This design comes from an exercise in tuning for small area, a short achievable clock period and few clock cycles on the open sky130 flow, not from production work. Where RTL was checked, it was by simulation tests only, not by an equivalence proof against the original. Some runs may be left out. An edit can pass the tests and still lose a function that they never use. The RTL of runs 4 to 6 and 10 to 12 was laid out without a check of its function.

### flow/config.mk
export PLATFORM = sky130hd
export DESIGN_NAME = accelerator_mod
export DESIGN_NICKNAME = accelerator_mod
export VERILOG_FILES = /design/flow/design.v
export SDC_FILE = /design/flow/constraint.sdc
export NUM_CORES = 4
export LEC_CHECK = 0
export CAP_MARGIN = 20
export CORE_MARGIN = 2
export CORE_UTILIZATION = 40
export PLACE_DENSITY = 0.6
export SLEW_MARGIN = 20
### flow/constraint.sdc
create_clock -name core_clock -period 2.8 [get_ports {pcie_clk}]
set_input_delay 0.5600 -clock core_clock [delete_from_list [all_inputs] [get_ports {pcie_clk}]]
set_output_delay 0.5600 -clock core_clock [all_outputs]
set_load 0.01 [all_outputs]
### flow/run.sh
#!/bin/bash
# synth_recipe.tcl (not shown) runs the flow's synth.tcl, then flattens the netlist and writes it again
# the make line also repeats each setting of config.mk as NAME=value (left out here)
make -C /OpenROAD-flow-scripts/flow DESIGN_CONFIG=/design/flow/config.mk WORK_HOME=/design/flow/orfs CLKGATE_MAP_FILE= SYNTH_SCRIPT=/design/flow/synth_recipe.tcl finish
### flow/design.v
module fifo_axi #(
    parameter DATA_WIDTH = 32,   
    parameter ADDR_WIDTH = 4     
)(
    input  wire                  clk,     
    input  wire                  rst_n,   
    input  wire [DATA_WIDTH-1:0] din,     
    input  wire                  wr_en,   
    output wire                  full,    
    output wire [DATA_WIDTH-1:0] dout,    
    input  wire                  rd_en,   
    output wire                  empty    
);
  localparam DEPTH = (1 << ADDR_WIDTH);
  reg [DATA_WIDTH-1:0] fifo_mem [0:DEPTH-1];
  reg [ADDR_WIDTH:0] wr_ptr; 
  reg [ADDR_WIDTH:0] rd_ptr;
  wire [ADDR_WIDTH-1:0] wr_addr = wr_ptr[ADDR_WIDTH-1:0];
  wire [ADDR_WIDTH-1:0] rd_addr = rd_ptr[ADDR_WIDTH-1:0];
  assign empty = (wr_ptr == rd_ptr);
  assign full  = ((wr_ptr[ADDR_WIDTH] != rd_ptr[ADDR_WIDTH]) &&
                  (wr_ptr[ADDR_WIDTH-1:0] == rd_ptr[ADDR_WIDTH-1:0]));
  assign dout = fifo_mem[rd_addr];
  always @(posedge clk or negedge rst_n) begin
    if (!rst_n) begin
      wr_ptr <= 0;
      rd_ptr <= 0;
    end else begin
      if (wr_en && !full) begin
        fifo_mem[wr_addr] <= din;
        wr_ptr <= wr_ptr + 1;
      end
      if (rd_en && !empty) begin
        rd_ptr <= rd_ptr + 1;
      end
    end
  end
endmodule
module axi_pcie_fifo_accel #(
    parameter DATA_WIDTH  = 32,
    parameter ADDR_WIDTH  = 4,
    parameter ADDR_LSB    = 2       
)(
    input  wire         s_axi_aclk,      
    input  wire         s_axi_aresetn,   
    input  wire [31:0]  s_axi_awaddr,
    input  wire         s_axi_awvalid,
    output reg          s_axi_awready,
    input  wire [31:0]  s_axi_wdata,
    input  wire [3:0]   s_axi_wstrb,
    input  wire         s_axi_wvalid,
    output reg          s_axi_wready,
    output reg [1:0]    s_axi_bresp,
    output reg          s_axi_bvalid,
    input  wire         s_axi_bready,
    input  wire [31:0]  s_axi_araddr,
    input  wire         s_axi_arvalid,
    output reg          s_axi_arready,
    output reg [31:0]   s_axi_rdata,
    output reg [1:0]    s_axi_rresp,
    output reg          s_axi_rvalid,
    input  wire         s_axi_rready
);
  wire fifo_full;
  wire fifo_empty;
  wire [DATA_WIDTH-1:0] fifo_dout;
  reg  [DATA_WIDTH-1:0] fifo_din;
  reg fifo_wr_en, fifo_rd_en;
  fifo_axi #(
      .DATA_WIDTH(DATA_WIDTH),
      .ADDR_WIDTH(ADDR_WIDTH)
  ) fifo_inst (
      .clk(s_axi_aclk),
      .rst_n(s_axi_aresetn),
      .din(fifo_din),
      .wr_en(fifo_wr_en),
      .full(fifo_full),
      .dout(fifo_dout),
      .rd_en(fifo_rd_en),
      .empty(fifo_empty)
  );
  reg [31:0] axi_awaddr_reg;
  reg        write_active;
  always @(posedge s_axi_aclk) begin
    if (!s_axi_aresetn) begin
      s_axi_awready   <= 0;
      s_axi_wready    <= 0;
      write_active    <= 0;
      axi_awaddr_reg  <= 32'd0;
      fifo_wr_en      <= 0;
      s_axi_bresp     <= 2'b00;
      s_axi_bvalid    <= 0;
    end else begin
      if (!write_active && s_axi_awvalid && s_axi_wvalid &&
          (!s_axi_bvalid || s_axi_bready)) begin
        axi_awaddr_reg <= s_axi_awaddr;
        s_axi_awready  <= 1;
        s_axi_wready   <= 1;
        write_active   <= 1;
      end else begin
        s_axi_awready  <= 0;
        s_axi_wready   <= 0;
      end
      if (write_active) begin
        case (axi_awaddr_reg[ADDR_LSB+1:ADDR_LSB])
          2'b00: begin
            if (!fifo_full) begin
              fifo_din  <= s_axi_wdata;
              fifo_wr_en <= 1;
            end else begin
              fifo_wr_en <= 0;
            end
          end
          default: begin
            fifo_wr_en <= 0;
          end
        endcase
      end else begin
        fifo_wr_en <= 0;
      end
      if (write_active) begin
        s_axi_bresp  <= 2'b00;
        s_axi_bvalid <= 1;
        write_active <= 0;   
      end else if (s_axi_bvalid && s_axi_bready) begin
        s_axi_bvalid <= 0;
      end
    end
  end
  always @(posedge s_axi_aclk) begin
    if (!s_axi_aresetn) begin
      s_axi_arready <= 0;
      s_axi_rvalid  <= 0;
      s_axi_rresp   <= 2'b00;
      fifo_rd_en    <= 0;
      s_axi_rdata   <= 32'd0;
    end else begin
      fifo_rd_en <= 0;
      if (s_axi_arvalid && !s_axi_arready &&
          (!s_axi_rvalid || s_axi_rready)) begin
        s_axi_arready <= 1;
      end else begin
        s_axi_arready <= 0;
      end
      if (s_axi_arready && s_axi_arvalid) begin
        case (s_axi_araddr[ADDR_LSB+1:ADDR_LSB])
          2'b01: begin
            if (!fifo_empty) begin
              fifo_rd_en  <= 1;
              s_axi_rdata <= fifo_dout;
            end else begin
              fifo_rd_en  <= 0;
              s_axi_rdata <= 32'hDEAD_DEAD;  
            end
          end
          2'b10: begin
            s_axi_rdata <= {30'd0, fifo_full, fifo_empty};
          end
          default: begin
            s_axi_rdata <= 32'd0;
          end
        endcase
        s_axi_rresp  <= 2'b00;   
        s_axi_rvalid <= 1;
      end else if (s_axi_rvalid && s_axi_rready) begin
        s_axi_rvalid <= 0;
      end
    end
  end
endmodule
module accelerator_mod #(
   parameter DATA_W = 32,
   parameter ADDR_W = 4
)(
   input  wire            pcie_clk,           
   input  wire            pcie_rstn,
   input  wire [31:0]     pcie_axi_awaddr,
   input  wire            pcie_axi_awvalid,
   output wire            pcie_axi_awready,
   input  wire [31:0]     pcie_axi_wdata,
   input  wire [3:0]      pcie_axi_wstrb,
   input  wire            pcie_axi_wvalid,
   output wire            pcie_axi_wready,
   output wire [1:0]      pcie_axi_bresp,
   output wire            pcie_axi_bvalid,
   input  wire            pcie_axi_bready,
   input  wire [31:0]     pcie_axi_araddr,
   input  wire            pcie_axi_arvalid,
   output wire            pcie_axi_arready,
   output wire [31:0]     pcie_axi_rdata,
   output wire [1:0]      pcie_axi_rresp,
   output wire            pcie_axi_rvalid,
   input  wire            pcie_axi_rready
);
   axi_pcie_fifo_accel #(
      .DATA_WIDTH (DATA_W),
      .ADDR_WIDTH (ADDR_W)
   ) u_fifo_accel (
      .s_axi_aclk   (pcie_clk),
      .s_axi_aresetn(pcie_rstn),
      .s_axi_awaddr (pcie_axi_awaddr),
      .s_axi_awvalid(pcie_axi_awvalid),
      .s_axi_awready(pcie_axi_awready),
      .s_axi_wdata  (pcie_axi_wdata),
      .s_axi_wstrb  (pcie_axi_wstrb),
      .s_axi_wvalid (pcie_axi_wvalid),
      .s_axi_wready (pcie_axi_wready),
      .s_axi_bresp  (pcie_axi_bresp),
      .s_axi_bvalid (pcie_axi_bvalid),
      .s_axi_bready (pcie_axi_bready),
      .s_axi_araddr (pcie_axi_araddr),
      .s_axi_arvalid(pcie_axi_arvalid),
      .s_axi_arready(pcie_axi_arready),
      .s_axi_rdata  (pcie_axi_rdata),
      .s_axi_rresp  (pcie_axi_rresp),
      .s_axi_rvalid (pcie_axi_rvalid),
      .s_axi_rready (pcie_axi_rready)
   );
endmodule
### Register map, names as in the netlist, run 1

Other sequential cells in the stronger gray, the rest of the logic in the fainter gray.
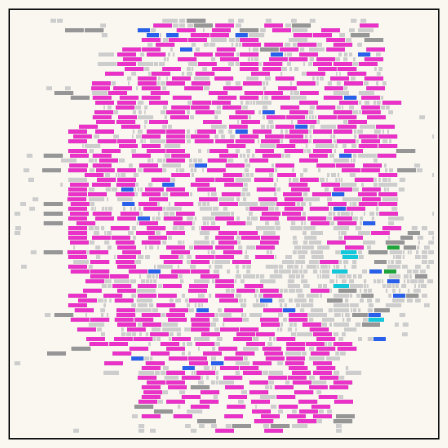
- blue: u_fifo_accel.s_axi_rdata (flops 32)
- cyan: u_fifo_accel.fifo_inst.wr_ptr (flops 5; where middle right)
- magenta: u_fifo_accel.fifo_inst.fifo_mem (flops 512)
- green: u_fifo_accel.axi_awaddr_reg (flops 2)
Register Area: 0.01741 mm²
Core Util, Final: 49.05%
sequential cell area share: 64.07%

### Clock wires, drivers and flops, run 1

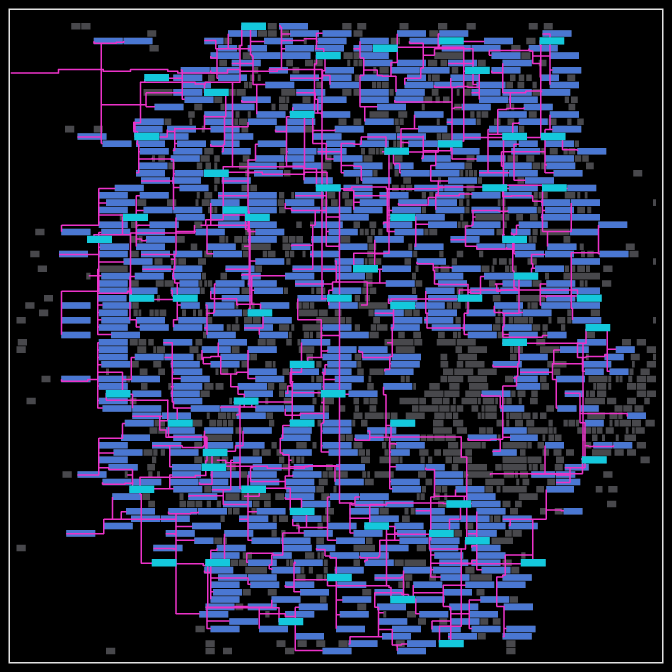
- magenta: clock wires (length 6680 µm)
- blue: flip-flops (count 595)
- cyan: clock drivers (count 59)
- routed clock nets: 60

### Placement by cell class, run 1

Scale bar: 50 µm. Fill, decap, tap and diode cells in gray.
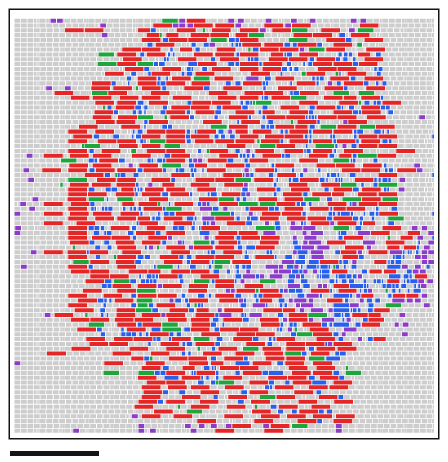
- green: clock drivers and dummy loads (cells 110; share of their area 7.9%)
- blue: combinational and other logic (cells 662; share of their area 18%)
- purple: remaining buffers and delay cells (cells 183; share of their area 7.5%)
- red: sequential cells (cells 595; share of their area 66%)

==> impl_metrics.toml, run 1 <==
[floorplan]
tap_cells = 748
initial_core_util_pct = 40.64
fp-row-count = 86
ios = 148
dieHeight_um = 241.3

[layout]
top_register = "u_fifo_accel.fifo_inst.fifo_mem"
fillCellCount = 4543
largest_cell_class = "flip-flops and latches"
n_all_buffers = 183
multi_input_area_mm2 = 0.004731
diodes = 0
design_area_mm2 = 0.02718
buffer_area_share_pct = 7.283
num-nets-final = 1618
multi_input_cells = 652
final_common_cell = "edfxtp_1"
largest_reg_flops = 512
clock_area_share_pct = 7.660
area_growth_pct = 20.68
drive_gt1_share_pct = 15.03

[grt]
grt_pass1_vias = 13135
grtUsageMet2_pct = 34.01
track_usage_pct = 21.18
grt_max_degree = 42
grt_pass1_wl_mm = 88.76
grt_antenna_before_repair = 0

[clock_network]
cts.sinks = 595
cts_resized = 0
postCtsSetupRepairBufs = 0
clk_pin_slew_ns = 0.06
ctsHoldBuffers = 0
clock_path_buffers = 3
cts-htree-levels = 2

[synthesis]
syn_area_mm2 = 0.02252
muxShareOfSynthArea_pct = 1.822
synthAdderAreaFrac_pct = 0.5555
synth_top_cells_by_count = "edfxtp_1 (544), nand2_1 (74), a22oi_1 (65)"
synth_ff_type = "edfxtp_1"
synth_top_area_cell = "edfxtp_1"
ys_seq_area_share_pct = 77.28
synth_top_family_by_area = "compound AO/OA/AOI/OAI gates"
synth-xor-area-share_pct = 0.5444
synth-compound-area-share_pct = 12.72
yosysUniqueCellTypes = 62
syn_area_per_cell_um2 = 16.60
async_reset_ff_share_pct = 1.681
ys_top_cells_by_area = "edfxtp_1 (73%), dfxtp_1 (3.6%), a22oi_1 (2.2%), a221oi_1 (1.5%), buf_2 (1.4%)"
synth_edf_count = 544
postSynthCellCount = 1357
synth_top_area_share_pct = 72.53
synth.most_common_cell = "edfxtp_1"

[setup_path]
crit_family = "compound AO/OA/AOI/OAI gates"
cp_max_fo = 13
arrival_ns = 3.21
startpoint_type = "flip-flop"
startpoint = "u_fifo_accel.fifo_inst.rd_ptr[1]"
worstPathRequired_ns = 3.32
r2r-start = "u_fifo_accel.fifo_inst.rd_ptr[1]"
path_class = "flip-flop to flip-flop"
critical_path.endpoint = "u_fifo_accel.s_axi_rdata[0]"
cp_slowest_cell = "a2111oi_0"
crit_path_end_kind = "flip-flop"
rr_worst_depth = 7
r2r_slack_ns = 0.11
crit_cells = 7
path_cells = "inv_1 > ha_4 > nor3_4 > and2_1 > a2111oi_0 > nand3_1 > o2bb2ai_1"

[drt]
highest-signal-layer = "met4"
wl_met2_mm = 29.21
wl_met1_mm = 25.77
vias = 13347
drt_iter0_drc = 1521
wl_mm = 61.39
drtPass1Iterations = 6
drc_errors = 0
viasPerCell = 5.808
drtAntennaViolNets = 0

[sta]
worstMarginPinSlew_ns = 0.6408
fmax_ghz = 0.3714
maxSlewHeadroom_pct = 57.28
final.setup.worst_slack_ns = 0.1077
skew_ns = 0.01585
hold_viol = 0
rsz0062_at_grt = "no"

[placement]
place_ws_ns = 0.05986
dpl.hpwl_mm = 35.97
place.gp.congestion = 0.7998
io_buffer_count = 79
dpl_cell_area_mm2 = 0.02508

[worst_hold_path]
min_path_type = "input port to async pin"

[run_status]
run_status = "finished clean"
Testbench counts for the RTL of run 1, summed over its fixed seeds: cycles 11,122.
### Close-up of the layout, run 1

Region (166, 166) to (196, 196) µm. Cells in gray, sequential cells in the stronger gray; small squares are vias.
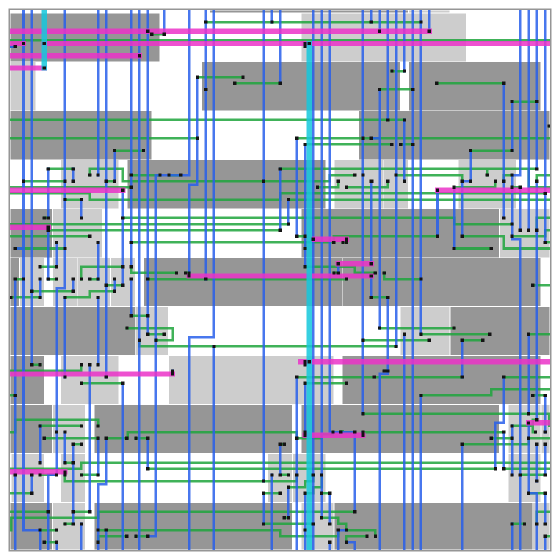

==> run 2: a larger rewrite; changed files in full <==
==> flow/design.v <==
module fifo_axi #(
    parameter DATA_WIDTH = 32,   
    parameter ADDR_WIDTH = 4     
)(
    input  wire                  clk,
    input  wire                  rst_n,
    input  wire [DATA_WIDTH-1:0] din,       
    input  wire                  wr_stage,  
    input  wire                  push,      
    output reg                   full,
    output wire [DATA_WIDTH-1:0] dout,      
    input  wire                  pop,
    output reg                   empty
);
  localparam DEPTH = (1 << ADDR_WIDTH);
  reg [DATA_WIDTH-1:0] fifo_mem [0:DEPTH-1];
  reg [ADDR_WIDTH-1:0] wr_ptr;
  reg [ADDR_WIDTH-1:0] rd_ptr;
  wire do_push = push && !full;
  wire do_pop  = pop && !empty;
  wire [ADDR_WIDTH-1:0] wr_nxt = wr_ptr + 1'b1;
  wire [ADDR_WIDTH-1:0] rd_nxt = rd_ptr + 1'b1;
  assign dout = fifo_mem[rd_ptr];
  always @(posedge clk) begin
    if (wr_stage && !full)
      fifo_mem[wr_ptr] <= din;
  end
  always @(posedge clk or negedge rst_n) begin
    if (!rst_n) begin
      wr_ptr <= 0;
      rd_ptr <= 0;
      full   <= 1'b0;
      empty  <= 1'b1;
    end else begin
      if (do_push) wr_ptr <= wr_nxt;
      if (do_pop)  rd_ptr <= rd_nxt;
      if (do_push && !do_pop) begin
        empty <= 1'b0;
        full  <= (wr_nxt == rd_ptr);
      end else if (do_pop && !do_push) begin
        full  <= 1'b0;
        empty <= (rd_nxt == wr_ptr);
      end
    end
  end
endmodule
module axi_pcie_fifo_accel #(
    parameter DATA_WIDTH  = 32,
    parameter ADDR_WIDTH  = 4,
    parameter ADDR_LSB    = 2       
)(
    input  wire         s_axi_aclk,
    input  wire         s_axi_aresetn,
    input  wire [31:0]  s_axi_awaddr,
    input  wire         s_axi_awvalid,
    output reg          s_axi_awready,
    input  wire [31:0]  s_axi_wdata,
    input  wire [3:0]   s_axi_wstrb,
    input  wire         s_axi_wvalid,
    output reg          s_axi_wready,
    output wire [1:0]   s_axi_bresp,
    output reg          s_axi_bvalid,
    input  wire         s_axi_bready,
    input  wire [31:0]  s_axi_araddr,
    input  wire         s_axi_arvalid,
    output reg          s_axi_arready,
    output reg  [31:0]  s_axi_rdata,
    output wire [1:0]   s_axi_rresp,
    output reg          s_axi_rvalid,
    input  wire         s_axi_rready
);
  assign s_axi_bresp = 2'b00;
  assign s_axi_rresp = 2'b00;
  wire fifo_full;
  wire fifo_empty;
  wire [DATA_WIDTH-1:0] fifo_dout;
  reg aw_pend;      
  reg aw_push;      
  reg w_pend;       
  reg b_two;        
  wire aw_hs   = s_axi_awvalid && s_axi_awready;
  wire w_hs    = s_axi_wvalid && s_axi_wready;
  wire aw_have = aw_hs || aw_pend;
  wire w_have  = w_hs || w_pend;
  wire wr_done = aw_have && w_have;
  wire is_push = aw_hs ? (s_axi_awaddr[ADDR_LSB+1:ADDR_LSB] == 2'b00) : aw_push;
  wire b_hs    = s_axi_bvalid && s_axi_bready;
  wire aw_pend_n = aw_have && !w_have;
  wire w_pend_n  = w_have && !aw_have;
  wire b_one_n   = wr_done ? (!b_hs || s_axi_bvalid) : (s_axi_bvalid && !b_hs) || b_two;
  wire b_two_n   = wr_done ? (s_axi_bvalid && !b_hs) || b_two : (b_two && !b_hs);
  always @(posedge s_axi_aclk or negedge s_axi_aresetn) begin
    if (!s_axi_aresetn) begin
      aw_pend       <= 1'b0;
      aw_push       <= 1'b0;
      w_pend        <= 1'b0;
      b_two         <= 1'b0;
      s_axi_bvalid  <= 1'b0;
      s_axi_awready <= 1'b1;
      s_axi_wready  <= 1'b1;
    end else begin
      aw_pend       <= aw_pend_n;
      w_pend        <= w_pend_n;
      if (aw_hs) aw_push <= is_push;
      s_axi_bvalid  <= b_one_n;
      b_two         <= b_two_n;
      s_axi_awready <= !aw_pend_n && !b_two_n;
      s_axi_wready  <= !w_pend_n && !b_two_n;
    end
  end
  reg [1:0] skid_t;    
  wire ar_hs  = s_axi_arvalid && s_axi_arready;
  wire r_free = !s_axi_rvalid || s_axi_rready;
  wire skid_v = !s_axi_arready;
  wire r_load = r_free && (skid_v || ar_hs);
  wire [1:0] r_t = skid_v ? skid_t : s_axi_araddr[ADDR_LSB+1:ADDR_LSB];
  wire fifo_pop = r_load && (r_t == 2'b01);
  always @(posedge s_axi_aclk or negedge s_axi_aresetn) begin
    if (!s_axi_aresetn) begin
      s_axi_rvalid  <= 1'b0;
      s_axi_arready <= 1'b1;
      skid_t        <= 2'b00;
    end else begin
      s_axi_rvalid  <= r_load || !r_free;
      s_axi_arready <= skid_v ? r_free : !(ar_hs && !r_free);
      if (ar_hs) skid_t <= s_axi_araddr[ADDR_LSB+1:ADDR_LSB];
    end
  end
  always @(posedge s_axi_aclk) begin
    if (r_load) begin
      case (r_t)
        2'b01:   s_axi_rdata <= fifo_empty ? 32'hDEAD_DEAD : fifo_dout;
        2'b10:   s_axi_rdata <= {30'd0, fifo_full, fifo_empty};
        default: s_axi_rdata <= 32'd0;
      endcase
    end
  end
  fifo_axi #(
      .DATA_WIDTH(DATA_WIDTH),
      .ADDR_WIDTH(ADDR_WIDTH)
  ) fifo_inst (
      .clk(s_axi_aclk),
      .rst_n(s_axi_aresetn),
      .din(s_axi_wdata),
      .wr_stage(!w_pend),
      .push(wr_done && is_push),
      .full(fifo_full),
      .dout(fifo_dout),
      .pop(fifo_pop),
      .empty(fifo_empty)
  );
endmodule
module accelerator_mod #(
   parameter DATA_W = 32,
   parameter ADDR_W = 4
)(
   input  wire            pcie_clk,           
   input  wire            pcie_rstn,
   input  wire [31:0]     pcie_axi_awaddr,
   input  wire            pcie_axi_awvalid,
   output wire            pcie_axi_awready,
   input  wire [31:0]     pcie_axi_wdata,
   input  wire [3:0]      pcie_axi_wstrb,
   input  wire            pcie_axi_wvalid,
   output wire            pcie_axi_wready,
   output wire [1:0]      pcie_axi_bresp,
   output wire            pcie_axi_bvalid,
   input  wire            pcie_axi_bready,
   input  wire [31:0]     pcie_axi_araddr,
   input  wire            pcie_axi_arvalid,
   output wire            pcie_axi_arready,
   output wire [31:0]     pcie_axi_rdata,
   output wire [1:0]      pcie_axi_rresp,
   output wire            pcie_axi_rvalid,
   input  wire            pcie_axi_rready
);
   axi_pcie_fifo_accel #(
      .DATA_WIDTH (DATA_W),
      .ADDR_WIDTH (ADDR_W)
   ) u_fifo_accel (
      .s_axi_aclk   (pcie_clk),
      .s_axi_aresetn(pcie_rstn),
      .s_axi_awaddr (pcie_axi_awaddr),
      .s_axi_awvalid(pcie_axi_awvalid),
      .s_axi_awready(pcie_axi_awready),
      .s_axi_wdata  (pcie_axi_wdata),
      .s_axi_wstrb  (pcie_axi_wstrb),
      .s_axi_wvalid (pcie_axi_wvalid),
      .s_axi_wready (pcie_axi_wready),
      .s_axi_bresp  (pcie_axi_bresp),
      .s_axi_bvalid (pcie_axi_bvalid),
      .s_axi_bready (pcie_axi_bready),
      .s_axi_araddr (pcie_axi_araddr),
      .s_axi_arvalid(pcie_axi_arvalid),
      .s_axi_arready(pcie_axi_arready),
      .s_axi_rdata  (pcie_axi_rdata),
      .s_axi_rresp  (pcie_axi_rresp),
      .s_axi_rvalid (pcie_axi_rvalid),
      .s_axi_rready (pcie_axi_rready)
   );
endmodule
==> flow/config.mk <==
export PLATFORM = sky130hd
export DESIGN_NAME = accelerator_mod
export DESIGN_NICKNAME = accelerator_mod
export VERILOG_FILES = /design/flow/design.v
export SDC_FILE = /design/flow/constraint.sdc
export NUM_CORES = 4
export LEC_CHECK = 0
export CAP_MARGIN = 20
export CORE_MARGIN = 2
export CORE_UTILIZATION = 40
export PLACE_DENSITY = 0.6
export SETUP_SLACK_MARGIN = 1.2
export SLEW_MARGIN = 20
### Close-up of the layout, run 2

Region (163, 163) to (193, 193) µm. Cells in gray, sequential cells in the stronger gray; small squares are vias.
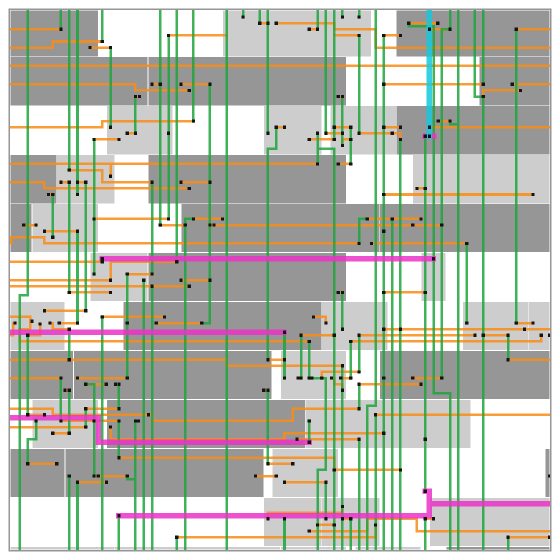
- orange: metal 1
- magenta: metal 3
- green: metal 2
- cyan: metal 4
- sequential cells in the window: 13
- netlist names of flops here include: u_fifo_accel.fifo_inst.fifo_mem (13)
- most frequent: edfxtp_1 (13), mux2i_1 (7), a21oi_2 (5)
- cells with their middle in the window: 32

### Register map, names as in the netlist, run 2

Other sequential cells in the stronger gray, the rest of the logic in the fainter gray.
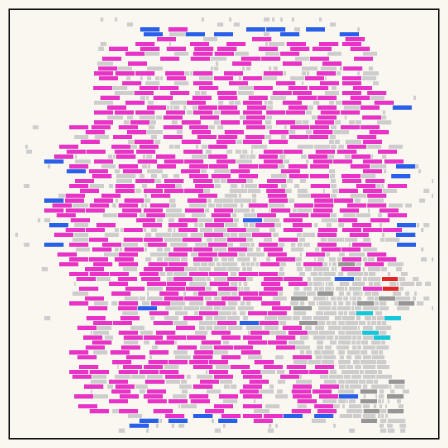
- cyan: u_fifo_accel.fifo_inst.wr_ptr (flops 4; where lower right)
- magenta: u_fifo_accel.fifo_inst.fifo_mem (flops 512)
- red: u_fifo_accel.skid_t (flops 2)
- blue: u_fifo_accel.s_axi_rdata (flops 32; where all over the die)
Register Area: 0.01688 mm²

### Placement by cell class, run 2

Scale bar: 50 µm. Fill, decap, tap and diode cells in gray.
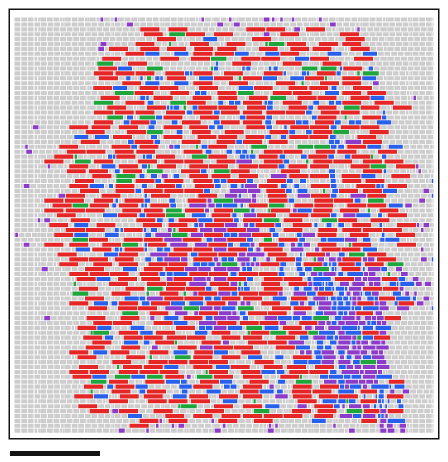
- red: sequential cells (cells 565; share of their area 61%)
- blue: combinational and other logic (cells 450; share of their area 20%)
- green: clock drivers and dummy loads (cells 104; share of their area 6.5%)
- purple: remaining buffers and delay cells (cells 278; share of their area 13%)

### Clock wires, drivers and flops, run 2

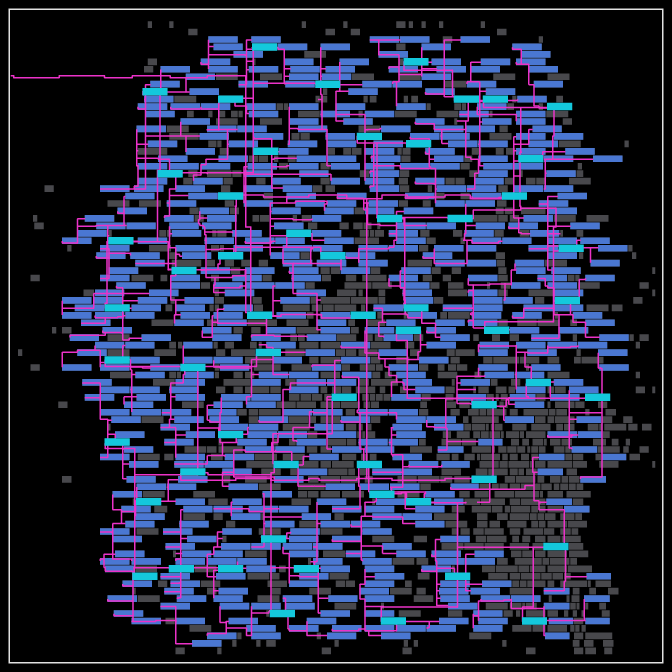
- blue: flip-flops (count 565)
- cyan: clock drivers (count 56)
- magenta: clock wires (length 6470 µm)
- routed clock nets: 57

==> run 2 against run 1 <==
Die area decreased by 2.8%; critical path type unchanged; worst hold slack improved by 0.092 ns; highest routed layer is now met5; sequential cell count down 30; first-iteration DRC count down 14%; sequential share of layout area shrank 4.9 points; critical endpoint is now u_fifo_accel.s_axi_rdata[30].
==> impl_metrics.toml, run 2 <==
[synthesis]
muxShareOfSynthArea_pct = 13.62
synth_top_area_share_pct = 74.67
synthAdderAreaFrac_pct = 0.4575
synth-xor-area-share_pct = 0.6005
postSynthCellCount = 1064
synth_top_area_cell = "edfxtp_1"
ys_seq_area_share_pct = 77.09
yosysUniqueCellTypes = 50
synth_edf_count = 544
synth.most_common_cell = "edfxtp_1"
synth_top_family_by_area = "multiplexers"
syn_area_mm2 = 0.02188
synth-compound-area-share_pct = 4.261
async_reset_ff_share_pct = 3.717

[layout]
final_common_cell = "edfxtp_1"
buffer_area_share_pct = 12.53
clock_area_share_pct = 6.308
multi_input_cells = 443
largest_reg_flops = 512
largest_cell_class = "flip-flops and latches"
top_register = "u_fifo_accel.fifo_inst.fifo_mem"
design_area_mm2 = 0.02854
area_growth_pct = 30.47
num-nets-final = 1466
diodes = 0

[placement]
dpl.hpwl_mm = 25.10
place.gp.congestion = 0.7307
dpl_cell_area_mm2 = 0.02384
place_ws_ns = -0.05722

[drt]
drtPass1Iterations = 7
drc_errors = 0
drt_iter0_drc = 1302
viasPerCell = 5.633
vias = 11789
wl_mm = 58.86
drtAntennaViolNets = 0
highest-signal-layer = "met5"
wl_met1_mm = 24.88

[grt]
track_usage_pct = 19.85
grt_max_degree = 62
grt_antenna_before_repair = 1
grtUsageMet2_pct = 31.33

[floorplan]
tap_cells = 696
dieHeight_um = 237.9

[setup_path]
r2r-start = "u_fifo_accel.s_axi_arready"
path_cells = "buf_12 > mux2i_4 > ha_4 > buf_6 > nand3b_1 > buf_6 > clkbuf_16 > a21oi_4 > a21oi_2 > o21ai_2"
crit_family = "buffers and inverters"
crit_cells = 10
crit_path_end_kind = "flip-flop"
critical_path.endpoint = "u_fifo_accel.s_axi_rdata[30]"
worstPathRequired_ns = 3.22
cp_slowest_cell = "dfstp_2"
path_class = "flip-flop to flip-flop"
cp_max_fo = 6

[sta]
final.setup.worst_slack_ns = 0.3449
fmax_ghz = 0.4073
maxSlewHeadroom_pct = 43.49
rsz0062_at_grt = "yes"
skew_ns = 0.01513

[run_status]
run_status = "finished clean"

[clock_network]
cts_resized = 279
postCtsSetupRepairBufs = 103
clk_pin_slew_ns = 0.06
cts.sinks = 565
Testbench counts for the RTL of run 2, summed over its fixed seeds: cycles 5,881.
### The whole layout, all layers, run 2

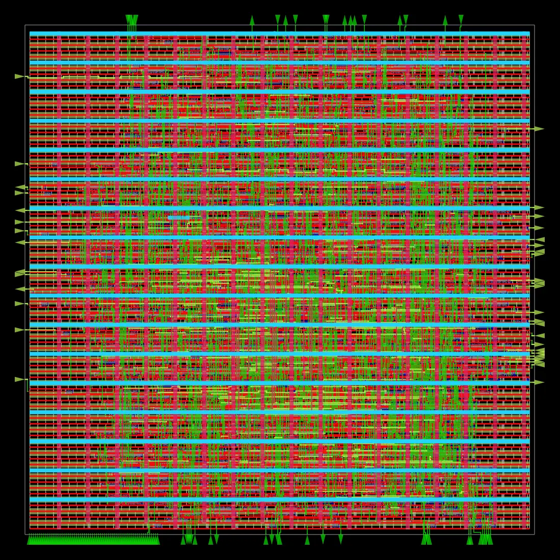

==> run 2 -> run 3 <==
--- a/flow/config.mk
+++ b/flow/config.mk
@@ -11,3 +11,2 @@
 export PLACE_DENSITY = 0.6
-export SETUP_SLACK_MARGIN = 1.2
 export SLEW_MARGIN = 20
### The whole layout, all layers, run 3

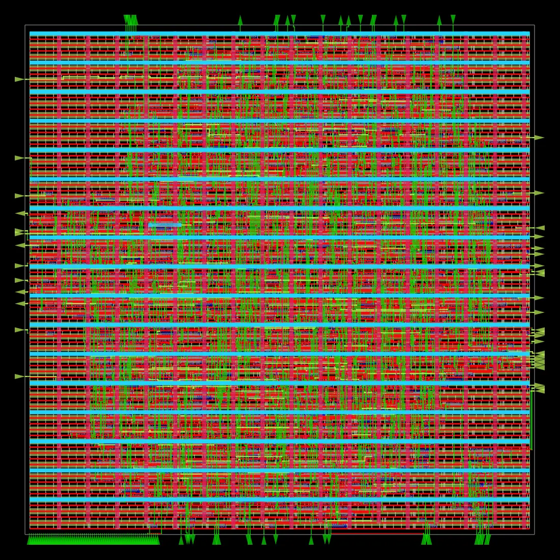
final non-filler cell total: 1947
DIE AREA: 0.05658 mm²
std cell rows: 85
die height: 237.9 µm

### Close-up of the layout, run 3

Region (163, 163) to (193, 193) µm. Cells in gray, sequential cells in the stronger gray; small squares are vias.
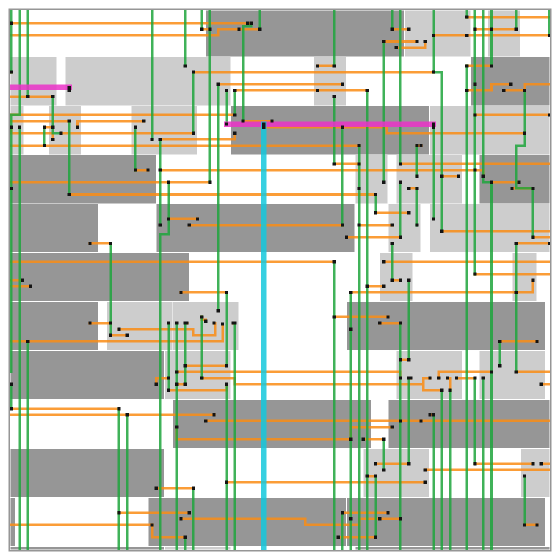
- orange: metal 1
- green: metal 2
- cyan: metal 4
- magenta: metal 3
- sequential cells in the window: 12
- most frequent: edfxtp_1 (12), mux2i_1 (7), a21oi_1 (5)
- netlist names of flops here include: u_fifo_accel.fifo_inst.fifo_mem (12)
- cells with their middle in the window: 31

==> run 3 against run 2 <==
Critical path depth decreased by 3; setup slack got worse by 0.067 ns; first-iteration DRC count decreased by 32%; sequential share of layout area increased by 6.5 points; via count decreased by 11%; cell count decreased by 7.0%.
==> impl_metrics.toml, run 3 <==
[drt]
drt_iter0_drc = 889
drtAntennaViolNets = 0
wl_met2_mm = 23.23
wl_met1_mm = 21.17
vias = 10519
drc_errors = 0
drtPass1Iterations = 5
viasPerCell = 5.403
highest-signal-layer = "met5"
wl_mm = 47.72

[layout]
regArea_mm2 = 0.01687
n_all_buffers = 145
diodes = 0
top_register = "u_fifo_accel.fifo_inst.fifo_mem"
largest_cell_class = "flip-flops and latches"
multi_input_cells = 432
largest_reg_flops = 512
fillCellCount = 4438
design_area_mm2 = 0.02569
clock_area_share_pct = 6.935
final_common_cell = "edfxtp_1"
multi_input_area_mm2 = 0.004639
drive_gt1_share_pct = 21.02
buffer_area_share_pct = 5.834
fin_util_pct = 47.65
seq_share_pct = 65.68
num-nets-final = 1323
area_growth_pct = 17.43

[synthesis]
synth-compound-area-share_pct = 4.261
postSynthCellCount = 1064
async_reset_ff_share_pct = 3.717
synth_top_cells_by_count = "edfxtp_1 (544), mux2i_1 (112), mux4_2 (81)"
synth_top_area_share_pct = 74.67
synth_ff_type = "edfxtp_1"
ys_seq_area_share_pct = 77.09
syn_area_per_cell_um2 = 20.56
yosysUniqueCellTypes = 50
synth-xor-area-share_pct = 0.6005
ys_top_cells_by_area = "edfxtp_1 (75%), mux4_2 (8.3%), mux2i_1 (5.1%), dfrtp_1 (1.9%), a21oi_1 (1.1%)"
synth_top_family_by_area = "multiplexers"
synth.most_common_cell = "edfxtp_1"
synth_top_area_cell = "edfxtp_1"
synthAdderAreaFrac_pct = 0.4575
muxShareOfSynthArea_pct = 13.62
syn_area_mm2 = 0.02188
synth_edf_count = 544

[setup_path]
rr_worst_depth = 7
worstPathRequired_ns = 3.35
arrival_ns = 3.07
critical_path.endpoint = "u_fifo_accel.fifo_inst.empty"
r2r_slack_ns = 0.28
startpoint = "u_fifo_accel.s_axi_arready"
cp_max_fo = 5
path_cells = "mux2i_1 > ha_1 > nand2b_1 > or3_1 > ha_1 > nor4_1 > a32o_1"
crit_family = "simple AND/OR/NAND/NOR gates"
path_class = "flip-flop to flip-flop"
crit_path_end_kind = "flip-flop"
crit_cells = 7
r2r-start = "u_fifo_accel.s_axi_arready"
startpoint_type = "flip-flop"

[grt]
grt_max_degree = 46
grt_pass1_wl_mm = 70.76
grtUsageMet2_pct = 28.15
grt_antenna_before_repair = 1
grt_pass1_vias = 10934
track_usage_pct = 17.08

[placement]
io_buffer_count = 79
place_ws_ns = -0.1085
dp.cells = 1845
place.gp.congestion = 0.7574
dpl_cell_area_mm2 = 0.02391
dpl.hpwl_mm = 26.37

[sta]
skew_ns = 0.01468
rsz0062_at_grt = "no"
hold_viol = 0
maxSlewHeadroom_pct = 54.39
worstMarginPinSlew_ns = 0.6821
final.setup.worst_slack_ns = 0.2779
fmax_ghz = 0.3965

[floorplan]
tap_cells = 696
initial_core_util_pct = 40.58
ios = 148

[clock_network]
cts_resized = 0
cts-htree-levels = 2
ctsHoldBuffers = 0
cts_tree = "done"
clk_pin_slew_ns = 0.06
cts.sinks = 565
postCtsSetupRepairBufs = 0
clock_path_buffers = 3
numCtsBuffers = 57

[worst_hold_path]
min_path_type = "input port to async pin"

[run_status]
run_status = "finished clean"
### Register map, names as in the netlist, run 3

Other sequential cells in the stronger gray, the rest of the logic in the fainter gray.
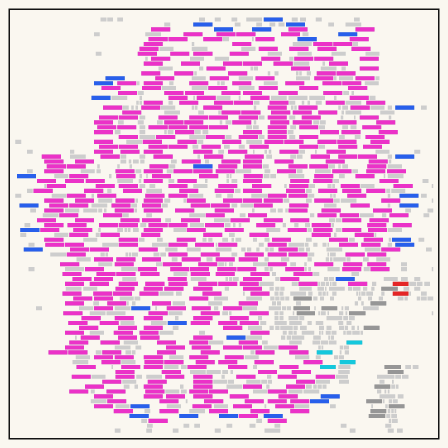
- blue: u_fifo_accel.s_axi_rdata (flops 32; where all over the die)
- red: u_fifo_accel.skid_t (flops 2)
- magenta: u_fifo_accel.fifo_inst.fifo_mem (flops 512)
- cyan: u_fifo_accel.fifo_inst.wr_ptr (flops 4; where lower right)
- not colored: 15

### Placement by cell class, run 3

Scale bar: 50 µm. Fill, decap, tap and diode cells in gray.
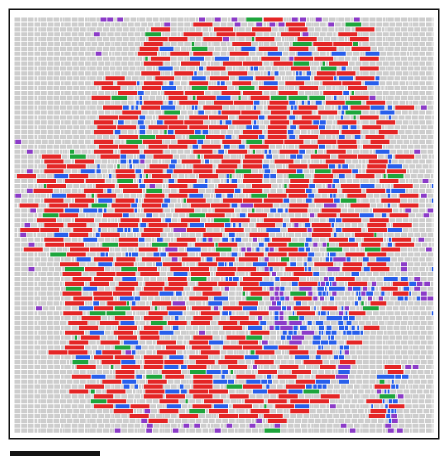
- green: clock drivers and dummy loads (cells 102; share of their area 7.2%)
- purple: remaining buffers and delay cells (cells 145; share of their area 6.0%)
- blue: combinational and other logic (cells 439; share of their area 19%)
- red: sequential cells (cells 565; share of their area 68%)

### Clock wires, drivers and flops, run 3

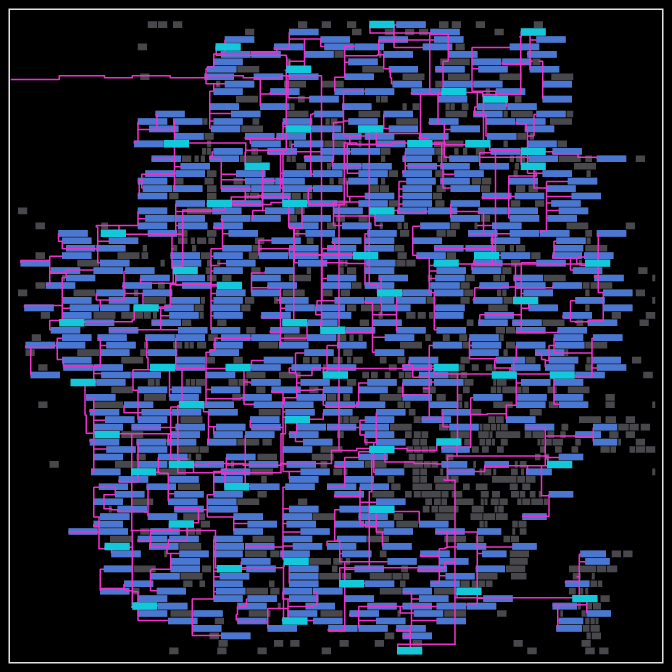

==> run 3 -> run 4 <==
--- a/flow/design.v
+++ b/flow/design.v
@@ -22,2 +22,4 @@
   wire [ADDR_WIDTH-1:0] rd_nxt = rd_ptr + 1'b1;
+  wire one_left  = (rd_nxt == wr_ptr);
+  wire one_free  = (wr_nxt == rd_ptr);
   assign dout = fifo_mem[rd_ptr];
@@ -27,3 +29,3 @@
   end
-  always @(posedge clk or negedge rst_n) begin
+  always @(posedge clk) begin
     if (!rst_n) begin
@@ -38,6 +40,6 @@
         empty <= 1'b0;
-        full  <= (wr_nxt == rd_ptr);
+        full  <= one_free;
       end else if (do_pop && !do_push) begin
         full  <= 1'b0;
-        empty <= (rd_nxt == wr_ptr);
+        empty <= one_left;
       end
@@ -89,8 +91,7 @@
   wire w_pend_n  = w_have && !aw_have;
-  wire b_one_n   = wr_done ? (!b_hs || s_axi_bvalid) : (s_axi_bvalid && !b_hs) || b_two;
+  wire b_one_n   = wr_done || (s_axi_bvalid && !b_hs) || b_two;
   wire b_two_n   = wr_done ? (s_axi_bvalid && !b_hs) || b_two : (b_two && !b_hs);
-  always @(posedge s_axi_aclk or negedge s_axi_aresetn) begin
+  always @(posedge s_axi_aclk) begin
     if (!s_axi_aresetn) begin
       aw_pend       <= 1'b0;
-      aw_push       <= 1'b0;
       w_pend        <= 1'b0;
@@ -103,3 +104,2 @@
       w_pend        <= w_pend_n;
-      if (aw_hs) aw_push <= is_push;
       s_axi_bvalid  <= b_one_n;
@@ -110,10 +110,16 @@
   end
-  reg [1:0] skid_t;    
+  always @(posedge s_axi_aclk) begin
+    if (aw_hs) aw_push <= is_push;
+  end
+  reg       skid_v;    
+  reg [1:0] skid_t;
   wire ar_hs  = s_axi_arvalid && s_axi_arready;
   wire r_free = !s_axi_rvalid || s_axi_rready;
-  wire skid_v = !s_axi_arready;
   wire r_load = r_free && (skid_v || ar_hs);
   wire [1:0] r_t = skid_v ? skid_t : s_axi_araddr[ADDR_LSB+1:ADDR_LSB];
-  wire fifo_pop = r_load && (r_t == 2'b01);
-  always @(posedge s_axi_aclk or negedge s_axi_aresetn) begin
+  wire t_pop  = (r_t == 2'b01);
+  wire t_stat = (r_t == 2'b10);
+  wire fifo_pop = r_load && t_pop;
+  wire skid_v_n = skid_v ? !r_free : (ar_hs && !r_free);
+  always @(posedge s_axi_aclk) begin
     if (!s_axi_aresetn) begin
@@ -121,7 +127,7 @@
       s_axi_arready <= 1'b1;
-      skid_t        <= 2'b00;
+      skid_v        <= 1'b0;
     end else begin
       s_axi_rvalid  <= r_load || !r_free;
-      s_axi_arready <= skid_v ? r_free : !(ar_hs && !r_free);
-      if (ar_hs) skid_t <= s_axi_araddr[ADDR_LSB+1:ADDR_LSB];
+      s_axi_arready <= !skid_v_n;
+      skid_v        <= skid_v_n;
     end
@@ -129,9 +135,11 @@
   always @(posedge s_axi_aclk) begin
-    if (r_load) begin
-      case (r_t)
-        2'b01:   s_axi_rdata <= fifo_empty ? 32'hDEAD_DEAD : fifo_dout;
-        2'b10:   s_axi_rdata <= {30'd0, fifo_full, fifo_empty};
-        default: s_axi_rdata <= 32'd0;
-      endcase
-    end
+    if (ar_hs) skid_t <= s_axi_araddr[ADDR_LSB+1:ADDR_LSB];
+  end
+  wire sel_head = t_pop && !fifo_empty;
+  wire sel_dead = t_pop && fifo_empty;
+  wire [31:0] r_val = ({32{sel_head}} & fifo_dout)
+                    | ({32{sel_dead}} & 32'hDEAD_DEAD)
+                    | {30'd0, t_stat && fifo_full, t_stat && fifo_empty};
+  always @(posedge s_axi_aclk) begin
+    if (r_load) s_axi_rdata <= r_val;
   end
--- a/flow/config.mk
+++ b/flow/config.mk
@@ -11,2 +11,3 @@
 export PLACE_DENSITY = 0.6
+export SETUP_SLACK_MARGIN = 0.8
 export SLEW_MARGIN = 20
### Clock wires, drivers and flops, run 4

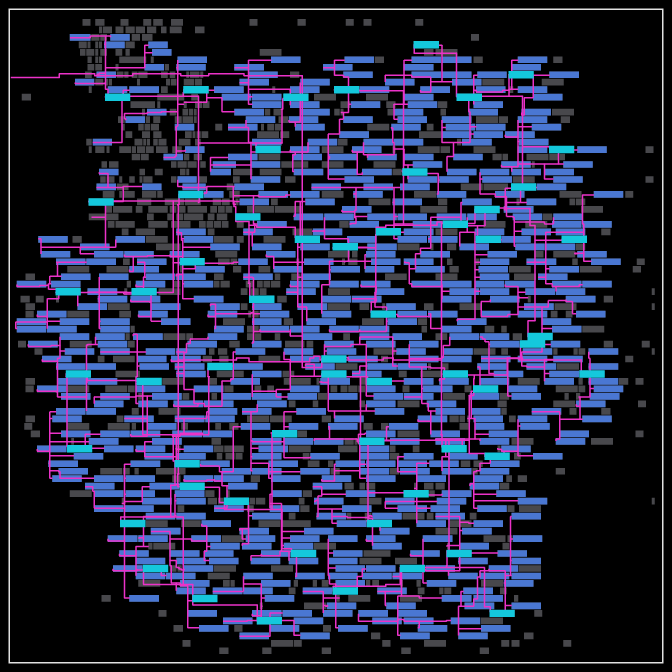
- blue: flip-flops (count 570)
- cyan: clock drivers (count 56)
- magenta: clock wires (length 6470 µm)
- flops lie: all over the die
- routed clock nets: 57
Setup Skew: 0.01405 ns
worst skew pair latency: 0.61 ns

### The whole layout, all layers, run 4

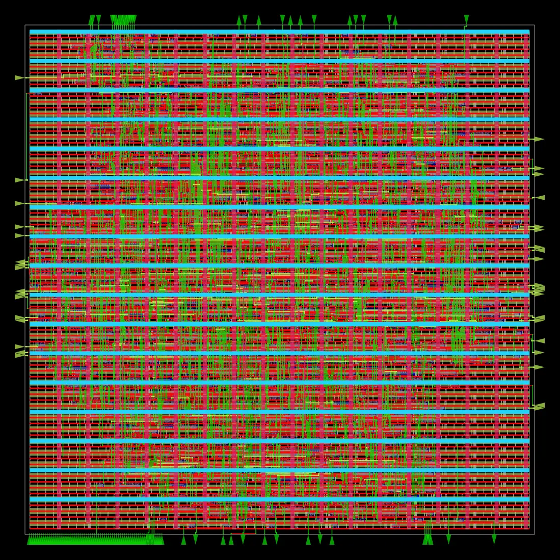
final wirelength: 47.73 mm
DIE AREA: 0.05620 mm²
# IOs: 148

==> run 4 against run 3 <==
Global-route usage up 0.062 points; critical endpoint is now u_fifo_accel.s_axi_rdata[2]; setup slack better by 0.52 ns; final area up 0.50%; non-clock buffer count up 10; die area down 0.68%; sequential cell count up 5; largest cell class unchanged.
==> impl_metrics.toml, run 4 <==
[run_status]
run_status = "finished clean"

[layout]
regArea_mm2 = 0.01690
n_all_buffers = 155
diodes = 0
fillCellCount = 4324
design_area_mm2 = 0.02582
drive_gt1_share_pct = 23.77
final_common_cell = "edfxtp_1"
layout_common_cells = "edfxtp_1 (547), mux4_2 (106), mux2i_1 (70)"
multi_input_cells = 396
fin_util_pct = 48.07
clock_area_share_pct = 6.324
area_growth_pct = 18.84
largest_reg_flops = 512
largest_cell_class = "flip-flops and latches"
finalNonFillerCells = 1920
buffer_area_share_pct = 6.581
seq_share_pct = 65.44
num-nets-final = 1298
multi_input_area_mm2 = 0.004697

[setup_path]
crit_path_end_kind = "flip-flop"
r2r_slack_ns = 0.80
worstPathRequired_ns = 3.10
startpoint_type = "flip-flop"
crit_family = "multiplexers"
cp_max_fo = 17
crit_cells = 4
path_cells = "buf_16 > mux4_2 > a211oi_1 > a21oi_2"
critical_path.endpoint = "u_fifo_accel.s_axi_rdata[2]"
arrival_ns = 2.31
path_class = "flip-flop to flip-flop"
rr_worst_depth = 4
cp_slowest_cell = "mux4_2"

[synthesis]
synth_edf_count = 547
synth-compound-area-share_pct = 3.853
syn_area_per_cell_um2 = 21.22
yosysUniqueCellTypes = 50
ys_top_cells_by_area = "edfxtp_1 (76%), mux4_2 (11%), mux2i_1 (3.2%), dfxtp_1 (2.1%), o22ai_1 (0.89%)"
synth_top_cells_by_count = "edfxtp_1 (547), mux4_2 (106), mux2i_1 (70)"
synth_top_family_by_area = "multiplexers"
async_reset_ff_share_pct = 0
ys_seq_area_share_pct = 77.72
synth_top_area_cell = "edfxtp_1"
synth.most_common_cell = "edfxtp_1"
synth-xor-area-share_pct = 0.4434
synth_ff_type = "edfxtp_1"
postSynthCellCount = 1024
synth_top_area_share_pct = 75.60
syn_area_mm2 = 0.02173
muxShareOfSynthArea_pct = 14.21

[placement]
place.gp.congestion = 0.7024
dp.cells = 1802
dpl_cell_area_mm2 = 0.02384
io_buffer_count = 79
place_ws_ns = 0.1945
dpl.hpwl_mm = 25.25

[sta]
fmax_ghz = 0.4998
hold_viol = 0
worstMarginPinSlew_ns = 0.8191
period_share_pct = 71.45
rsz0062_at_grt = "yes"
final.setup.worst_slack_ns = 0.7994
maxSlewHeadroom_pct = 45.39
hold_ws_ns = 0.2212

[clock_network]
cts.sinks = 570
postCtsSetupRepairBufs = 11
clock_path_buffers = 3
cts_tree = "done"
cts_resized = 54
ctsHoldBuffers = 0
cts-htree-levels = 2
numCtsBuffers = 56
clk_pin_slew_ns = 0.06

[grt]
grt_max_degree = 38
grt_pass1_wl_mm = 70.51
overflow = 0
track_usage_pct = 17.14
grtUsageMet2_pct = 27.41
grt_antenna_before_repair = 0
grt_pass1_vias = 10900

[drt]
wl_met2_mm = 22.78
drt_iter0_drc = 958
drtAntennaViolNets = 0
drtPass1Iterations = 5
drc_errors = 0
highest-signal-layer = "met4"
wl_met1_mm = 21.64
vias = 10444
viasPerCell = 5.440

[floorplan]
dieHeight_um = 237.1
tap_cells = 696
initial_core_util_pct = 40.45
fp-row-count = 85

[worst_hold_path]
min_path_type = "input port to flip-flop"
### Placement by cell class, run 4

Scale bar: 50 µm. Fill, decap, tap and diode cells in gray.
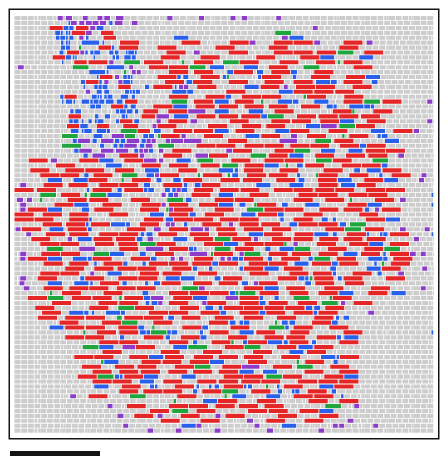
- blue: combinational and other logic (cells 402; share of their area 19%)
- purple: remaining buffers and delay cells (cells 155; share of their area 6.8%)
- red: sequential cells (cells 570; share of their area 68%)
- green: clock drivers and dummy loads (cells 97; share of their area 6.5%)

### Close-up of the layout, run 4

Region (163, 163) to (193, 193) µm. Cells in gray, sequential cells in the stronger gray; small squares are vias.
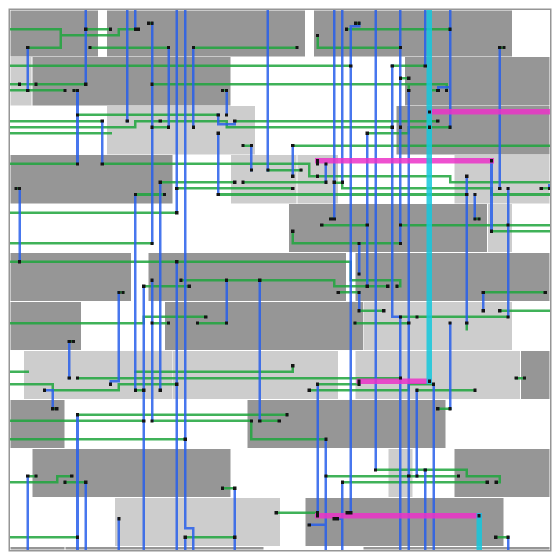
- magenta: metal 3
- cyan: metal 4
- green: metal 1
- blue: metal 2
- most frequent: edfxtp_1 (14), mux4_2 (4), clkbuf_16 (3)
- netlist names of flops here include: u_fifo_accel.fifo_inst.fifo_mem (14)
- sequential cells in the window: 14
- cells with their middle in the window: 26

### Register map, names as in the netlist, run 4

Other sequential cells in the stronger gray, the rest of the logic in the fainter gray.
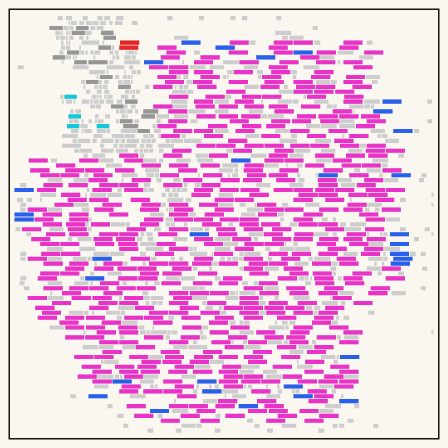

==> run 4 -> run 5 <==
--- a/flow/config.mk
+++ b/flow/config.mk
@@ -11,3 +11,2 @@
 export PLACE_DENSITY = 0.6
-export SETUP_SLACK_MARGIN = 0.8
 export SLEW_MARGIN = 20
### Register map, names as in the netlist, run 5

Other sequential cells in the stronger gray, the rest of the logic in the fainter gray.
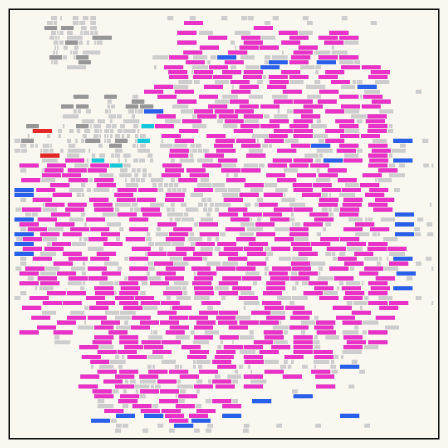
- red: u_fifo_accel.skid_t (flops 2)
- blue: u_fifo_accel.s_axi_rdata (flops 32; where all over the die)
- magenta: u_fifo_accel.fifo_inst.fifo_mem (flops 512; where all over the die)
- cyan: u_fifo_accel.fifo_inst.wr_ptr (flops 4)

### The whole layout, all layers, run 5

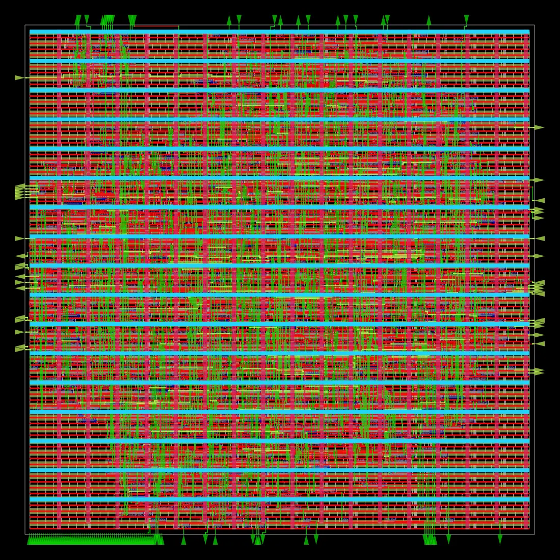
Core Util, Final: 47.95%
Die X: 237.1 µm
final non-filler cell total: 1917
final wirelength: 47.73 mm

==> run 5 against run 4 <==
Critical endpoint is now u_fifo_accel.fifo_inst.fifo_mem[2][28]; critical path type unchanged; clock skew increased by 0.016 ns.
==> impl_metrics.toml, run 5 <==
[synthesis]
synth_edf_count = 547
ys_top_cells_by_area = "edfxtp_1 (76%), mux4_2 (11%), mux2i_1 (3.2%), dfxtp_1 (2.1%), o22ai_1 (0.89%)"
async_reset_ff_share_pct = 0
synth_top_area_cell = "edfxtp_1"
synth-xor-area-share_pct = 0.4434
synth_ff_type = "edfxtp_1"
ys_seq_area_share_pct = 77.72
yosysUniqueCellTypes = 50
synth_top_area_share_pct = 75.60

[clock_network]
cts-htree-levels = 2
numCtsBuffers = 59
cts_resized = 0
clk_pin_slew_ns = 0.06

[layout]
multi_input_cells = 396
fillCellCount = 4363
layout_common_cells = "edfxtp_1 (547), mux4_2 (106), clkdlybuf4s50_1 (79)"
largest_reg_flops = 512
seq_share_pct = 65.60
num-nets-final = 1288
drive_gt1_share_pct = 22.28
design_area_mm2 = 0.02575

[drt]
wl_met2_mm = 23.46
drtPass1Iterations = 5
highest-signal-layer = "met4"

[sta]
fmax_ghz = 0.4454
period_share_pct = 80.18
maxSlewHeadroom_pct = 48.00
skew_ns = 0.02979
hold_viol = 0

[grt]
grt_max_degree = 35
grt_antenna_before_repair = 0

[floorplan]
initial_core_util_pct = 40.45
fp-row-count = 85

[placement]
place.gp.congestion = 0.7167
dpl.hpwl_mm = 27.81

[worst_hold_path]
min_path_type = "flip-flop to flip-flop"

[setup_path]
crit_cells = 3
startpoint_type = "flip-flop"

[run_status]
run_status = "finished clean"
### Clock wires, drivers and flops, run 5

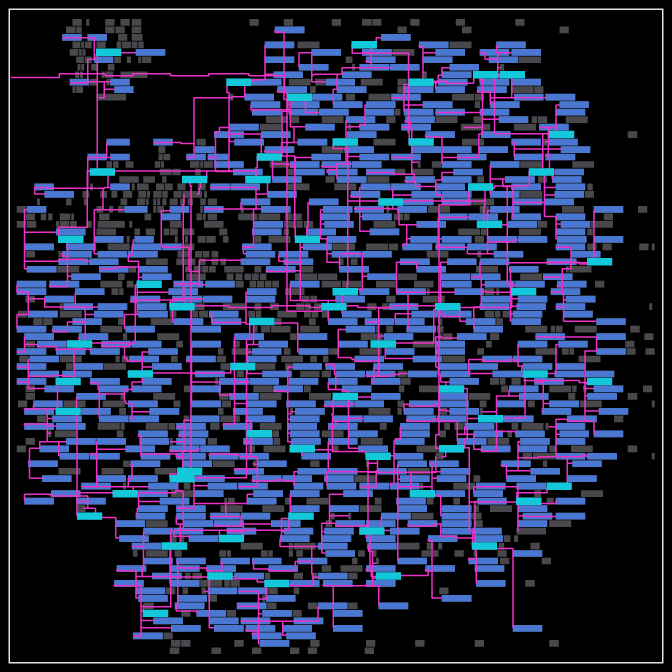
- cyan: clock drivers (count 59)
- magenta: clock wires (length 6660 µm)
- blue: flip-flops (count 570)
- flops lie: all over the die

### Close-up of the layout, run 5

Region (163, 163) to (193, 193) µm. Cells in gray, sequential cells in the stronger gray; small squares are vias.
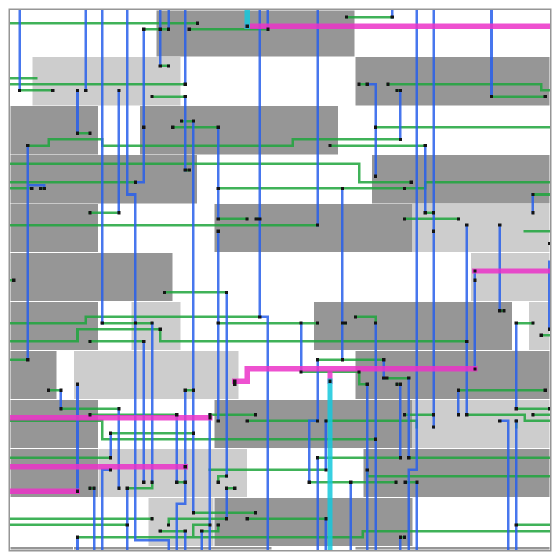
- blue: metal 2
- magenta: metal 3
- green: metal 1
- cyan: metal 4
- cells with their middle in the window: 19
- sequential cells in the window: 12
- netlist names of flops here include: u_fifo_accel.fifo_inst.fifo_mem (12)
- most frequent: edfxtp_1 (12), mux4_2 (4)

### Placement by cell class, run 5

Scale bar: 50 µm. Fill, decap, tap and diode cells in gray.
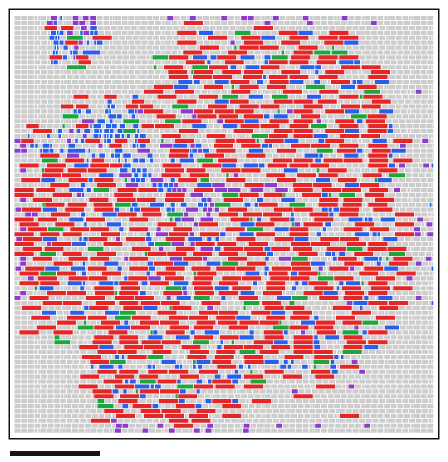

==> run 5 -> run 6 <==
--- a/flow/config.mk
+++ b/flow/config.mk
@@ -10,3 +10,6 @@
 export CORE_UTILIZATION = 40
+export CTS_CLUSTER_DIAMETER = 80
+export CTS_CLUSTER_SIZE = 30
 export PLACE_DENSITY = 0.6
+export SETUP_SLACK_MARGIN = 0.8
 export SLEW_MARGIN = 20
### Placement by cell class, run 6

Scale bar: 50 µm. Fill, decap, tap and diode cells in gray.
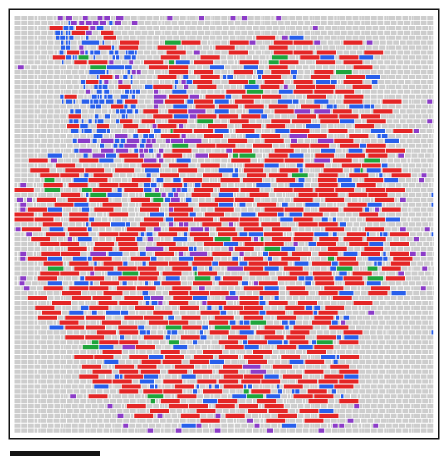
- red: sequential cells (cells 570; share of their area 69%)
- purple: remaining buffers and delay cells (cells 164; share of their area 7.7%)
- blue: combinational and other logic (cells 402; share of their area 20%)
- green: clock drivers and dummy loads (cells 45; share of their area 3.6%)

### Close-up of the layout, run 6

Region (163, 163) to (193, 193) µm. Cells in gray, sequential cells in the stronger gray; small squares are vias.
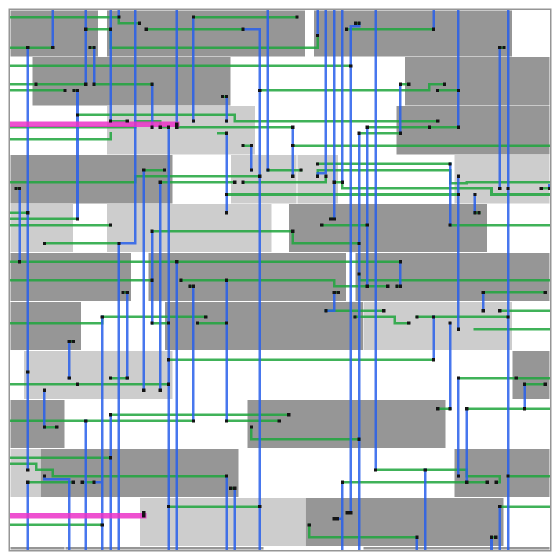
- green: metal 1
- blue: metal 2
- magenta: metal 3
- netlist names of flops here include: u_fifo_accel.fifo_inst.fifo_mem (14)
- cells with their middle in the window: 22
- most frequent: edfxtp_1 (14), mux4_2 (4), clkbuf_16 (2)
- sequential cells in the window: 14

==> run 6 against run 5 <==
Still clean on timing, DRC and antenna; core utilization shrank 0.84 points; sequential cell count did not move; non-clock buffer count up 22; count of clock-buffer cells in the layout shrank 52; area after synthesis stayed put; sequential share of layout area grew 1.2 points; global-route usage decreased by 0.52 points; critical path type unchanged; critical endpoint is now u_fifo_accel.s_axi_rdata[2].
==> impl_metrics.toml, run 6 <==
[run_status]
run_status = "finished clean"

[drt]
drt_iter0_drc = 1035
drc_errors = 0
vias = 10348
wl_met2_mm = 22.89
highest-signal-layer = "met4"

[setup_path]
cp_max_fo = 9
path_class = "flip-flop to flip-flop"
startpoint_type = "flip-flop"
crit_path_end_kind = "flip-flop"
worstPathRequired_ns = 3.21
critical_path.endpoint = "u_fifo_accel.s_axi_rdata[2]"
crit_cells = 7
r2r_slack_ns = 0.82
arrival_ns = 2.39

[layout]
multi_input_cells = 396
multi_input_area_mm2 = 0.004766
fillCellCount = 4359
top_register = "u_fifo_accel.fifo_inst.fifo_mem"
final_common_cell = "edfxtp_1"
num-nets-final = 1278

[placement]
dpl.hpwl_mm = 25.25

[synthesis]
synth_top_area_cell = "edfxtp_1"
muxShareOfSynthArea_pct = 14.21
synth.most_common_cell = "edfxtp_1"
postSynthCellCount = 1024
synth_top_family_by_area = "multiplexers"
ys_seq_area_share_pct = 77.72
synth_top_area_share_pct = 75.60

[grt]
grt_pass1_wl_mm = 69.15
overflow = 0
grt_pass1_vias = 10543

[sta]
period_share_pct = 70.84
fmax_ghz = 0.5042
maxSlewHeadroom_pct = 48.87
skew_ns = 0.02059

[floorplan]
die_w_um = 237.1
### The whole layout, all layers, run 6

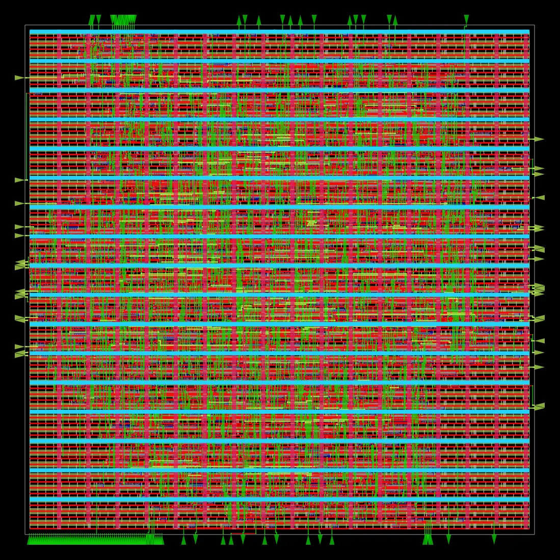
die height: 237.1 µm
final non-filler cell total: 1877
Core Util, Final: 47.11%
Layout Cell Area excl Fill: 0.02530 mm²

### Register map, names as in the netlist, run 6

Other sequential cells in the stronger gray, the rest of the logic in the fainter gray.
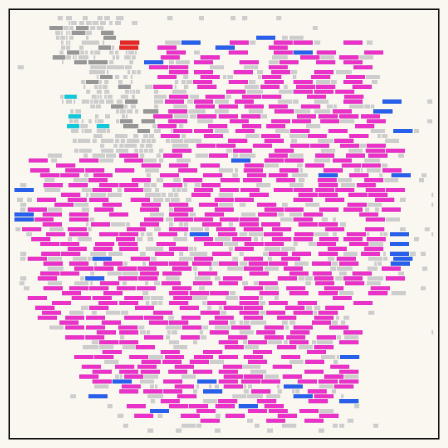
- cyan: u_fifo_accel.fifo_inst.wr_ptr (flops 4; where upper left)
- magenta: u_fifo_accel.fifo_inst.fifo_mem (flops 512; where all over the die)
- red: u_fifo_accel.skid_t (flops 2)
- blue: u_fifo_accel.s_axi_rdata (flops 32; where all over the die)
sequential cell area share: 66.78%
Register Area: 0.01690 mm²

### Clock wires, drivers and flops, run 6

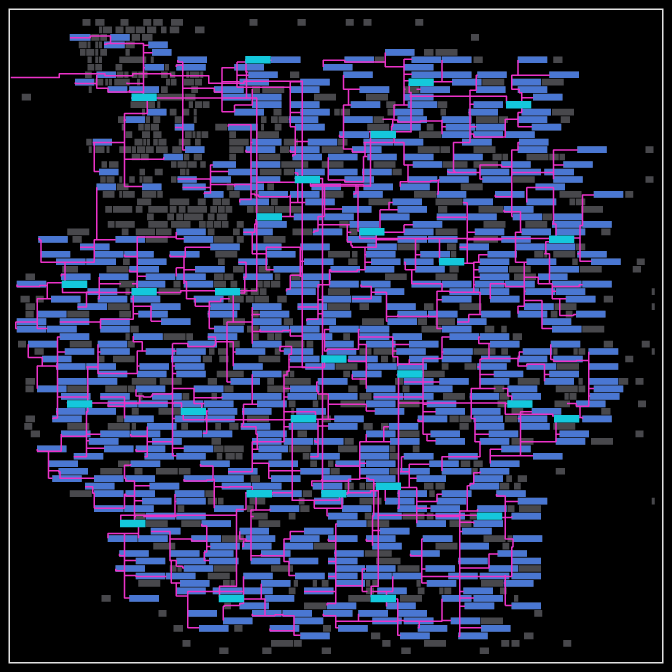

==> run 6 -> run 7 <==
--- a/flow/design.v
+++ b/flow/design.v
@@ -7,3 +7,3 @@
     input  wire [DATA_WIDTH-1:0] din,       
-    input  wire                  wr_stage,  
+    input  wire                  hold,      
     input  wire                  push,      
@@ -16,24 +16,36 @@
   reg [DATA_WIDTH-1:0] fifo_mem [0:DEPTH-1];
-  reg [ADDR_WIDTH-1:0] wr_ptr;
-  reg [ADDR_WIDTH-1:0] rd_ptr;
+  reg [DEPTH-1:0] tail;    
+  reg [DEPTH-1:0] head;    
   wire do_push = push && !full;
   wire do_pop  = pop && !empty;
-  wire [ADDR_WIDTH-1:0] wr_nxt = wr_ptr + 1'b1;
-  wire [ADDR_WIDTH-1:0] rd_nxt = rd_ptr + 1'b1;
-  wire one_left  = (rd_nxt == wr_ptr);
-  wire one_free  = (wr_nxt == rd_ptr);
-  assign dout = fifo_mem[rd_ptr];
-  always @(posedge clk) begin
-    if (wr_stage && !full)
-      fifo_mem[wr_ptr] <= din;
-  end
+  wire [DEPTH-1:0] tail_nxt = {tail[DEPTH-2:0], tail[DEPTH-1]};
+  wire [DEPTH-1:0] head_nxt = {head[DEPTH-2:0], head[DEPTH-1]};
+  wire one_left = |(head_nxt & tail);
+  wire one_free = |(tail_nxt & head);
+  reg [DATA_WIDTH-1:0] rd_or;
+  integer i;
+  always @(*) begin
+    rd_or = {DATA_WIDTH{1'b0}};
+    for (i = 0; i < DEPTH; i = i + 1)
+      rd_or = rd_or | ({DATA_WIDTH{head[i]}} & fifo_mem[i]);
+  end
+  assign dout = rd_or;
+  genvar g;
+  generate
+    for (g = 0; g < DEPTH; g = g + 1) begin : g_row
+      always @(posedge clk) begin
+        if (tail[g] && !hold && !full)
+          fifo_mem[g] <= din;
+      end
+    end
+  endgenerate
   always @(posedge clk) begin
     if (!rst_n) begin
-      wr_ptr <= 0;
-      rd_ptr <= 0;
-      full   <= 1'b0;
-      empty  <= 1'b1;
+      tail  <= {{(DEPTH-1){1'b0}}, 1'b1};
+      head  <= {{(DEPTH-1){1'b0}}, 1'b1};
+      full  <= 1'b0;
+      empty <= 1'b1;
     end else begin
-      if (do_push) wr_ptr <= wr_nxt;
-      if (do_pop)  rd_ptr <= rd_nxt;
+      if (do_push) tail <= tail_nxt;
+      if (do_pop)  head <= head_nxt;
       if (do_push && !do_pop) begin
@@ -152,3 +164,3 @@
       .din(s_axi_wdata),
-      .wr_stage(!w_pend),
+      .hold(w_pend),
       .push(wr_done && is_push),
### Clock wires, drivers and flops, run 7

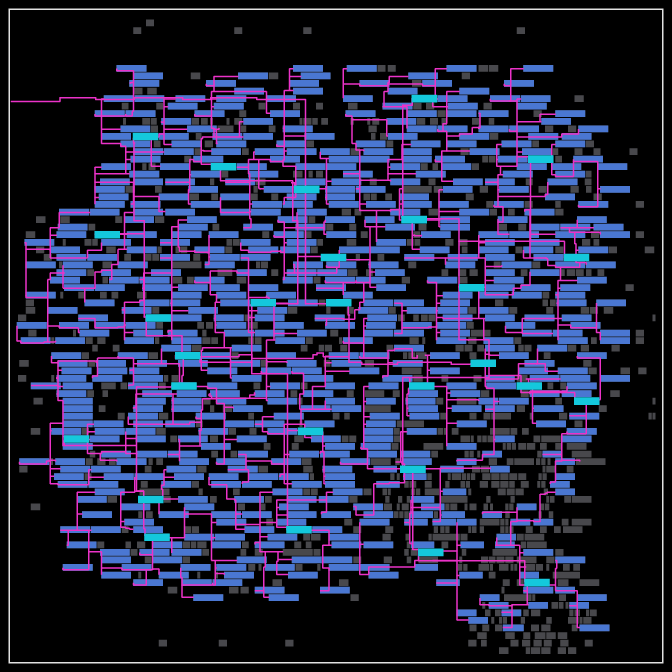
- magenta: clock wires (length 5680 µm)
- blue: flip-flops (count 590)
- cyan: clock drivers (count 27)
- flops lie: all over the die
- routed clock nets: 28

### Close-up of the layout, run 7

Region (161, 161) to (191, 191) µm. Cells in gray, sequential cells in the stronger gray; small squares are vias.
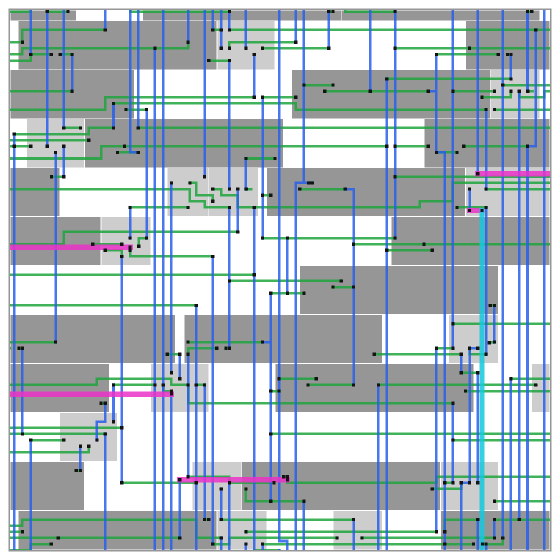
- magenta: metal 3
- blue: metal 2
- green: metal 1
- cyan: metal 4
- most frequent: edfxtp_1 (15), a22oi_1 (4)
- netlist names of flops here include: u_fifo_accel.fifo_inst.fifo_mem (15)
- sequential cells in the window: 15
- cells with their middle in the window: 29

### Placement by cell class, run 7

Scale bar: 50 µm. Fill, decap, tap and diode cells in gray.
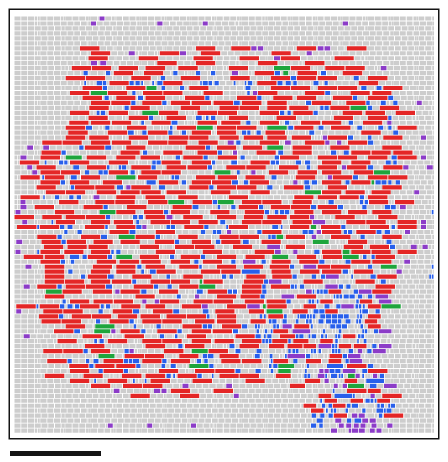
- purple: remaining buffers and delay cells (cells 136; share of their area 6.3%)
- blue: combinational and other logic (cells 512; share of their area 16%)
- green: clock drivers and dummy loads (cells 42; share of their area 4.0%)
- red: sequential cells (cells 590; share of their area 74%)

### The whole layout, all layers, run 7

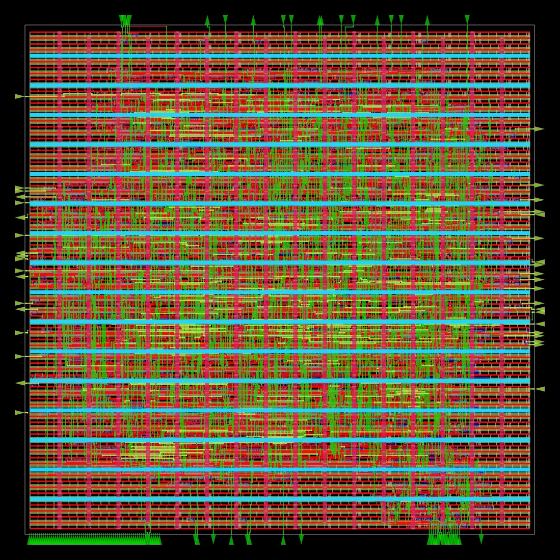
final wirelength: 56.83 mm
std cell rows: 84

==> run 7 against run 6 <==
Wire length is 19% higher; count of clock-buffer cells in the layout fell by 1; register-to-register slack barely moved; first-iteration DRC count increased by 54%; cell count increased by 4.9%; sequential cell count increased by 20; critical path type unchanged; critical endpoint is now u_fifo_accel.fifo_inst.full.
==> impl_metrics.toml, run 7 <==
[floorplan]
dieHeight_um = 234.5
tap_cells = 688
ios = 148

[synthesis]
ys_top_cells_by_area = "edfxtp_1 (77%), a22oi_1 (5.4%), dfxtp_1 (4.1%), a221oi_1 (1.6%), a22o_1 (1.6%)"
postSynthCellCount = 1186
async_reset_ff_share_pct = 0
synth_ff_type = "edfxtp_1"
synth_edf_count = 547
synth_top_area_share_pct = 77.29
syn_area_mm2 = 0.02125
ys_seq_area_share_pct = 81.34
synth_top_family_by_area = "compound AO/OA/AOI/OAI gates"
synth-compound-area-share_pct = 12.25

[clock_network]
postCtsSetupRepairBufs = 2
clock_latency_ns = 0.61
numCtsBuffers = 27
clk_pin_slew_ns = 0.10
cts-htree-levels = 1
cts.sinks = 590
cts_resized = 61
clock_path_buffers = 3

[setup_path]
r2r_slack_ns = 0.81
path_class = "flip-flop to flip-flop"
crit_family = "simple AND/OR/NAND/NOR gates"
rr_worst_depth = 6
r2r-start = "u_fifo_accel.skid_v"
crit_path_end_kind = "flip-flop"
path_cells = "or3b_4 > a2111oi_4 > inv_2 > ha_4 > and3b_1 > a32o_1"
cp_max_fo = 6
critical_path.endpoint = "u_fifo_accel.fifo_inst.full"
arrival_ns = 2.49
crit_cells = 6
startpoint = "u_fifo_accel.skid_v"

[grt]
grtUsageMet2_pct = 33.21
grt_pass1_wl_mm = 80.23
grt_pass1_vias = 11434
track_usage_pct = 20.33
overflow = 0

[drt]
drtPass1Iterations = 5
wl_met1_mm = 24.41
drtAntennaViolNets = 0
drc_errors = 0

[placement]
dp.cells = 1921
dpl.hpwl_mm = 28.02
io_buffer_count = 79
place_ws_ns = 0.06477
place.gp.congestion = 0.8029
dpl_cell_area_mm2 = 0.02322

[sta]
hold_viol = 0
hold_ws_ns = 0.3229
skew_ns = 0.02747
maxSlewHeadroom_pct = 45.52
worstMarginPinSlew_ns = 0.8173
fmax_ghz = 0.5016

[layout]
seq_share_pct = 71.47
fin_util_pct = 46.19
buffer_area_share_pct = 6.093
largest_reg_flops = 512
n_all_buffers = 136
area_growth_pct = 14.21
final_common_cell = "edfxtp_1"
diodes = 1

[run_status]
run_status = "finished clean"
Testbench counts for the RTL of run 7, summed over its fixed seeds: cycles 5,881.
### Register map, names as in the netlist, run 7

Other sequential cells in the stronger gray, the rest of the logic in the fainter gray.
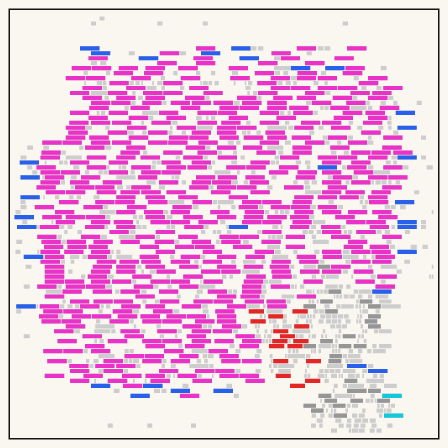

==> run 7 -> run 8 <==
--- a/flow/config.mk
+++ b/flow/config.mk
@@ -13,3 +13,3 @@
 export PLACE_DENSITY = 0.6
-export SETUP_SLACK_MARGIN = 0.8
+export SETUP_SLACK_MARGIN = 1.3
 export SLEW_MARGIN = 20
### Register map, names as in the netlist, run 8

Other sequential cells in the stronger gray, the rest of the logic in the fainter gray.
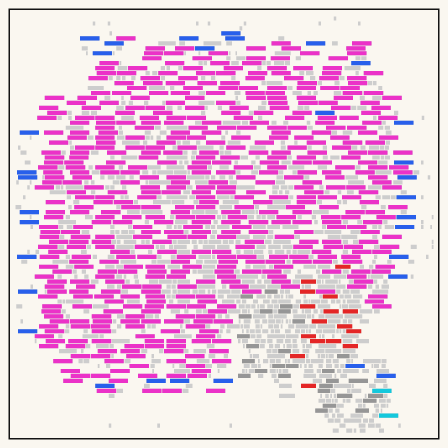
- cyan: u_fifo_accel.skid_t (flops 2)
- magenta: u_fifo_accel.fifo_inst.fifo_mem (flops 512)
- blue: u_fifo_accel.s_axi_rdata (flops 32; where all over the die)
- red: u_fifo_accel.fifo_inst.head (flops 16; where lower right)

### Clock wires, drivers and flops, run 8

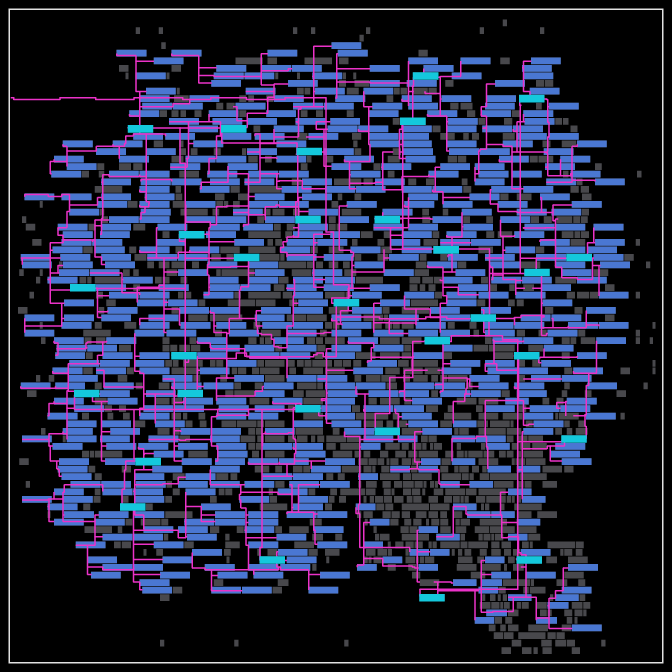
- magenta: clock wires (length 5920 µm)
- blue: flip-flops (count 590)
- cyan: clock drivers (count 29)
- flops lie: all over the die
- routed clock nets: 30

==> run 8 against run 7 <==
Fmax is 3.0% higher; non-clock buffer count up 160; via count grew 14%; die area unchanged; setup slack gained 0.059 ns; core utilization is 6.2 points higher; critical path depth did not move; still clean on timing, DRC and antenna; critical path type unchanged; global-route usage rose by 5.5 points; largest cell class unchanged; sequential cell count stayed put.
==> impl_metrics.toml, run 8 <==
[synthesis]
synthAdderAreaFrac_pct = 0.05887
synth.most_common_cell = "edfxtp_1"
postSynthCellCount = 1186

[sta]
hold_ws_ns = 0.2944
maxSlewHeadroom_pct = 32.58
fmax_ghz = 0.5169
rsz0062_at_grt = "yes"

[placement]
place.gp.congestion = 0.7370
place_ws_ns = 0.09784

[layout]
multi_input_cells = 519
fin_util_pct = 52.42
buffer_area_share_pct = 13.96
final_common_cell = "edfxtp_1"
diodes = 0
multi_input_area_mm2 = 0.004522
regArea_mm2 = 0.01736
design_area_mm2 = 0.02755
drive_gt1_share_pct = 32.10

[grt]
grtUsageMet2_pct = 41.31

[drt]
viasPerCell = 6.310
wl_mm = 71.31

[clock_network]
clock_path_buffers = 3
cts-htree-levels = 1
postCtsSetupRepairBufs = 149
ctsHoldBuffers = 0

[floorplan]
ios = 148
die_w_um = 234.5

[setup_path]
crit_family = "simple AND/OR/NAND/NOR gates"
worstPathRequired_ns = 3.31
r2r_slack_ns = 0.87
crit_cells = 6
path_cells = "or3b_4 > a2111oi_4 > inv_2 > ha_4 > and3b_1 > a32o_1"
arrival_ns = 2.45
startpoint_type = "flip-flop"
path_class = "flip-flop to flip-flop"
startpoint = "u_fifo_accel.skid_v"

[run_status]
run_status = "finished clean"
### Placement by cell class, run 8

Scale bar: 50 µm. Fill, decap, tap and diode cells in gray.
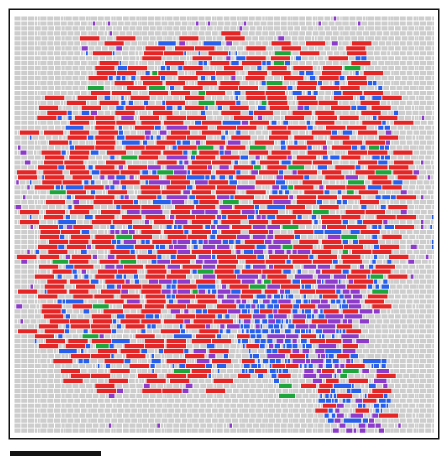
- red: sequential cells (cells 590; share of their area 65%)
- purple: remaining buffers and delay cells (cells 296; share of their area 14%)
- blue: combinational and other logic (cells 523; share of their area 17%)
- green: clock drivers and dummy loads (cells 46; share of their area 3.5%)
Core ar.: 0.05255 mm²
sequential cell area share: 63.02%

### Close-up of the layout, run 8

Region (161, 161) to (191, 191) µm. Cells in gray, sequential cells in the stronger gray; small squares are vias.
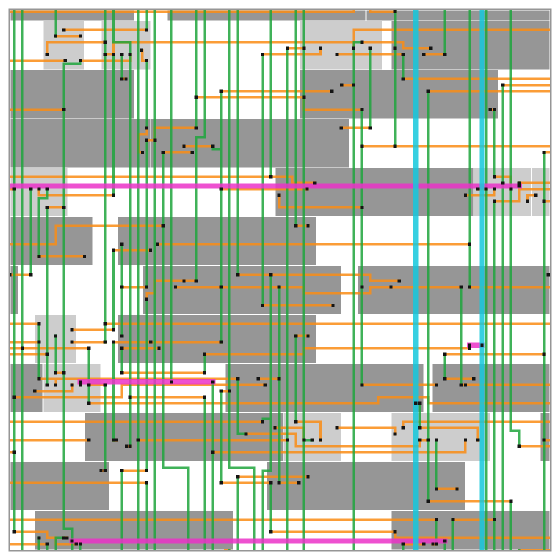
- green: metal 2
- magenta: metal 3
- orange: metal 1
- cyan: metal 4
- most frequent: edfxtp_1 (17), a22o_1 (3)
- sequential cells in the window: 17
- cells with their middle in the window: 26
- netlist names of flops here include: u_fifo_accel.fifo_inst.fifo_mem (16), u_fifo_accel.s_axi_rdata (1)

### The whole layout, all layers, run 8

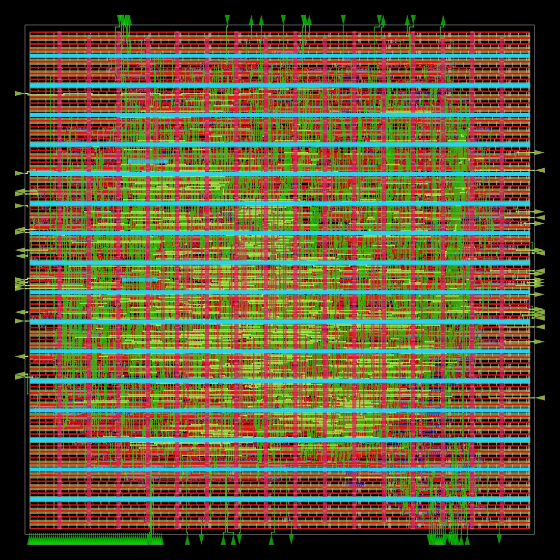

==> run 8 -> run 9 <==
==> flow/flow/run.sh (new file) <==
#!/bin/bash
# Standard layout, with the port buffers made from plain buffers.
set -o pipefail
echo 'export BUFFER_PORTS_ARGS = -buffer_cell sky130_fd_sc_hd__buf_2' >> config.mk
bash standard.sh > standard.log 2>&1
==> flow/standard.sh (new file) <==
#!/bin/bash
# synth_recipe.tcl (not shown) runs the flow's synth.tcl, then flattens the netlist and writes it again
# the make line also repeats each setting of config.mk as NAME=value (left out here)
make -C /OpenROAD-flow-scripts/flow DESIGN_CONFIG=/design/flow/config.mk WORK_HOME=/design/flow/orfs CLKGATE_MAP_FILE= SYNTH_SCRIPT=/design/flow/synth_recipe.tcl "${@:-finish}"
--- a/flow/config.mk
+++ b/flow/config.mk
@@ -13,3 +13,4 @@
 export PLACE_DENSITY = 0.6
-export SETUP_SLACK_MARGIN = 1.3
+export SETUP_SLACK_MARGIN = 0.8
 export SLEW_MARGIN = 20
+export BUFFER_PORTS_ARGS = -buffer_cell sky130_fd_sc_hd__buf_2
removed: flow/run.sh
### The whole layout, all layers, run 9

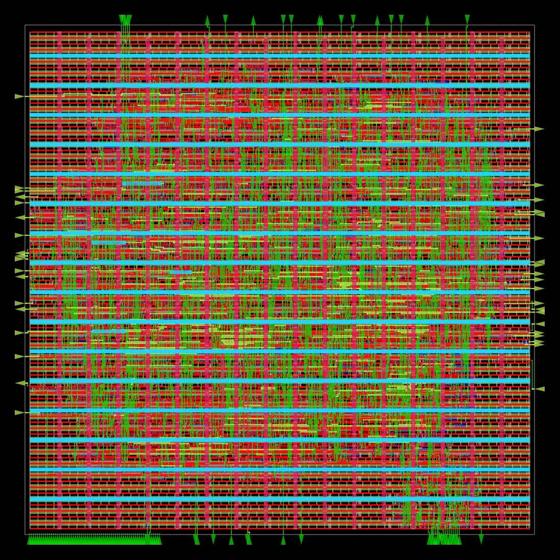
final non-filler cell total: 1976
final wirelength: 56.30 mm
Layout Cell Area excl Fill: 0.02381 mm²

### Placement by cell class, run 9

Scale bar: 50 µm. Fill, decap, tap and diode cells in gray.
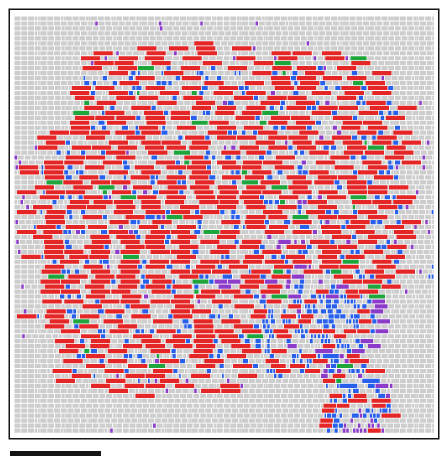
- blue: combinational and other logic (cells 512; share of their area 16%)
- red: sequential cells (cells 590; share of their area 76%)
- green: clock drivers and dummy loads (cells 46; share of their area 3.7%)
- purple: remaining buffers and delay cells (cells 138; share of their area 4.8%)

### Close-up of the layout, run 9

Region (161, 161) to (191, 191) µm. Cells in gray, sequential cells in the stronger gray; small squares are vias.
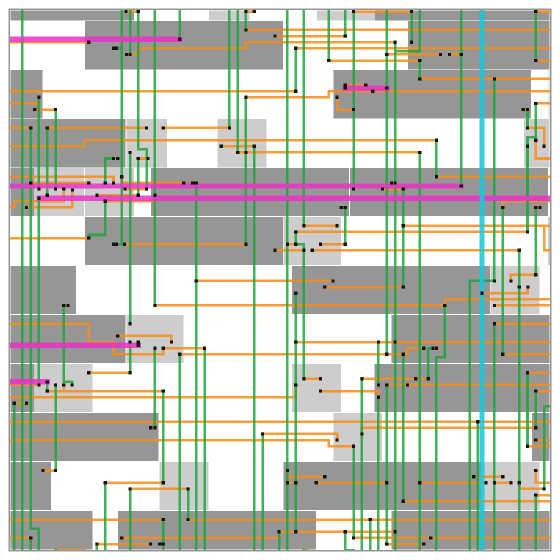
- cyan: metal 4
- orange: metal 1
- green: metal 2
- magenta: metal 3
- netlist names of flops here include: u_fifo_accel.fifo_inst.fifo_mem (15)
- most frequent: edfxtp_1 (15), a22oi_1 (4), buf_4 (4)
- sequential cells in the window: 15
- cells with their middle in the window: 28

### Clock wires, drivers and flops, run 9

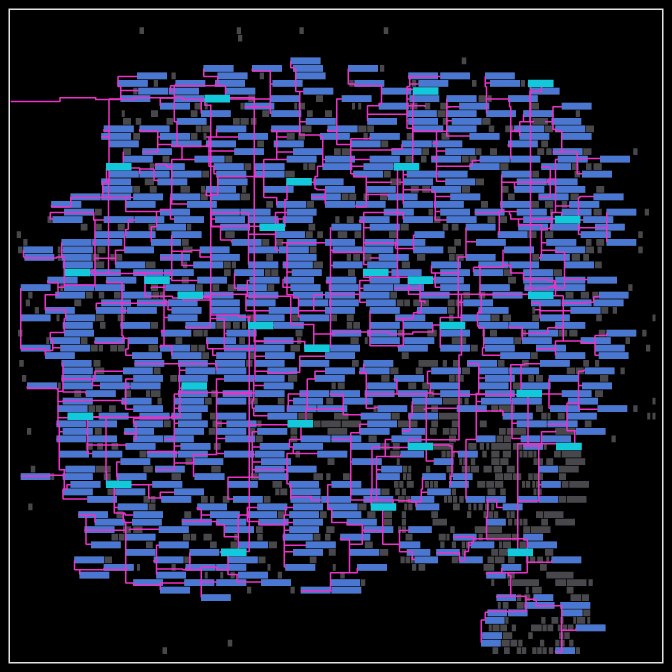
- blue: flip-flops (count 590)
- cyan: clock drivers (count 27)
- magenta: clock wires (length 5750 µm)
- routed clock nets: 28
- flops lie: all over the die
worst skew pair latency: 0.60 ns
Setup Skew: 0.02464 ns

==> run 9 against run 8 <==
Critical endpoint is now u_fifo_accel.s_axi_rdata[10]; highest routed layer unchanged; core utilization decreased by 7.1 points; still clean on timing, DRC and antenna; first-iteration DRC count decreased by 43%; sequential cell count unchanged.
==> impl_metrics.toml, run 9 <==
[floorplan]
core_area_mm2 = 0.05255
dieHeight_um = 234.5
fp-row-count = 84
initial_core_util_pct = 40.44
die_w_um = 234.5
ios = 148
fp.dieArea_mm2 = 0.05499
tap_cells = 688

[layout]
layout_common_cells = "edfxtp_1 (547), a22oi_1 (152), buf_2 (79)"
top_register = "u_fifo_accel.fifo_inst.fifo_mem"
diodes = 2
fin_util_pct = 45.31
seq_share_pct = 72.83
drive_gt1_share_pct = 17.57
multi_input_cells = 508
fillCellCount = 4521
clock_area_share_pct = 3.584
regArea_mm2 = 0.01734
n_all_buffers = 138
multi_input_area_mm2 = 0.003627
largest_cell_class = "flip-flops and latches"
largest_reg_flops = 512

[clock_network]
clk_pin_slew_ns = 0.11
cts_tree = "done"
numCtsBuffers = 27
clock_path_buffers = 3
cts-htree-levels = 1
ctsHoldBuffers = 0
cts_resized = 15
postCtsSetupRepairBufs = 3

[synthesis]
ys_top_cells_by_area = "edfxtp_1 (77%), a22oi_1 (5.4%), dfxtp_1 (4.1%), a221oi_1 (1.6%), a22o_1 (1.6%)"
ys_seq_area_share_pct = 81.34
syn_area_per_cell_um2 = 17.92
synth_ff_type = "edfxtp_1"
synth_top_family_by_area = "compound AO/OA/AOI/OAI gates"
synth_top_area_cell = "edfxtp_1"
synth-xor-area-share_pct = 0
syn_area_mm2 = 0.02125
synth_edf_count = 547
synth.most_common_cell = "edfxtp_1"
synthAdderAreaFrac_pct = 0.05887
synth_top_cells_by_count = "edfxtp_1 (547), a22oi_1 (152), clkbuf_1 (69)"
async_reset_ff_share_pct = 0
synth_top_area_share_pct = 77.29

[grt]
grt_antenna_before_repair = 6
grt_max_degree = 35
grt_pass1_wl_mm = 79.83
track_usage_pct = 20.18

[placement]
io_buffer_count = 79
dpl.hpwl_mm = 28.62
dpl_cell_area_mm2 = 0.02282
place_ws_ns = 0.4081
dp.cells = 1923
place.gp.congestion = 0.7768

[drt]
viasPerCell = 6.003
drtPass1Iterations = 8
wl_met2_mm = 26.97
drt_iter0_drc = 1383
drtAntennaViolNets = 0
wl_met1_mm = 24.06
drc_errors = 0
vias = 11862

[sta]
rsz0062_at_grt = "yes"
worstMarginPinSlew_ns = 0.7547
final.setup.worst_slack_ns = 0.8545
hold_ws_ns = 0.1708
period_share_pct = 69.48
fmax_ghz = 0.5140
fin_setup_tns_ns = 0
maxSlewHeadroom_pct = 49.68

[setup_path]
rr_worst_depth = 6
r2r_slack_ns = 0.85
critPathMaxStageDelay_ns = 0.47
critical_path.endpoint = "u_fifo_accel.s_axi_rdata[10]"
worstPathRequired_ns = 3.14
startpoint = "u_fifo_accel.fifo_inst.head[10]"
crit_path_end_kind = "flip-flop"
path_class = "flip-flop to flip-flop"
r2r-start = "u_fifo_accel.fifo_inst.head[10]"
arrival_ns = 2.29
crit_cells = 6
startpoint_type = "flip-flop"
crit_family = "compound AO/OA/AOI/OAI gates"

[worst_hold_path]
min_path_type = "input port to flip-flop"
hold_depth = 1

[run_status]
run_status = "finished clean"
### Register map, names as in the netlist, run 9

Other sequential cells in the stronger gray, the rest of the logic in the fainter gray.
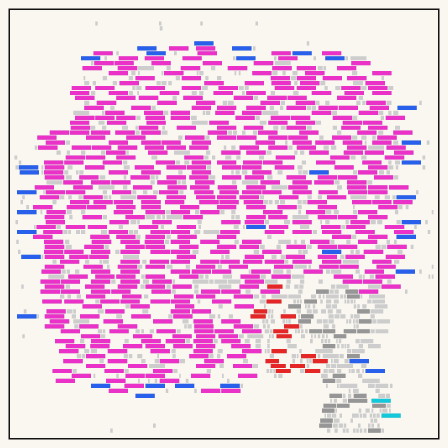

==> run 9 -> run 10 <==
--- a/flow/design.v
+++ b/flow/design.v
@@ -50,9 +50,4 @@
       if (do_pop)  head <= head_nxt;
-      if (do_push && !do_pop) begin
-        empty <= 1'b0;
-        full  <= one_free;
-      end else if (do_pop && !do_push) begin
-        full  <= 1'b0;
-        empty <= one_left;
-      end
+      full  <= (full && !do_pop) || (do_push && !do_pop && one_free);
+      empty <= (empty && !do_push) || (do_pop && !do_push && one_left);
     end
@@ -99,3 +94,4 @@
   wire wr_done = aw_have && w_have;
-  wire is_push = aw_hs ? (s_axi_awaddr[ADDR_LSB+1:ADDR_LSB] == 2'b00) : aw_push;
+  wire aw_is0  = (s_axi_awaddr[ADDR_LSB+1:ADDR_LSB] == 2'b00);
+  wire push    = (aw_hs && aw_is0 && w_have) || (aw_pend && aw_push && w_hs);
   wire b_hs    = s_axi_bvalid && s_axi_bready;
@@ -123,13 +119,15 @@
   always @(posedge s_axi_aclk) begin
-    if (aw_hs) aw_push <= is_push;
-  end
-  reg       skid_v;    
-  reg [1:0] skid_t;
+    if (aw_hs) aw_push <= aw_is0;
+  end
+  reg skid_v;      
+  reg skid_pop;    
+  reg skid_stat;   
   wire ar_hs  = s_axi_arvalid && s_axi_arready;
+  wire ar_pop  = (s_axi_araddr[ADDR_LSB+1:ADDR_LSB] == 2'b01);
+  wire ar_stat = (s_axi_araddr[ADDR_LSB+1:ADDR_LSB] == 2'b10);
   wire r_free = !s_axi_rvalid || s_axi_rready;
   wire r_load = r_free && (skid_v || ar_hs);
-  wire [1:0] r_t = skid_v ? skid_t : s_axi_araddr[ADDR_LSB+1:ADDR_LSB];
-  wire t_pop  = (r_t == 2'b01);
-  wire t_stat = (r_t == 2'b10);
-  wire fifo_pop = r_load && t_pop;
+  wire t_pop  = skid_v ? skid_pop : ar_pop;
+  wire t_stat = skid_v ? skid_stat : ar_stat;
+  wire fifo_pop = r_free && (skid_v ? skid_pop : (ar_hs && ar_pop));
   wire skid_v_n = skid_v ? !r_free : (ar_hs && !r_free);
@@ -147,3 +145,6 @@
   always @(posedge s_axi_aclk) begin
-    if (ar_hs) skid_t <= s_axi_araddr[ADDR_LSB+1:ADDR_LSB];
+    if (ar_hs) begin
+      skid_pop  <= ar_pop;
+      skid_stat <= ar_stat;
+    end
   end
@@ -155,3 +156,3 @@
   always @(posedge s_axi_aclk) begin
-    if (r_load) s_axi_rdata <= r_val;
+    s_axi_rdata <= ({32{r_load}} & r_val) | ({32{!r_load}} & s_axi_rdata);
   end
@@ -165,3 +166,3 @@
       .hold(w_pend),
-      .push(wr_done && is_push),
+      .push(push),
       .full(fifo_full),
### Register map, names as in the netlist, run 10

Other sequential cells in the stronger gray, the rest of the logic in the fainter gray.
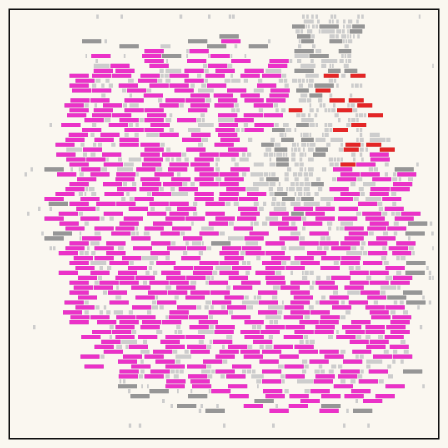
- magenta: u_fifo_accel.fifo_inst.fifo_mem (flops 512)
- red: u_fifo_accel.fifo_inst.head (flops 16; where upper right)
- not colored: 62

### Placement by cell class, run 10

Scale bar: 50 µm. Fill, decap, tap and diode cells in gray.
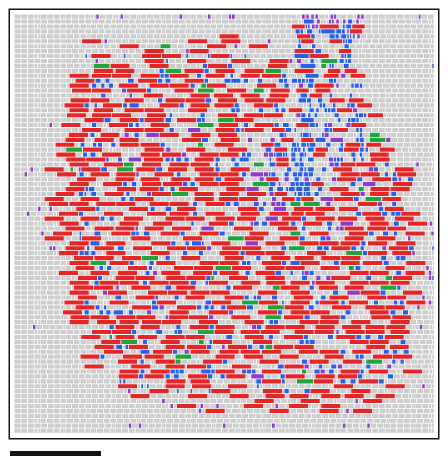
- green: clock drivers and dummy loads (cells 50; share of their area 4.1%)
- purple: remaining buffers and delay cells (cells 146; share of their area 4.7%)
- blue: combinational and other logic (cells 521; share of their area 16%)
- red: sequential cells (cells 590; share of their area 75%)
Core ar.: 0.05360 mm²
std cell rows: 85
sequential cell area share: 71.99%
Layout Cell Area excl Fill: 0.02409 mm²

### Clock wires, drivers and flops, run 10

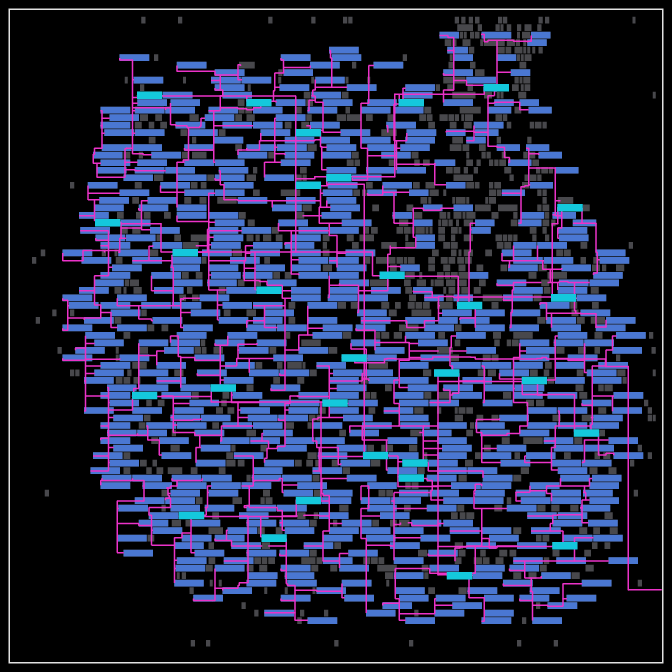
- cyan: clock drivers (count 29)
- magenta: clock wires (length 5800 µm)
- blue: flip-flops (count 590)
- flops lie: all over the die
Setup Skew: 0.01930 ns
worst skew pair latency: 0.61 ns

### The whole layout, all layers, run 10

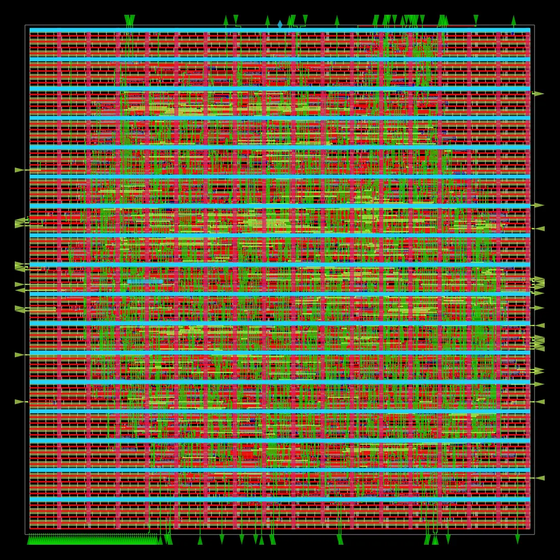
Core Util, Final: 44.95%
die height: 236.2 µm
DIE AREA: 0.05580 mm²
final non-filler cell total: 2005

==> run 10 against run 9 <==
Sequential cell count is the same; clock skew shrank 0.0053 ns; fmax shrank 0.39%; register-to-register slack is essentially flat; wire length grew 2.7%; global-route usage grew 0.21 points; count of clock-buffer cells in the layout shrank 1; die area grew 1.5%; critical path depth shrank 1; sequential share of layout area shrank 0.84 points; synthesized cell count grew 0.76%; largest cell class unchanged; highest routed layer unchanged.
==> impl_metrics.toml, run 10 <==
[grt]
grt_pass1_vias = 11865
grt_max_degree = 38
track_usage_pct = 20.39
grtUsageMet2_pct = 34.50
grt_pass1_wl_mm = 83.51
grt_antenna_before_repair = 3

[synthesis]
synth_top_area_cell = "edfxtp_1"
synth_top_cells_by_count = "edfxtp_1 (547), a22oi_1 (164), dfxtp_1 (43)"
synth_top_area_share_pct = 76.15
synth-xor-area-share_pct = 0
postSynthCellCount = 1195
synth-compound-area-share_pct = 12.56
synth_edf_count = 547
muxShareOfSynthArea_pct = 0.7889
synth_top_family_by_area = "compound AO/OA/AOI/OAI gates"
ys_top_cells_by_area = "edfxtp_1 (76%), a22oi_1 (5.7%), dfxtp_1 (4.0%), a221oi_1 (1.3%), a22o_1 (1.3%)"
synth.most_common_cell = "edfxtp_1"
async_reset_ff_share_pct = 0
ys_seq_area_share_pct = 80.14
syn_area_per_cell_um2 = 18.05
syn_area_mm2 = 0.02157
synth-simple-area-share_pct = 3.898
synth_ff_type = "edfxtp_1"
synthAdderAreaFrac_pct = 0
yosysUniqueCellTypes = 53

[drt]
drtAntennaViolNets = 0
highest-signal-layer = "met5"
wl_mm = 57.85
drtPass1Iterations = 5
drc_errors = 0
wl_met2_mm = 28.46
drt_iter0_drc = 1507

[worst_hold_path]
min_to = "u_fifo_accel.s_axi_wready"
hold_depth = 3

[setup_path]
cp_max_fo = 28
crit_family = "compound AO/OA/AOI/OAI gates"
startpoint = "u_fifo_accel.fifo_inst.head[6]"
path_cells = "buf_4 > a22oi_1 > nand4_1 > a2111oi_0 > nor2_1"
worstPathRequired_ns = 3.16
critPathMaxStageDelay_ns = 0.52
rr_worst_depth = 5
cp_slowest_cell = "dfxtp_4"
r2r-start = "u_fifo_accel.fifo_inst.head[6]"

[layout]
clock_area_share_pct = 3.973
n_all_buffers = 146
final_common_cell = "edfxtp_1"
regArea_mm2 = 0.01735
fillCellCount = 4610
largest_cell_class = "flip-flops and latches"
buffer_area_share_pct = 4.508
diodes = 2
top_register = "u_fifo_accel.fifo_inst.fifo_mem"
drive_gt1_share_pct = 19.05
area_growth_pct = 11.70
largest_reg_flops = 512
multi_input_area_mm2 = 0.003796

[sta]
final.setup.worst_slack_ns = 0.8468
hold_viol = 0
worstMarginPinSlew_ns = 0.8831
maxSlewHeadroom_pct = 41.13
period_share_pct = 69.76
fin_setup_tns_ns = 0
rsz0062_at_grt = "yes"
hold_ws_ns = 0.2293

[clock_network]
cts_tree = "done"
numCtsBuffers = 29
clk_pin_slew_ns = 0.11
postCtsSetupRepairBufs = 0
ctsHoldBuffers = 0
clock_path_buffers = 3
cts_resized = 17
cts.sinks = 590

[floorplan]
ios = 148
initial_core_util_pct = 40.24
tap_cells = 696
die_w_um = 236.2

[placement]
dpl.hpwl_mm = 31.45
dpl_cell_area_mm2 = 0.02307
place_ws_ns = 0.5995
dp.cells = 1953
io_buffer_count = 79

[run_status]
run_status = "finished clean"
### Close-up of the layout, run 10

Region (162, 162) to (192, 192) µm. Cells in gray, sequential cells in the stronger gray; small squares are vias.
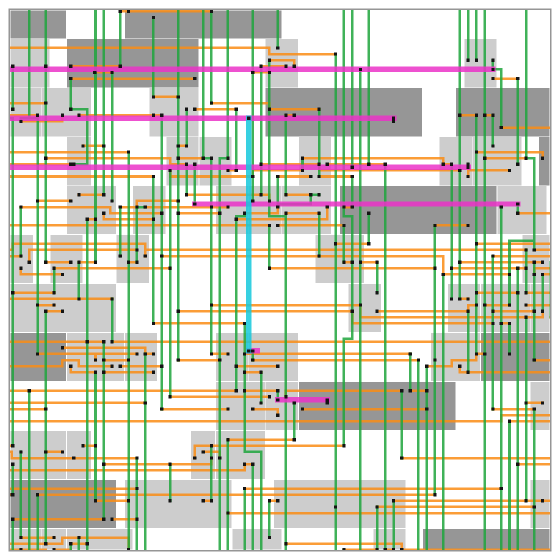

==> run 10 -> run 11 <==
--- a/flow/config.mk
+++ b/flow/config.mk
@@ -9,6 +9,6 @@
 export CORE_MARGIN = 2
-export CORE_UTILIZATION = 40
+export CORE_UTILIZATION = 65
 export CTS_CLUSTER_DIAMETER = 80
 export CTS_CLUSTER_SIZE = 30
-export PLACE_DENSITY = 0.6
+export PLACE_DENSITY = 0.75
 export SETUP_SLACK_MARGIN = 0.8
### Close-up of the layout, run 11

Region (125, 125) to (155, 155) µm. Cells in gray, sequential cells in the stronger gray; small squares are vias.
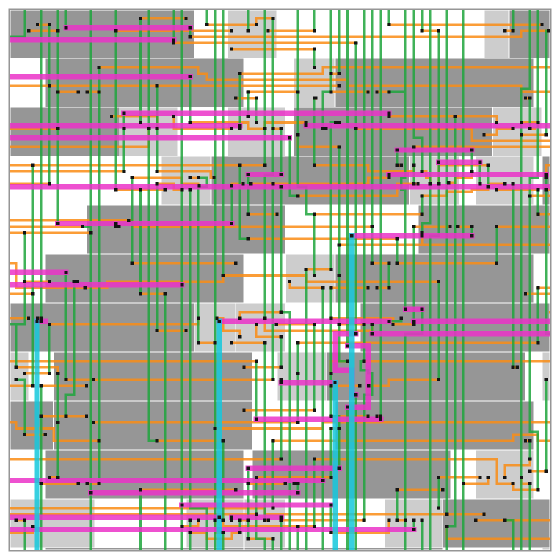
- orange: metal 1
- cyan: metal 4
- magenta: metal 3
- green: metal 2
- netlist names of flops here include: u_fifo_accel.fifo_inst.fifo_mem (19)
- most frequent: edfxtp_1 (19), a22oi_1 (5)
- sequential cells in the window: 19
- cells with their middle in the window: 37

### Clock wires, drivers and flops, run 11

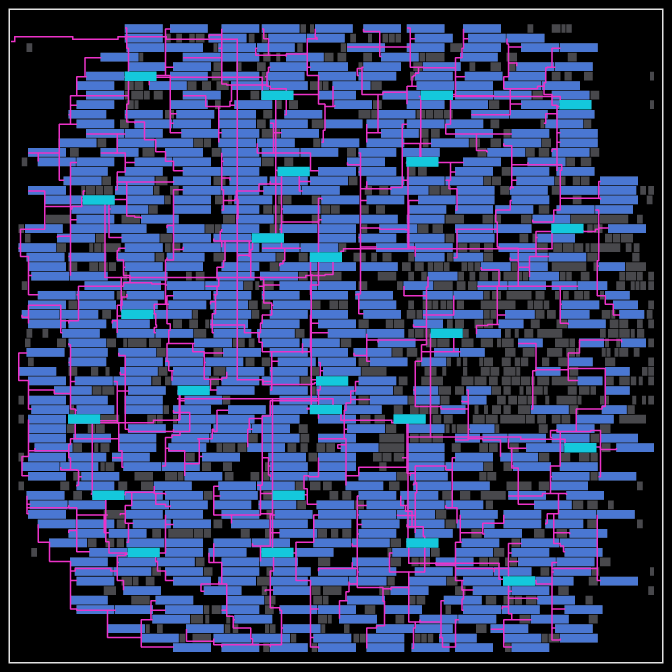
- magenta: clock wires (length 4850 µm)
- cyan: clock drivers (count 24)
- blue: flip-flops (count 590)
- flops lie: all over the die
worst skew pair latency: 0.57 ns

==> run 11 against run 10 <==
Highest routed layer unchanged; still clean; register-to-register slack worse by 0.05 ns; worst hold slack better by 0.031 ns; synthesized cell count unchanged; die area down 38%; first-iteration DRC count up 42%.
==> impl_metrics.toml, run 11 <==
[synthesis]
synth-simple-area-share_pct = 3.898
synth.most_common_cell = "edfxtp_1"
synth-compound-area-share_pct = 12.56
synth_edf_count = 547
syn_area_per_cell_um2 = 18.05
synth_top_cells_by_count = "edfxtp_1 (547), a22oi_1 (164), dfxtp_1 (43)"
postSynthCellCount = 1195
synth_top_area_share_pct = 76.15
yosysUniqueCellTypes = 53
ys_seq_area_share_pct = 80.14
syn_area_mm2 = 0.02157
synth_top_family_by_area = "compound AO/OA/AOI/OAI gates"
muxShareOfSynthArea_pct = 0.7889
async_reset_ff_share_pct = 0
synth_top_area_cell = "edfxtp_1"
synth_ff_type = "edfxtp_1"
synthAdderAreaFrac_pct = 0

[floorplan]
initial_core_util_pct = 66.13
die_w_um = 186.2
tap_cells = 442
fp-row-count = 66
core_area_mm2 = 0.03262
ios = 148

[placement]
place.gp.congestion = 0.8655
dpl_cell_area_mm2 = 0.02260
io_buffer_count = 79
dp.cells = 1687

[layout]
largest_cell_class = "flip-flops and latches"
largest_reg_flops = 512
multi_input_area_mm2 = 0.003814
num-nets-final = 1383
clock_area_share_pct = 3.087
fillCellCount = 1953
multi_input_cells = 513
top_register = "u_fifo_accel.fifo_inst.fifo_mem"
final_common_cell = "edfxtp_1"
design_area_mm2 = 0.02351
diodes = 2
buffer_area_share_pct = 4.396
drive_gt1_share_pct = 17.31
n_all_buffers = 139

[setup_path]
startpoint = "u_fifo_accel.fifo_inst.head[7]"
cp_max_fo = 36
startpoint_type = "flip-flop"
crit_family = "compound AO/OA/AOI/OAI gates"
arrival_ns = 2.30
r2r_slack_ns = 0.80
worstPathRequired_ns = 3.10
path_class = "flip-flop to flip-flop"
path_cells = "a222oi_1 > nand3_1 > a2111oi_1 > nor2_1"
crit_path_end_kind = "flip-flop"
critPathMaxStageDelay_ns = 0.56
cp_slowest_cell = "dfxtp_4"
rr_worst_depth = 4
r2r-start = "u_fifo_accel.fifo_inst.head[7]"

[sta]
final.setup.worst_slack_ns = 0.7975
maxSlewHeadroom_pct = 38.31
fin_setup_tns_ns = 0
fmax_ghz = 0.4994
worstMarginPinSlew_ns = 0.9253
hold_viol = 0

[clock_network]
cts_resized = 14
postCtsSetupRepairBufs = 0
clk_pin_slew_ns = 0.11
cts-htree-levels = 1
numCtsBuffers = 24
cts_tree = "done"
cts.sinks = 590
ctsHoldBuffers = 0
clock_path_buffers = 3

[worst_hold_path]
min_path_type = "input port to flip-flop"
hold_depth = 3
min_to = "u_fifo_accel.s_axi_awready"

[grt]
grt_antenna_before_repair = 3
track_usage_pct = 31.02
overflow = 0
grt_max_degree = 37
grt_pass1_vias = 11751

[drt]
drtAntennaViolNets = 0
wl_met2_mm = 25.76
wl_met1_mm = 19.46
vias = 12504
drt_iter0_drc = 2143

[run_status]
run_status = "finished clean"
### The whole layout, all layers, run 11

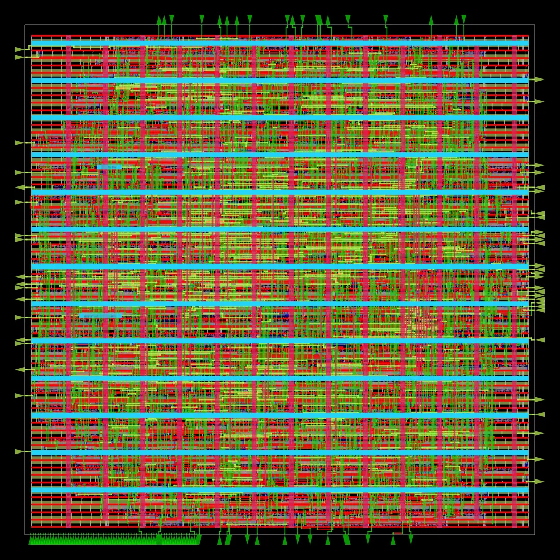
die height: 186.2 µm
final wirelength: 53.84 mm
Core Util, Final: 72.08%
DIE AREA: 0.03466 mm²

### Register map, names as in the netlist, run 11

Other sequential cells in the stronger gray, the rest of the logic in the fainter gray.
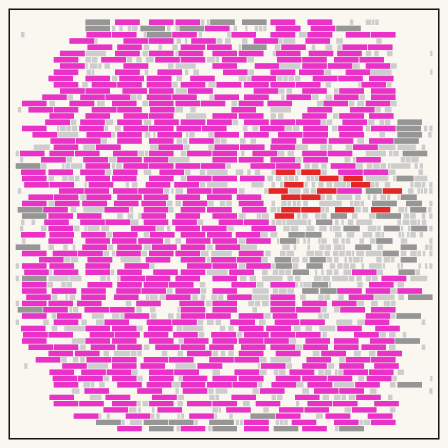
- magenta: u_fifo_accel.fifo_inst.fifo_mem (flops 512; where all over the die)
- red: u_fifo_accel.fifo_inst.head (flops 16)
- not colored: 62
sequential cell area share: 73.79%
Register Area: 0.01735 mm²

### Placement by cell class, run 11

Scale bar: 50 µm. Fill, decap, tap and diode cells in gray.
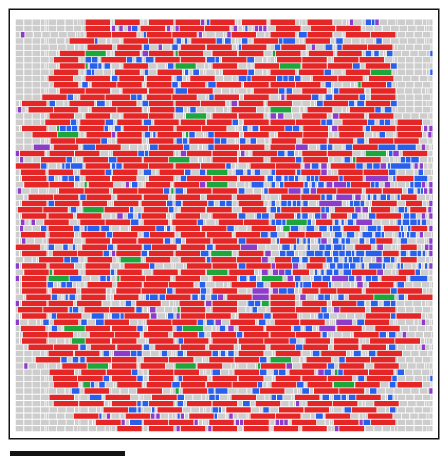

==> run 11 -> run 12 <==
--- a/flow/design.v
+++ b/flow/design.v
@@ -44,3 +44,3 @@
       tail  <= {{(DEPTH-1){1'b0}}, 1'b1};
-      head  <= {{(DEPTH-1){1'b0}}, 1'b1};
+      head  <= {DEPTH{1'b0}};
       full  <= 1'b0;
@@ -49,3 +49,6 @@
       if (do_push) tail <= tail_nxt;
-      if (do_pop)  head <= head_nxt;
+      if (do_push && empty)
+        head <= tail;
+      else if (do_pop)
+        head <= (one_left && !do_push) ? {DEPTH{1'b0}} : head_nxt;
       full  <= (full && !do_pop) || (do_push && !do_pop && one_free);
@@ -150,9 +153,7 @@
   end
-  wire sel_head = t_pop && !fifo_empty;
-  wire sel_dead = t_pop && fifo_empty;
-  wire [31:0] r_val = ({32{sel_head}} & fifo_dout)
-                    | ({32{sel_dead}} & 32'hDEAD_DEAD)
-                    | {30'd0, t_stat && fifo_full, t_stat && fifo_empty};
-  always @(posedge s_axi_aclk) begin
-    s_axi_rdata <= ({32{r_load}} & r_val) | ({32{!r_load}} & s_axi_rdata);
+  wire [31:0] pop_val = fifo_dout | ({32{fifo_empty}} & 32'hDEAD_DEAD);
+  wire [31:0] r_val = t_pop ? pop_val
+                            : {30'd0, t_stat && fifo_full, t_stat && fifo_empty};
+  always @(posedge s_axi_aclk) begin
+    if (r_load) s_axi_rdata <= r_val;
   end
--- a/flow/config.mk
+++ b/flow/config.mk
@@ -9,6 +9,6 @@
 export CORE_MARGIN = 2
-export CORE_UTILIZATION = 65
+export CORE_UTILIZATION = 40
 export CTS_CLUSTER_DIAMETER = 80
 export CTS_CLUSTER_SIZE = 30
-export PLACE_DENSITY = 0.75
+export PLACE_DENSITY = 0.6
 export SETUP_SLACK_MARGIN = 0.8
### Placement by cell class, run 12

Scale bar: 50 µm. Fill, decap, tap and diode cells in gray.
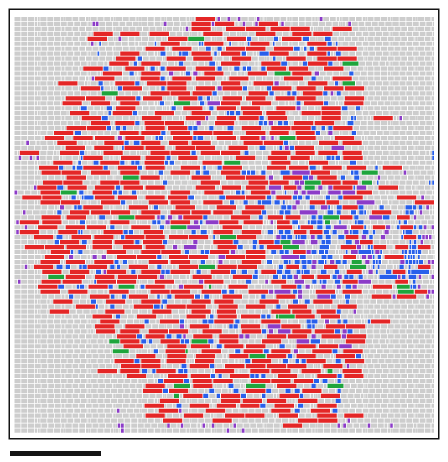
- red: sequential cells (cells 590; share of their area 74%)
- green: clock drivers and dummy loads (cells 41; share of their area 3.7%)
- blue: combinational and other logic (cells 509; share of their area 16%)
- purple: remaining buffers and delay cells (cells 184; share of their area 6.5%)

### Clock wires, drivers and flops, run 12

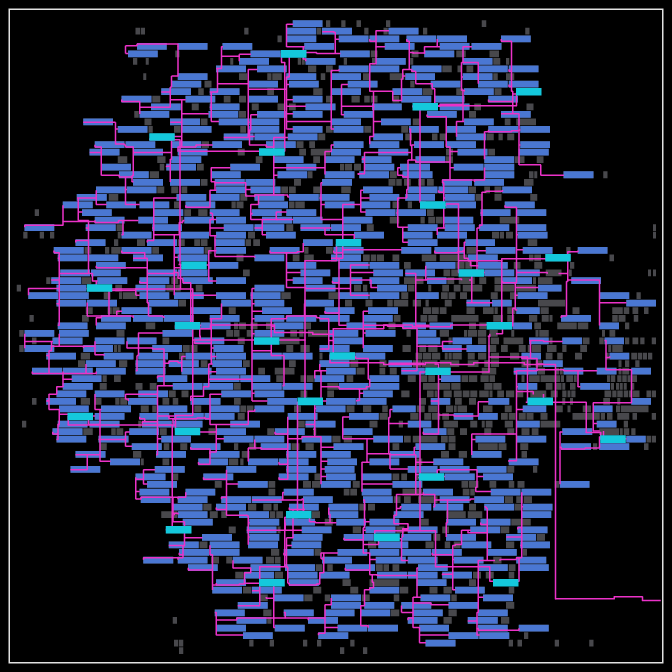
- magenta: clock wires (length 5870 µm)
- blue: flip-flops (count 590)
- cyan: clock drivers (count 27)
- routed clock nets: 28

==> run 12 against run 11 <==
Cell count rose by 16%; area after synthesis shrank 1.2%; first-iteration DRC count shrank 26%; register-to-register slack improved by 0.02 ns; core utilization fell by 26 points; die area up 59%; still clean on timing, DRC and antenna; count of clock-buffer cells in the layout is 12 lower; largest cell class unchanged; sequential cell count unchanged; wire length grew 9.2%.
==> impl_metrics.toml, run 12 <==
[synthesis]
synth-xor-area-share_pct = 0
postSynthCellCount = 1180
synth_top_family_by_area = "compound AO/OA/AOI/OAI gates"
muxShareOfSynthArea_pct = 0.8047
yosysUniqueCellTypes = 40
ys_seq_area_share_pct = 81.16
syn_area_mm2 = 0.02130
synth_top_cells_by_count = "edfxtp_1 (547), a22oi_1 (170), clkbuf_1 (73)"
synth.most_common_cell = "edfxtp_1"
syn_area_per_cell_um2 = 18.05
async_reset_ff_share_pct = 0
synth_top_area_share_pct = 77.11
synth-simple-area-share_pct = 3.777
synthAdderAreaFrac_pct = 0
synth_top_area_cell = "edfxtp_1"
ys_top_cells_by_area = "edfxtp_1 (77%), a22oi_1 (6.0%), dfxtp_1 (4.0%), a221oi_1 (1.5%), a22o_1 (1.5%)"
synth-compound-area-share_pct = 12.56
synth_ff_type = "edfxtp_1"

[floorplan]
tap_cells = 688
ios = 148
initial_core_util_pct = 40.45
dieHeight_um = 234.8
fp.dieArea_mm2 = 0.05511
core_area_mm2 = 0.05266
fp-row-count = 84
die_w_um = 234.8

[layout]
n_all_buffers = 184
fillCellCount = 4446
seq_share_pct = 71.17
finalNonFillerCells = 2013
clock_area_share_pct = 3.547
fin_util_pct = 46.29
design_area_mm2 = 0.02437
regArea_mm2 = 0.01735
multi_input_area_mm2 = 0.003751
drive_gt1_share_pct = 20.47
area_growth_pct = 14.43
final_common_cell = "edfxtp_1"
diodes = 1
num-nets-final = 1419
layout_common_cells = "edfxtp_1 (547), a22oi_1 (170), buf_2 (79)"

[setup_path]
startpoint_type = "flip-flop"
worstPathRequired_ns = 3.31
cp_slowest_cell = "dfxtp_4"
startpoint = "u_fifo_accel.fifo_inst.head[12]"
path_class = "flip-flop to flip-flop"
arrival_ns = 2.49
critPathMaxStageDelay_ns = 0.46
r2r_slack_ns = 0.82
r2r-start = "u_fifo_accel.fifo_inst.head[12]"
crit_cells = 6
path_cells = "a22o_1 > a221oi_1 > nand4_1 > a211oi_4 > buf_6 > o2bb2ai_1"

[drt]
drc_errors = 0
drt_iter0_drc = 1584
viasPerCell = 6.111
wl_met1_mm = 24.38
wl_mm = 58.81
drtPass1Iterations = 7
highest-signal-layer = "met5"

[grt]
grtUsageMet2_pct = 33.85
grt_max_degree = 36
grt_antenna_before_repair = 5
grt_pass1_wl_mm = 83.44
grt_pass1_vias = 12044
track_usage_pct = 20.38

[sta]
final.setup.worst_slack_ns = 0.8190
fin_setup_tns_ns = 0
fmax_ghz = 0.5048
skew_ns = 0.03604
rsz0062_at_grt = "no"
hold_viol = 0
hold_ws_ns = 0.2156
maxSlewHeadroom_pct = 59.21

[clock_network]
cts_resized = 19
cts.sinks = 590
cts-htree-levels = 1
ctsHoldBuffers = 0
clock_path_buffers = 3
numCtsBuffers = 27
cts_tree = "done"
postCtsSetupRepairBufs = 5
clk_pin_slew_ns = 0.10

[placement]
place.gp.congestion = 0.7902
dp.cells = 1938
io_buffer_count = 79
dpl_cell_area_mm2 = 0.02300
dpl.hpwl_mm = 30.88
place_ws_ns = 0.5784

[worst_hold_path]
hold_depth = 2
min_path_type = "input port to flip-flop"
min_to = "u_fifo_accel.fifo_inst.tail[0]"

[run_status]
run_status = "finished clean"
### Close-up of the layout, run 12

Region (161, 161) to (191, 191) µm. Cells in gray, sequential cells in the stronger gray; small squares are vias.
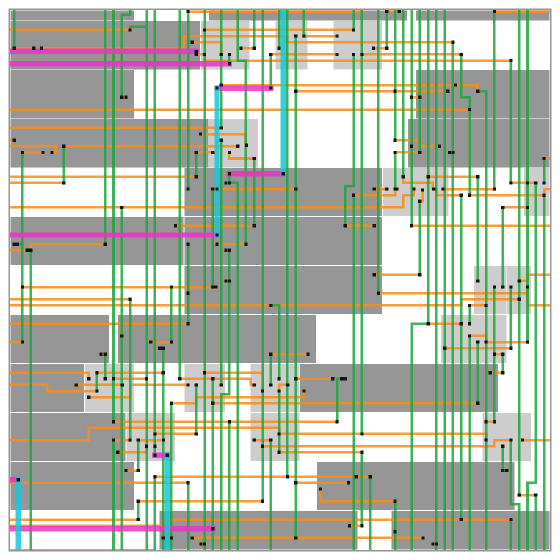
- magenta: metal 3
- orange: metal 1
- green: metal 2
- cyan: metal 4
- most frequent: edfxtp_1 (17), a22oi_1 (8)
- netlist names of flops here include: u_fifo_accel.fifo_inst.fifo_mem (17)
- sequential cells in the window: 17
- cells with their middle in the window: 32

### Register map, names as in the netlist, run 12

Other sequential cells in the stronger gray, the rest of the logic in the fainter gray.
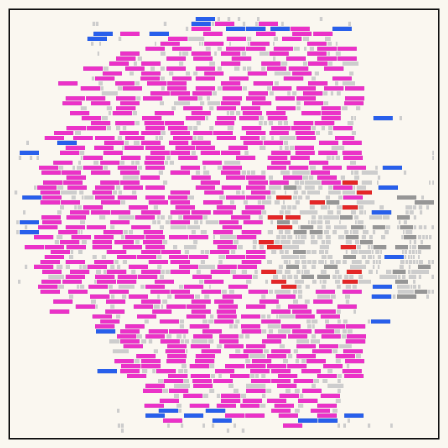
- red: u_fifo_accel.fifo_inst.head (flops 16)
- blue: u_fifo_accel.s_axi_rdata (flops 32; where all over the die)
- magenta: u_fifo_accel.fifo_inst.fifo_mem (flops 512)
- not colored: 30

-- what the ideal ports hide --
No port has a modelled driver above. Below, the same layouts with a new extraction and two added sets of constraints. Step 1: set_driving_cell puts a clkbuf_16 on pcie_clk and a buf_2 on each other input, an assumption about the parent block. Step 2 moves the port delays by t, midway between the first and last clock arrival at a register: inputs arrive t later, outputs are due t later. That takes back most of the time a late clock gives input paths. Slacks: ideal ports / drivers / drivers and shift; pairs: ideal ports / drivers.
| run | t (ns) | setup slack, ns | worst setup path at the end | clock arrival spread, ns | pins driven straight from the clock port |
|---|---|---|---|---|---|
| run 1 | 0.681 | 0.108 / 0.108 / 0.065 | input to register | 0.020 / 0.021 | 1 |
| run 2 | 0.667 | 0.345 / 0.345 / -0.055 | input to register | 0.016 / 0.016 | 1 |
| run 3 | 0.653 | 0.278 / 0.278 / -0.123 | input to register | 0.017 / 0.018 | 1 |
| run 4 | 0.657 | 0.799 / 0.759 / 0.282 | input to register | 0.016 / 0.015 | 1 |
| run 5 | 0.666 | 0.555 / 0.546 / -0.033 | input to register | 0.036 / 0.036 | 1 |
| run 6 | 0.645 | 0.817 / 0.809 / 0.226 | input to register | 0.023 / 0.023 | 1 |
| run 7 | 0.643 | 0.806 / 0.790 / 0.239 | input to register | 0.031 / 0.031 | 1 |
| run 8 | 0.665 | 0.865 / 0.865 / 0.348 | input to register | 0.028 / 0.028 | 1 |
| run 9 | 0.644 | 0.854 / 0.854 / 0.487 | input to register | 0.028 / 0.028 | 1 |
| run 10 | 0.652 | 0.847 / 0.847 / 0.768 | input to register | 0.028 / 0.028 | 1 |
| run 11 | 0.613 | 0.797 / 0.797 / 0.635 | input to register | 0.028 / 0.029 | 1 |
| run 12 | 0.659 | 0.819 / 0.819 / 0.508 | input to register | 0.036 / 0.037 | 1 |
With both steps, setup timing fails in run 2, run 3 and run 5, where it was met with ideal ports. For run 6, which loses most, drivers alone change the setup slack by -0.008 ns; drivers and shift together by -0.591 ns.
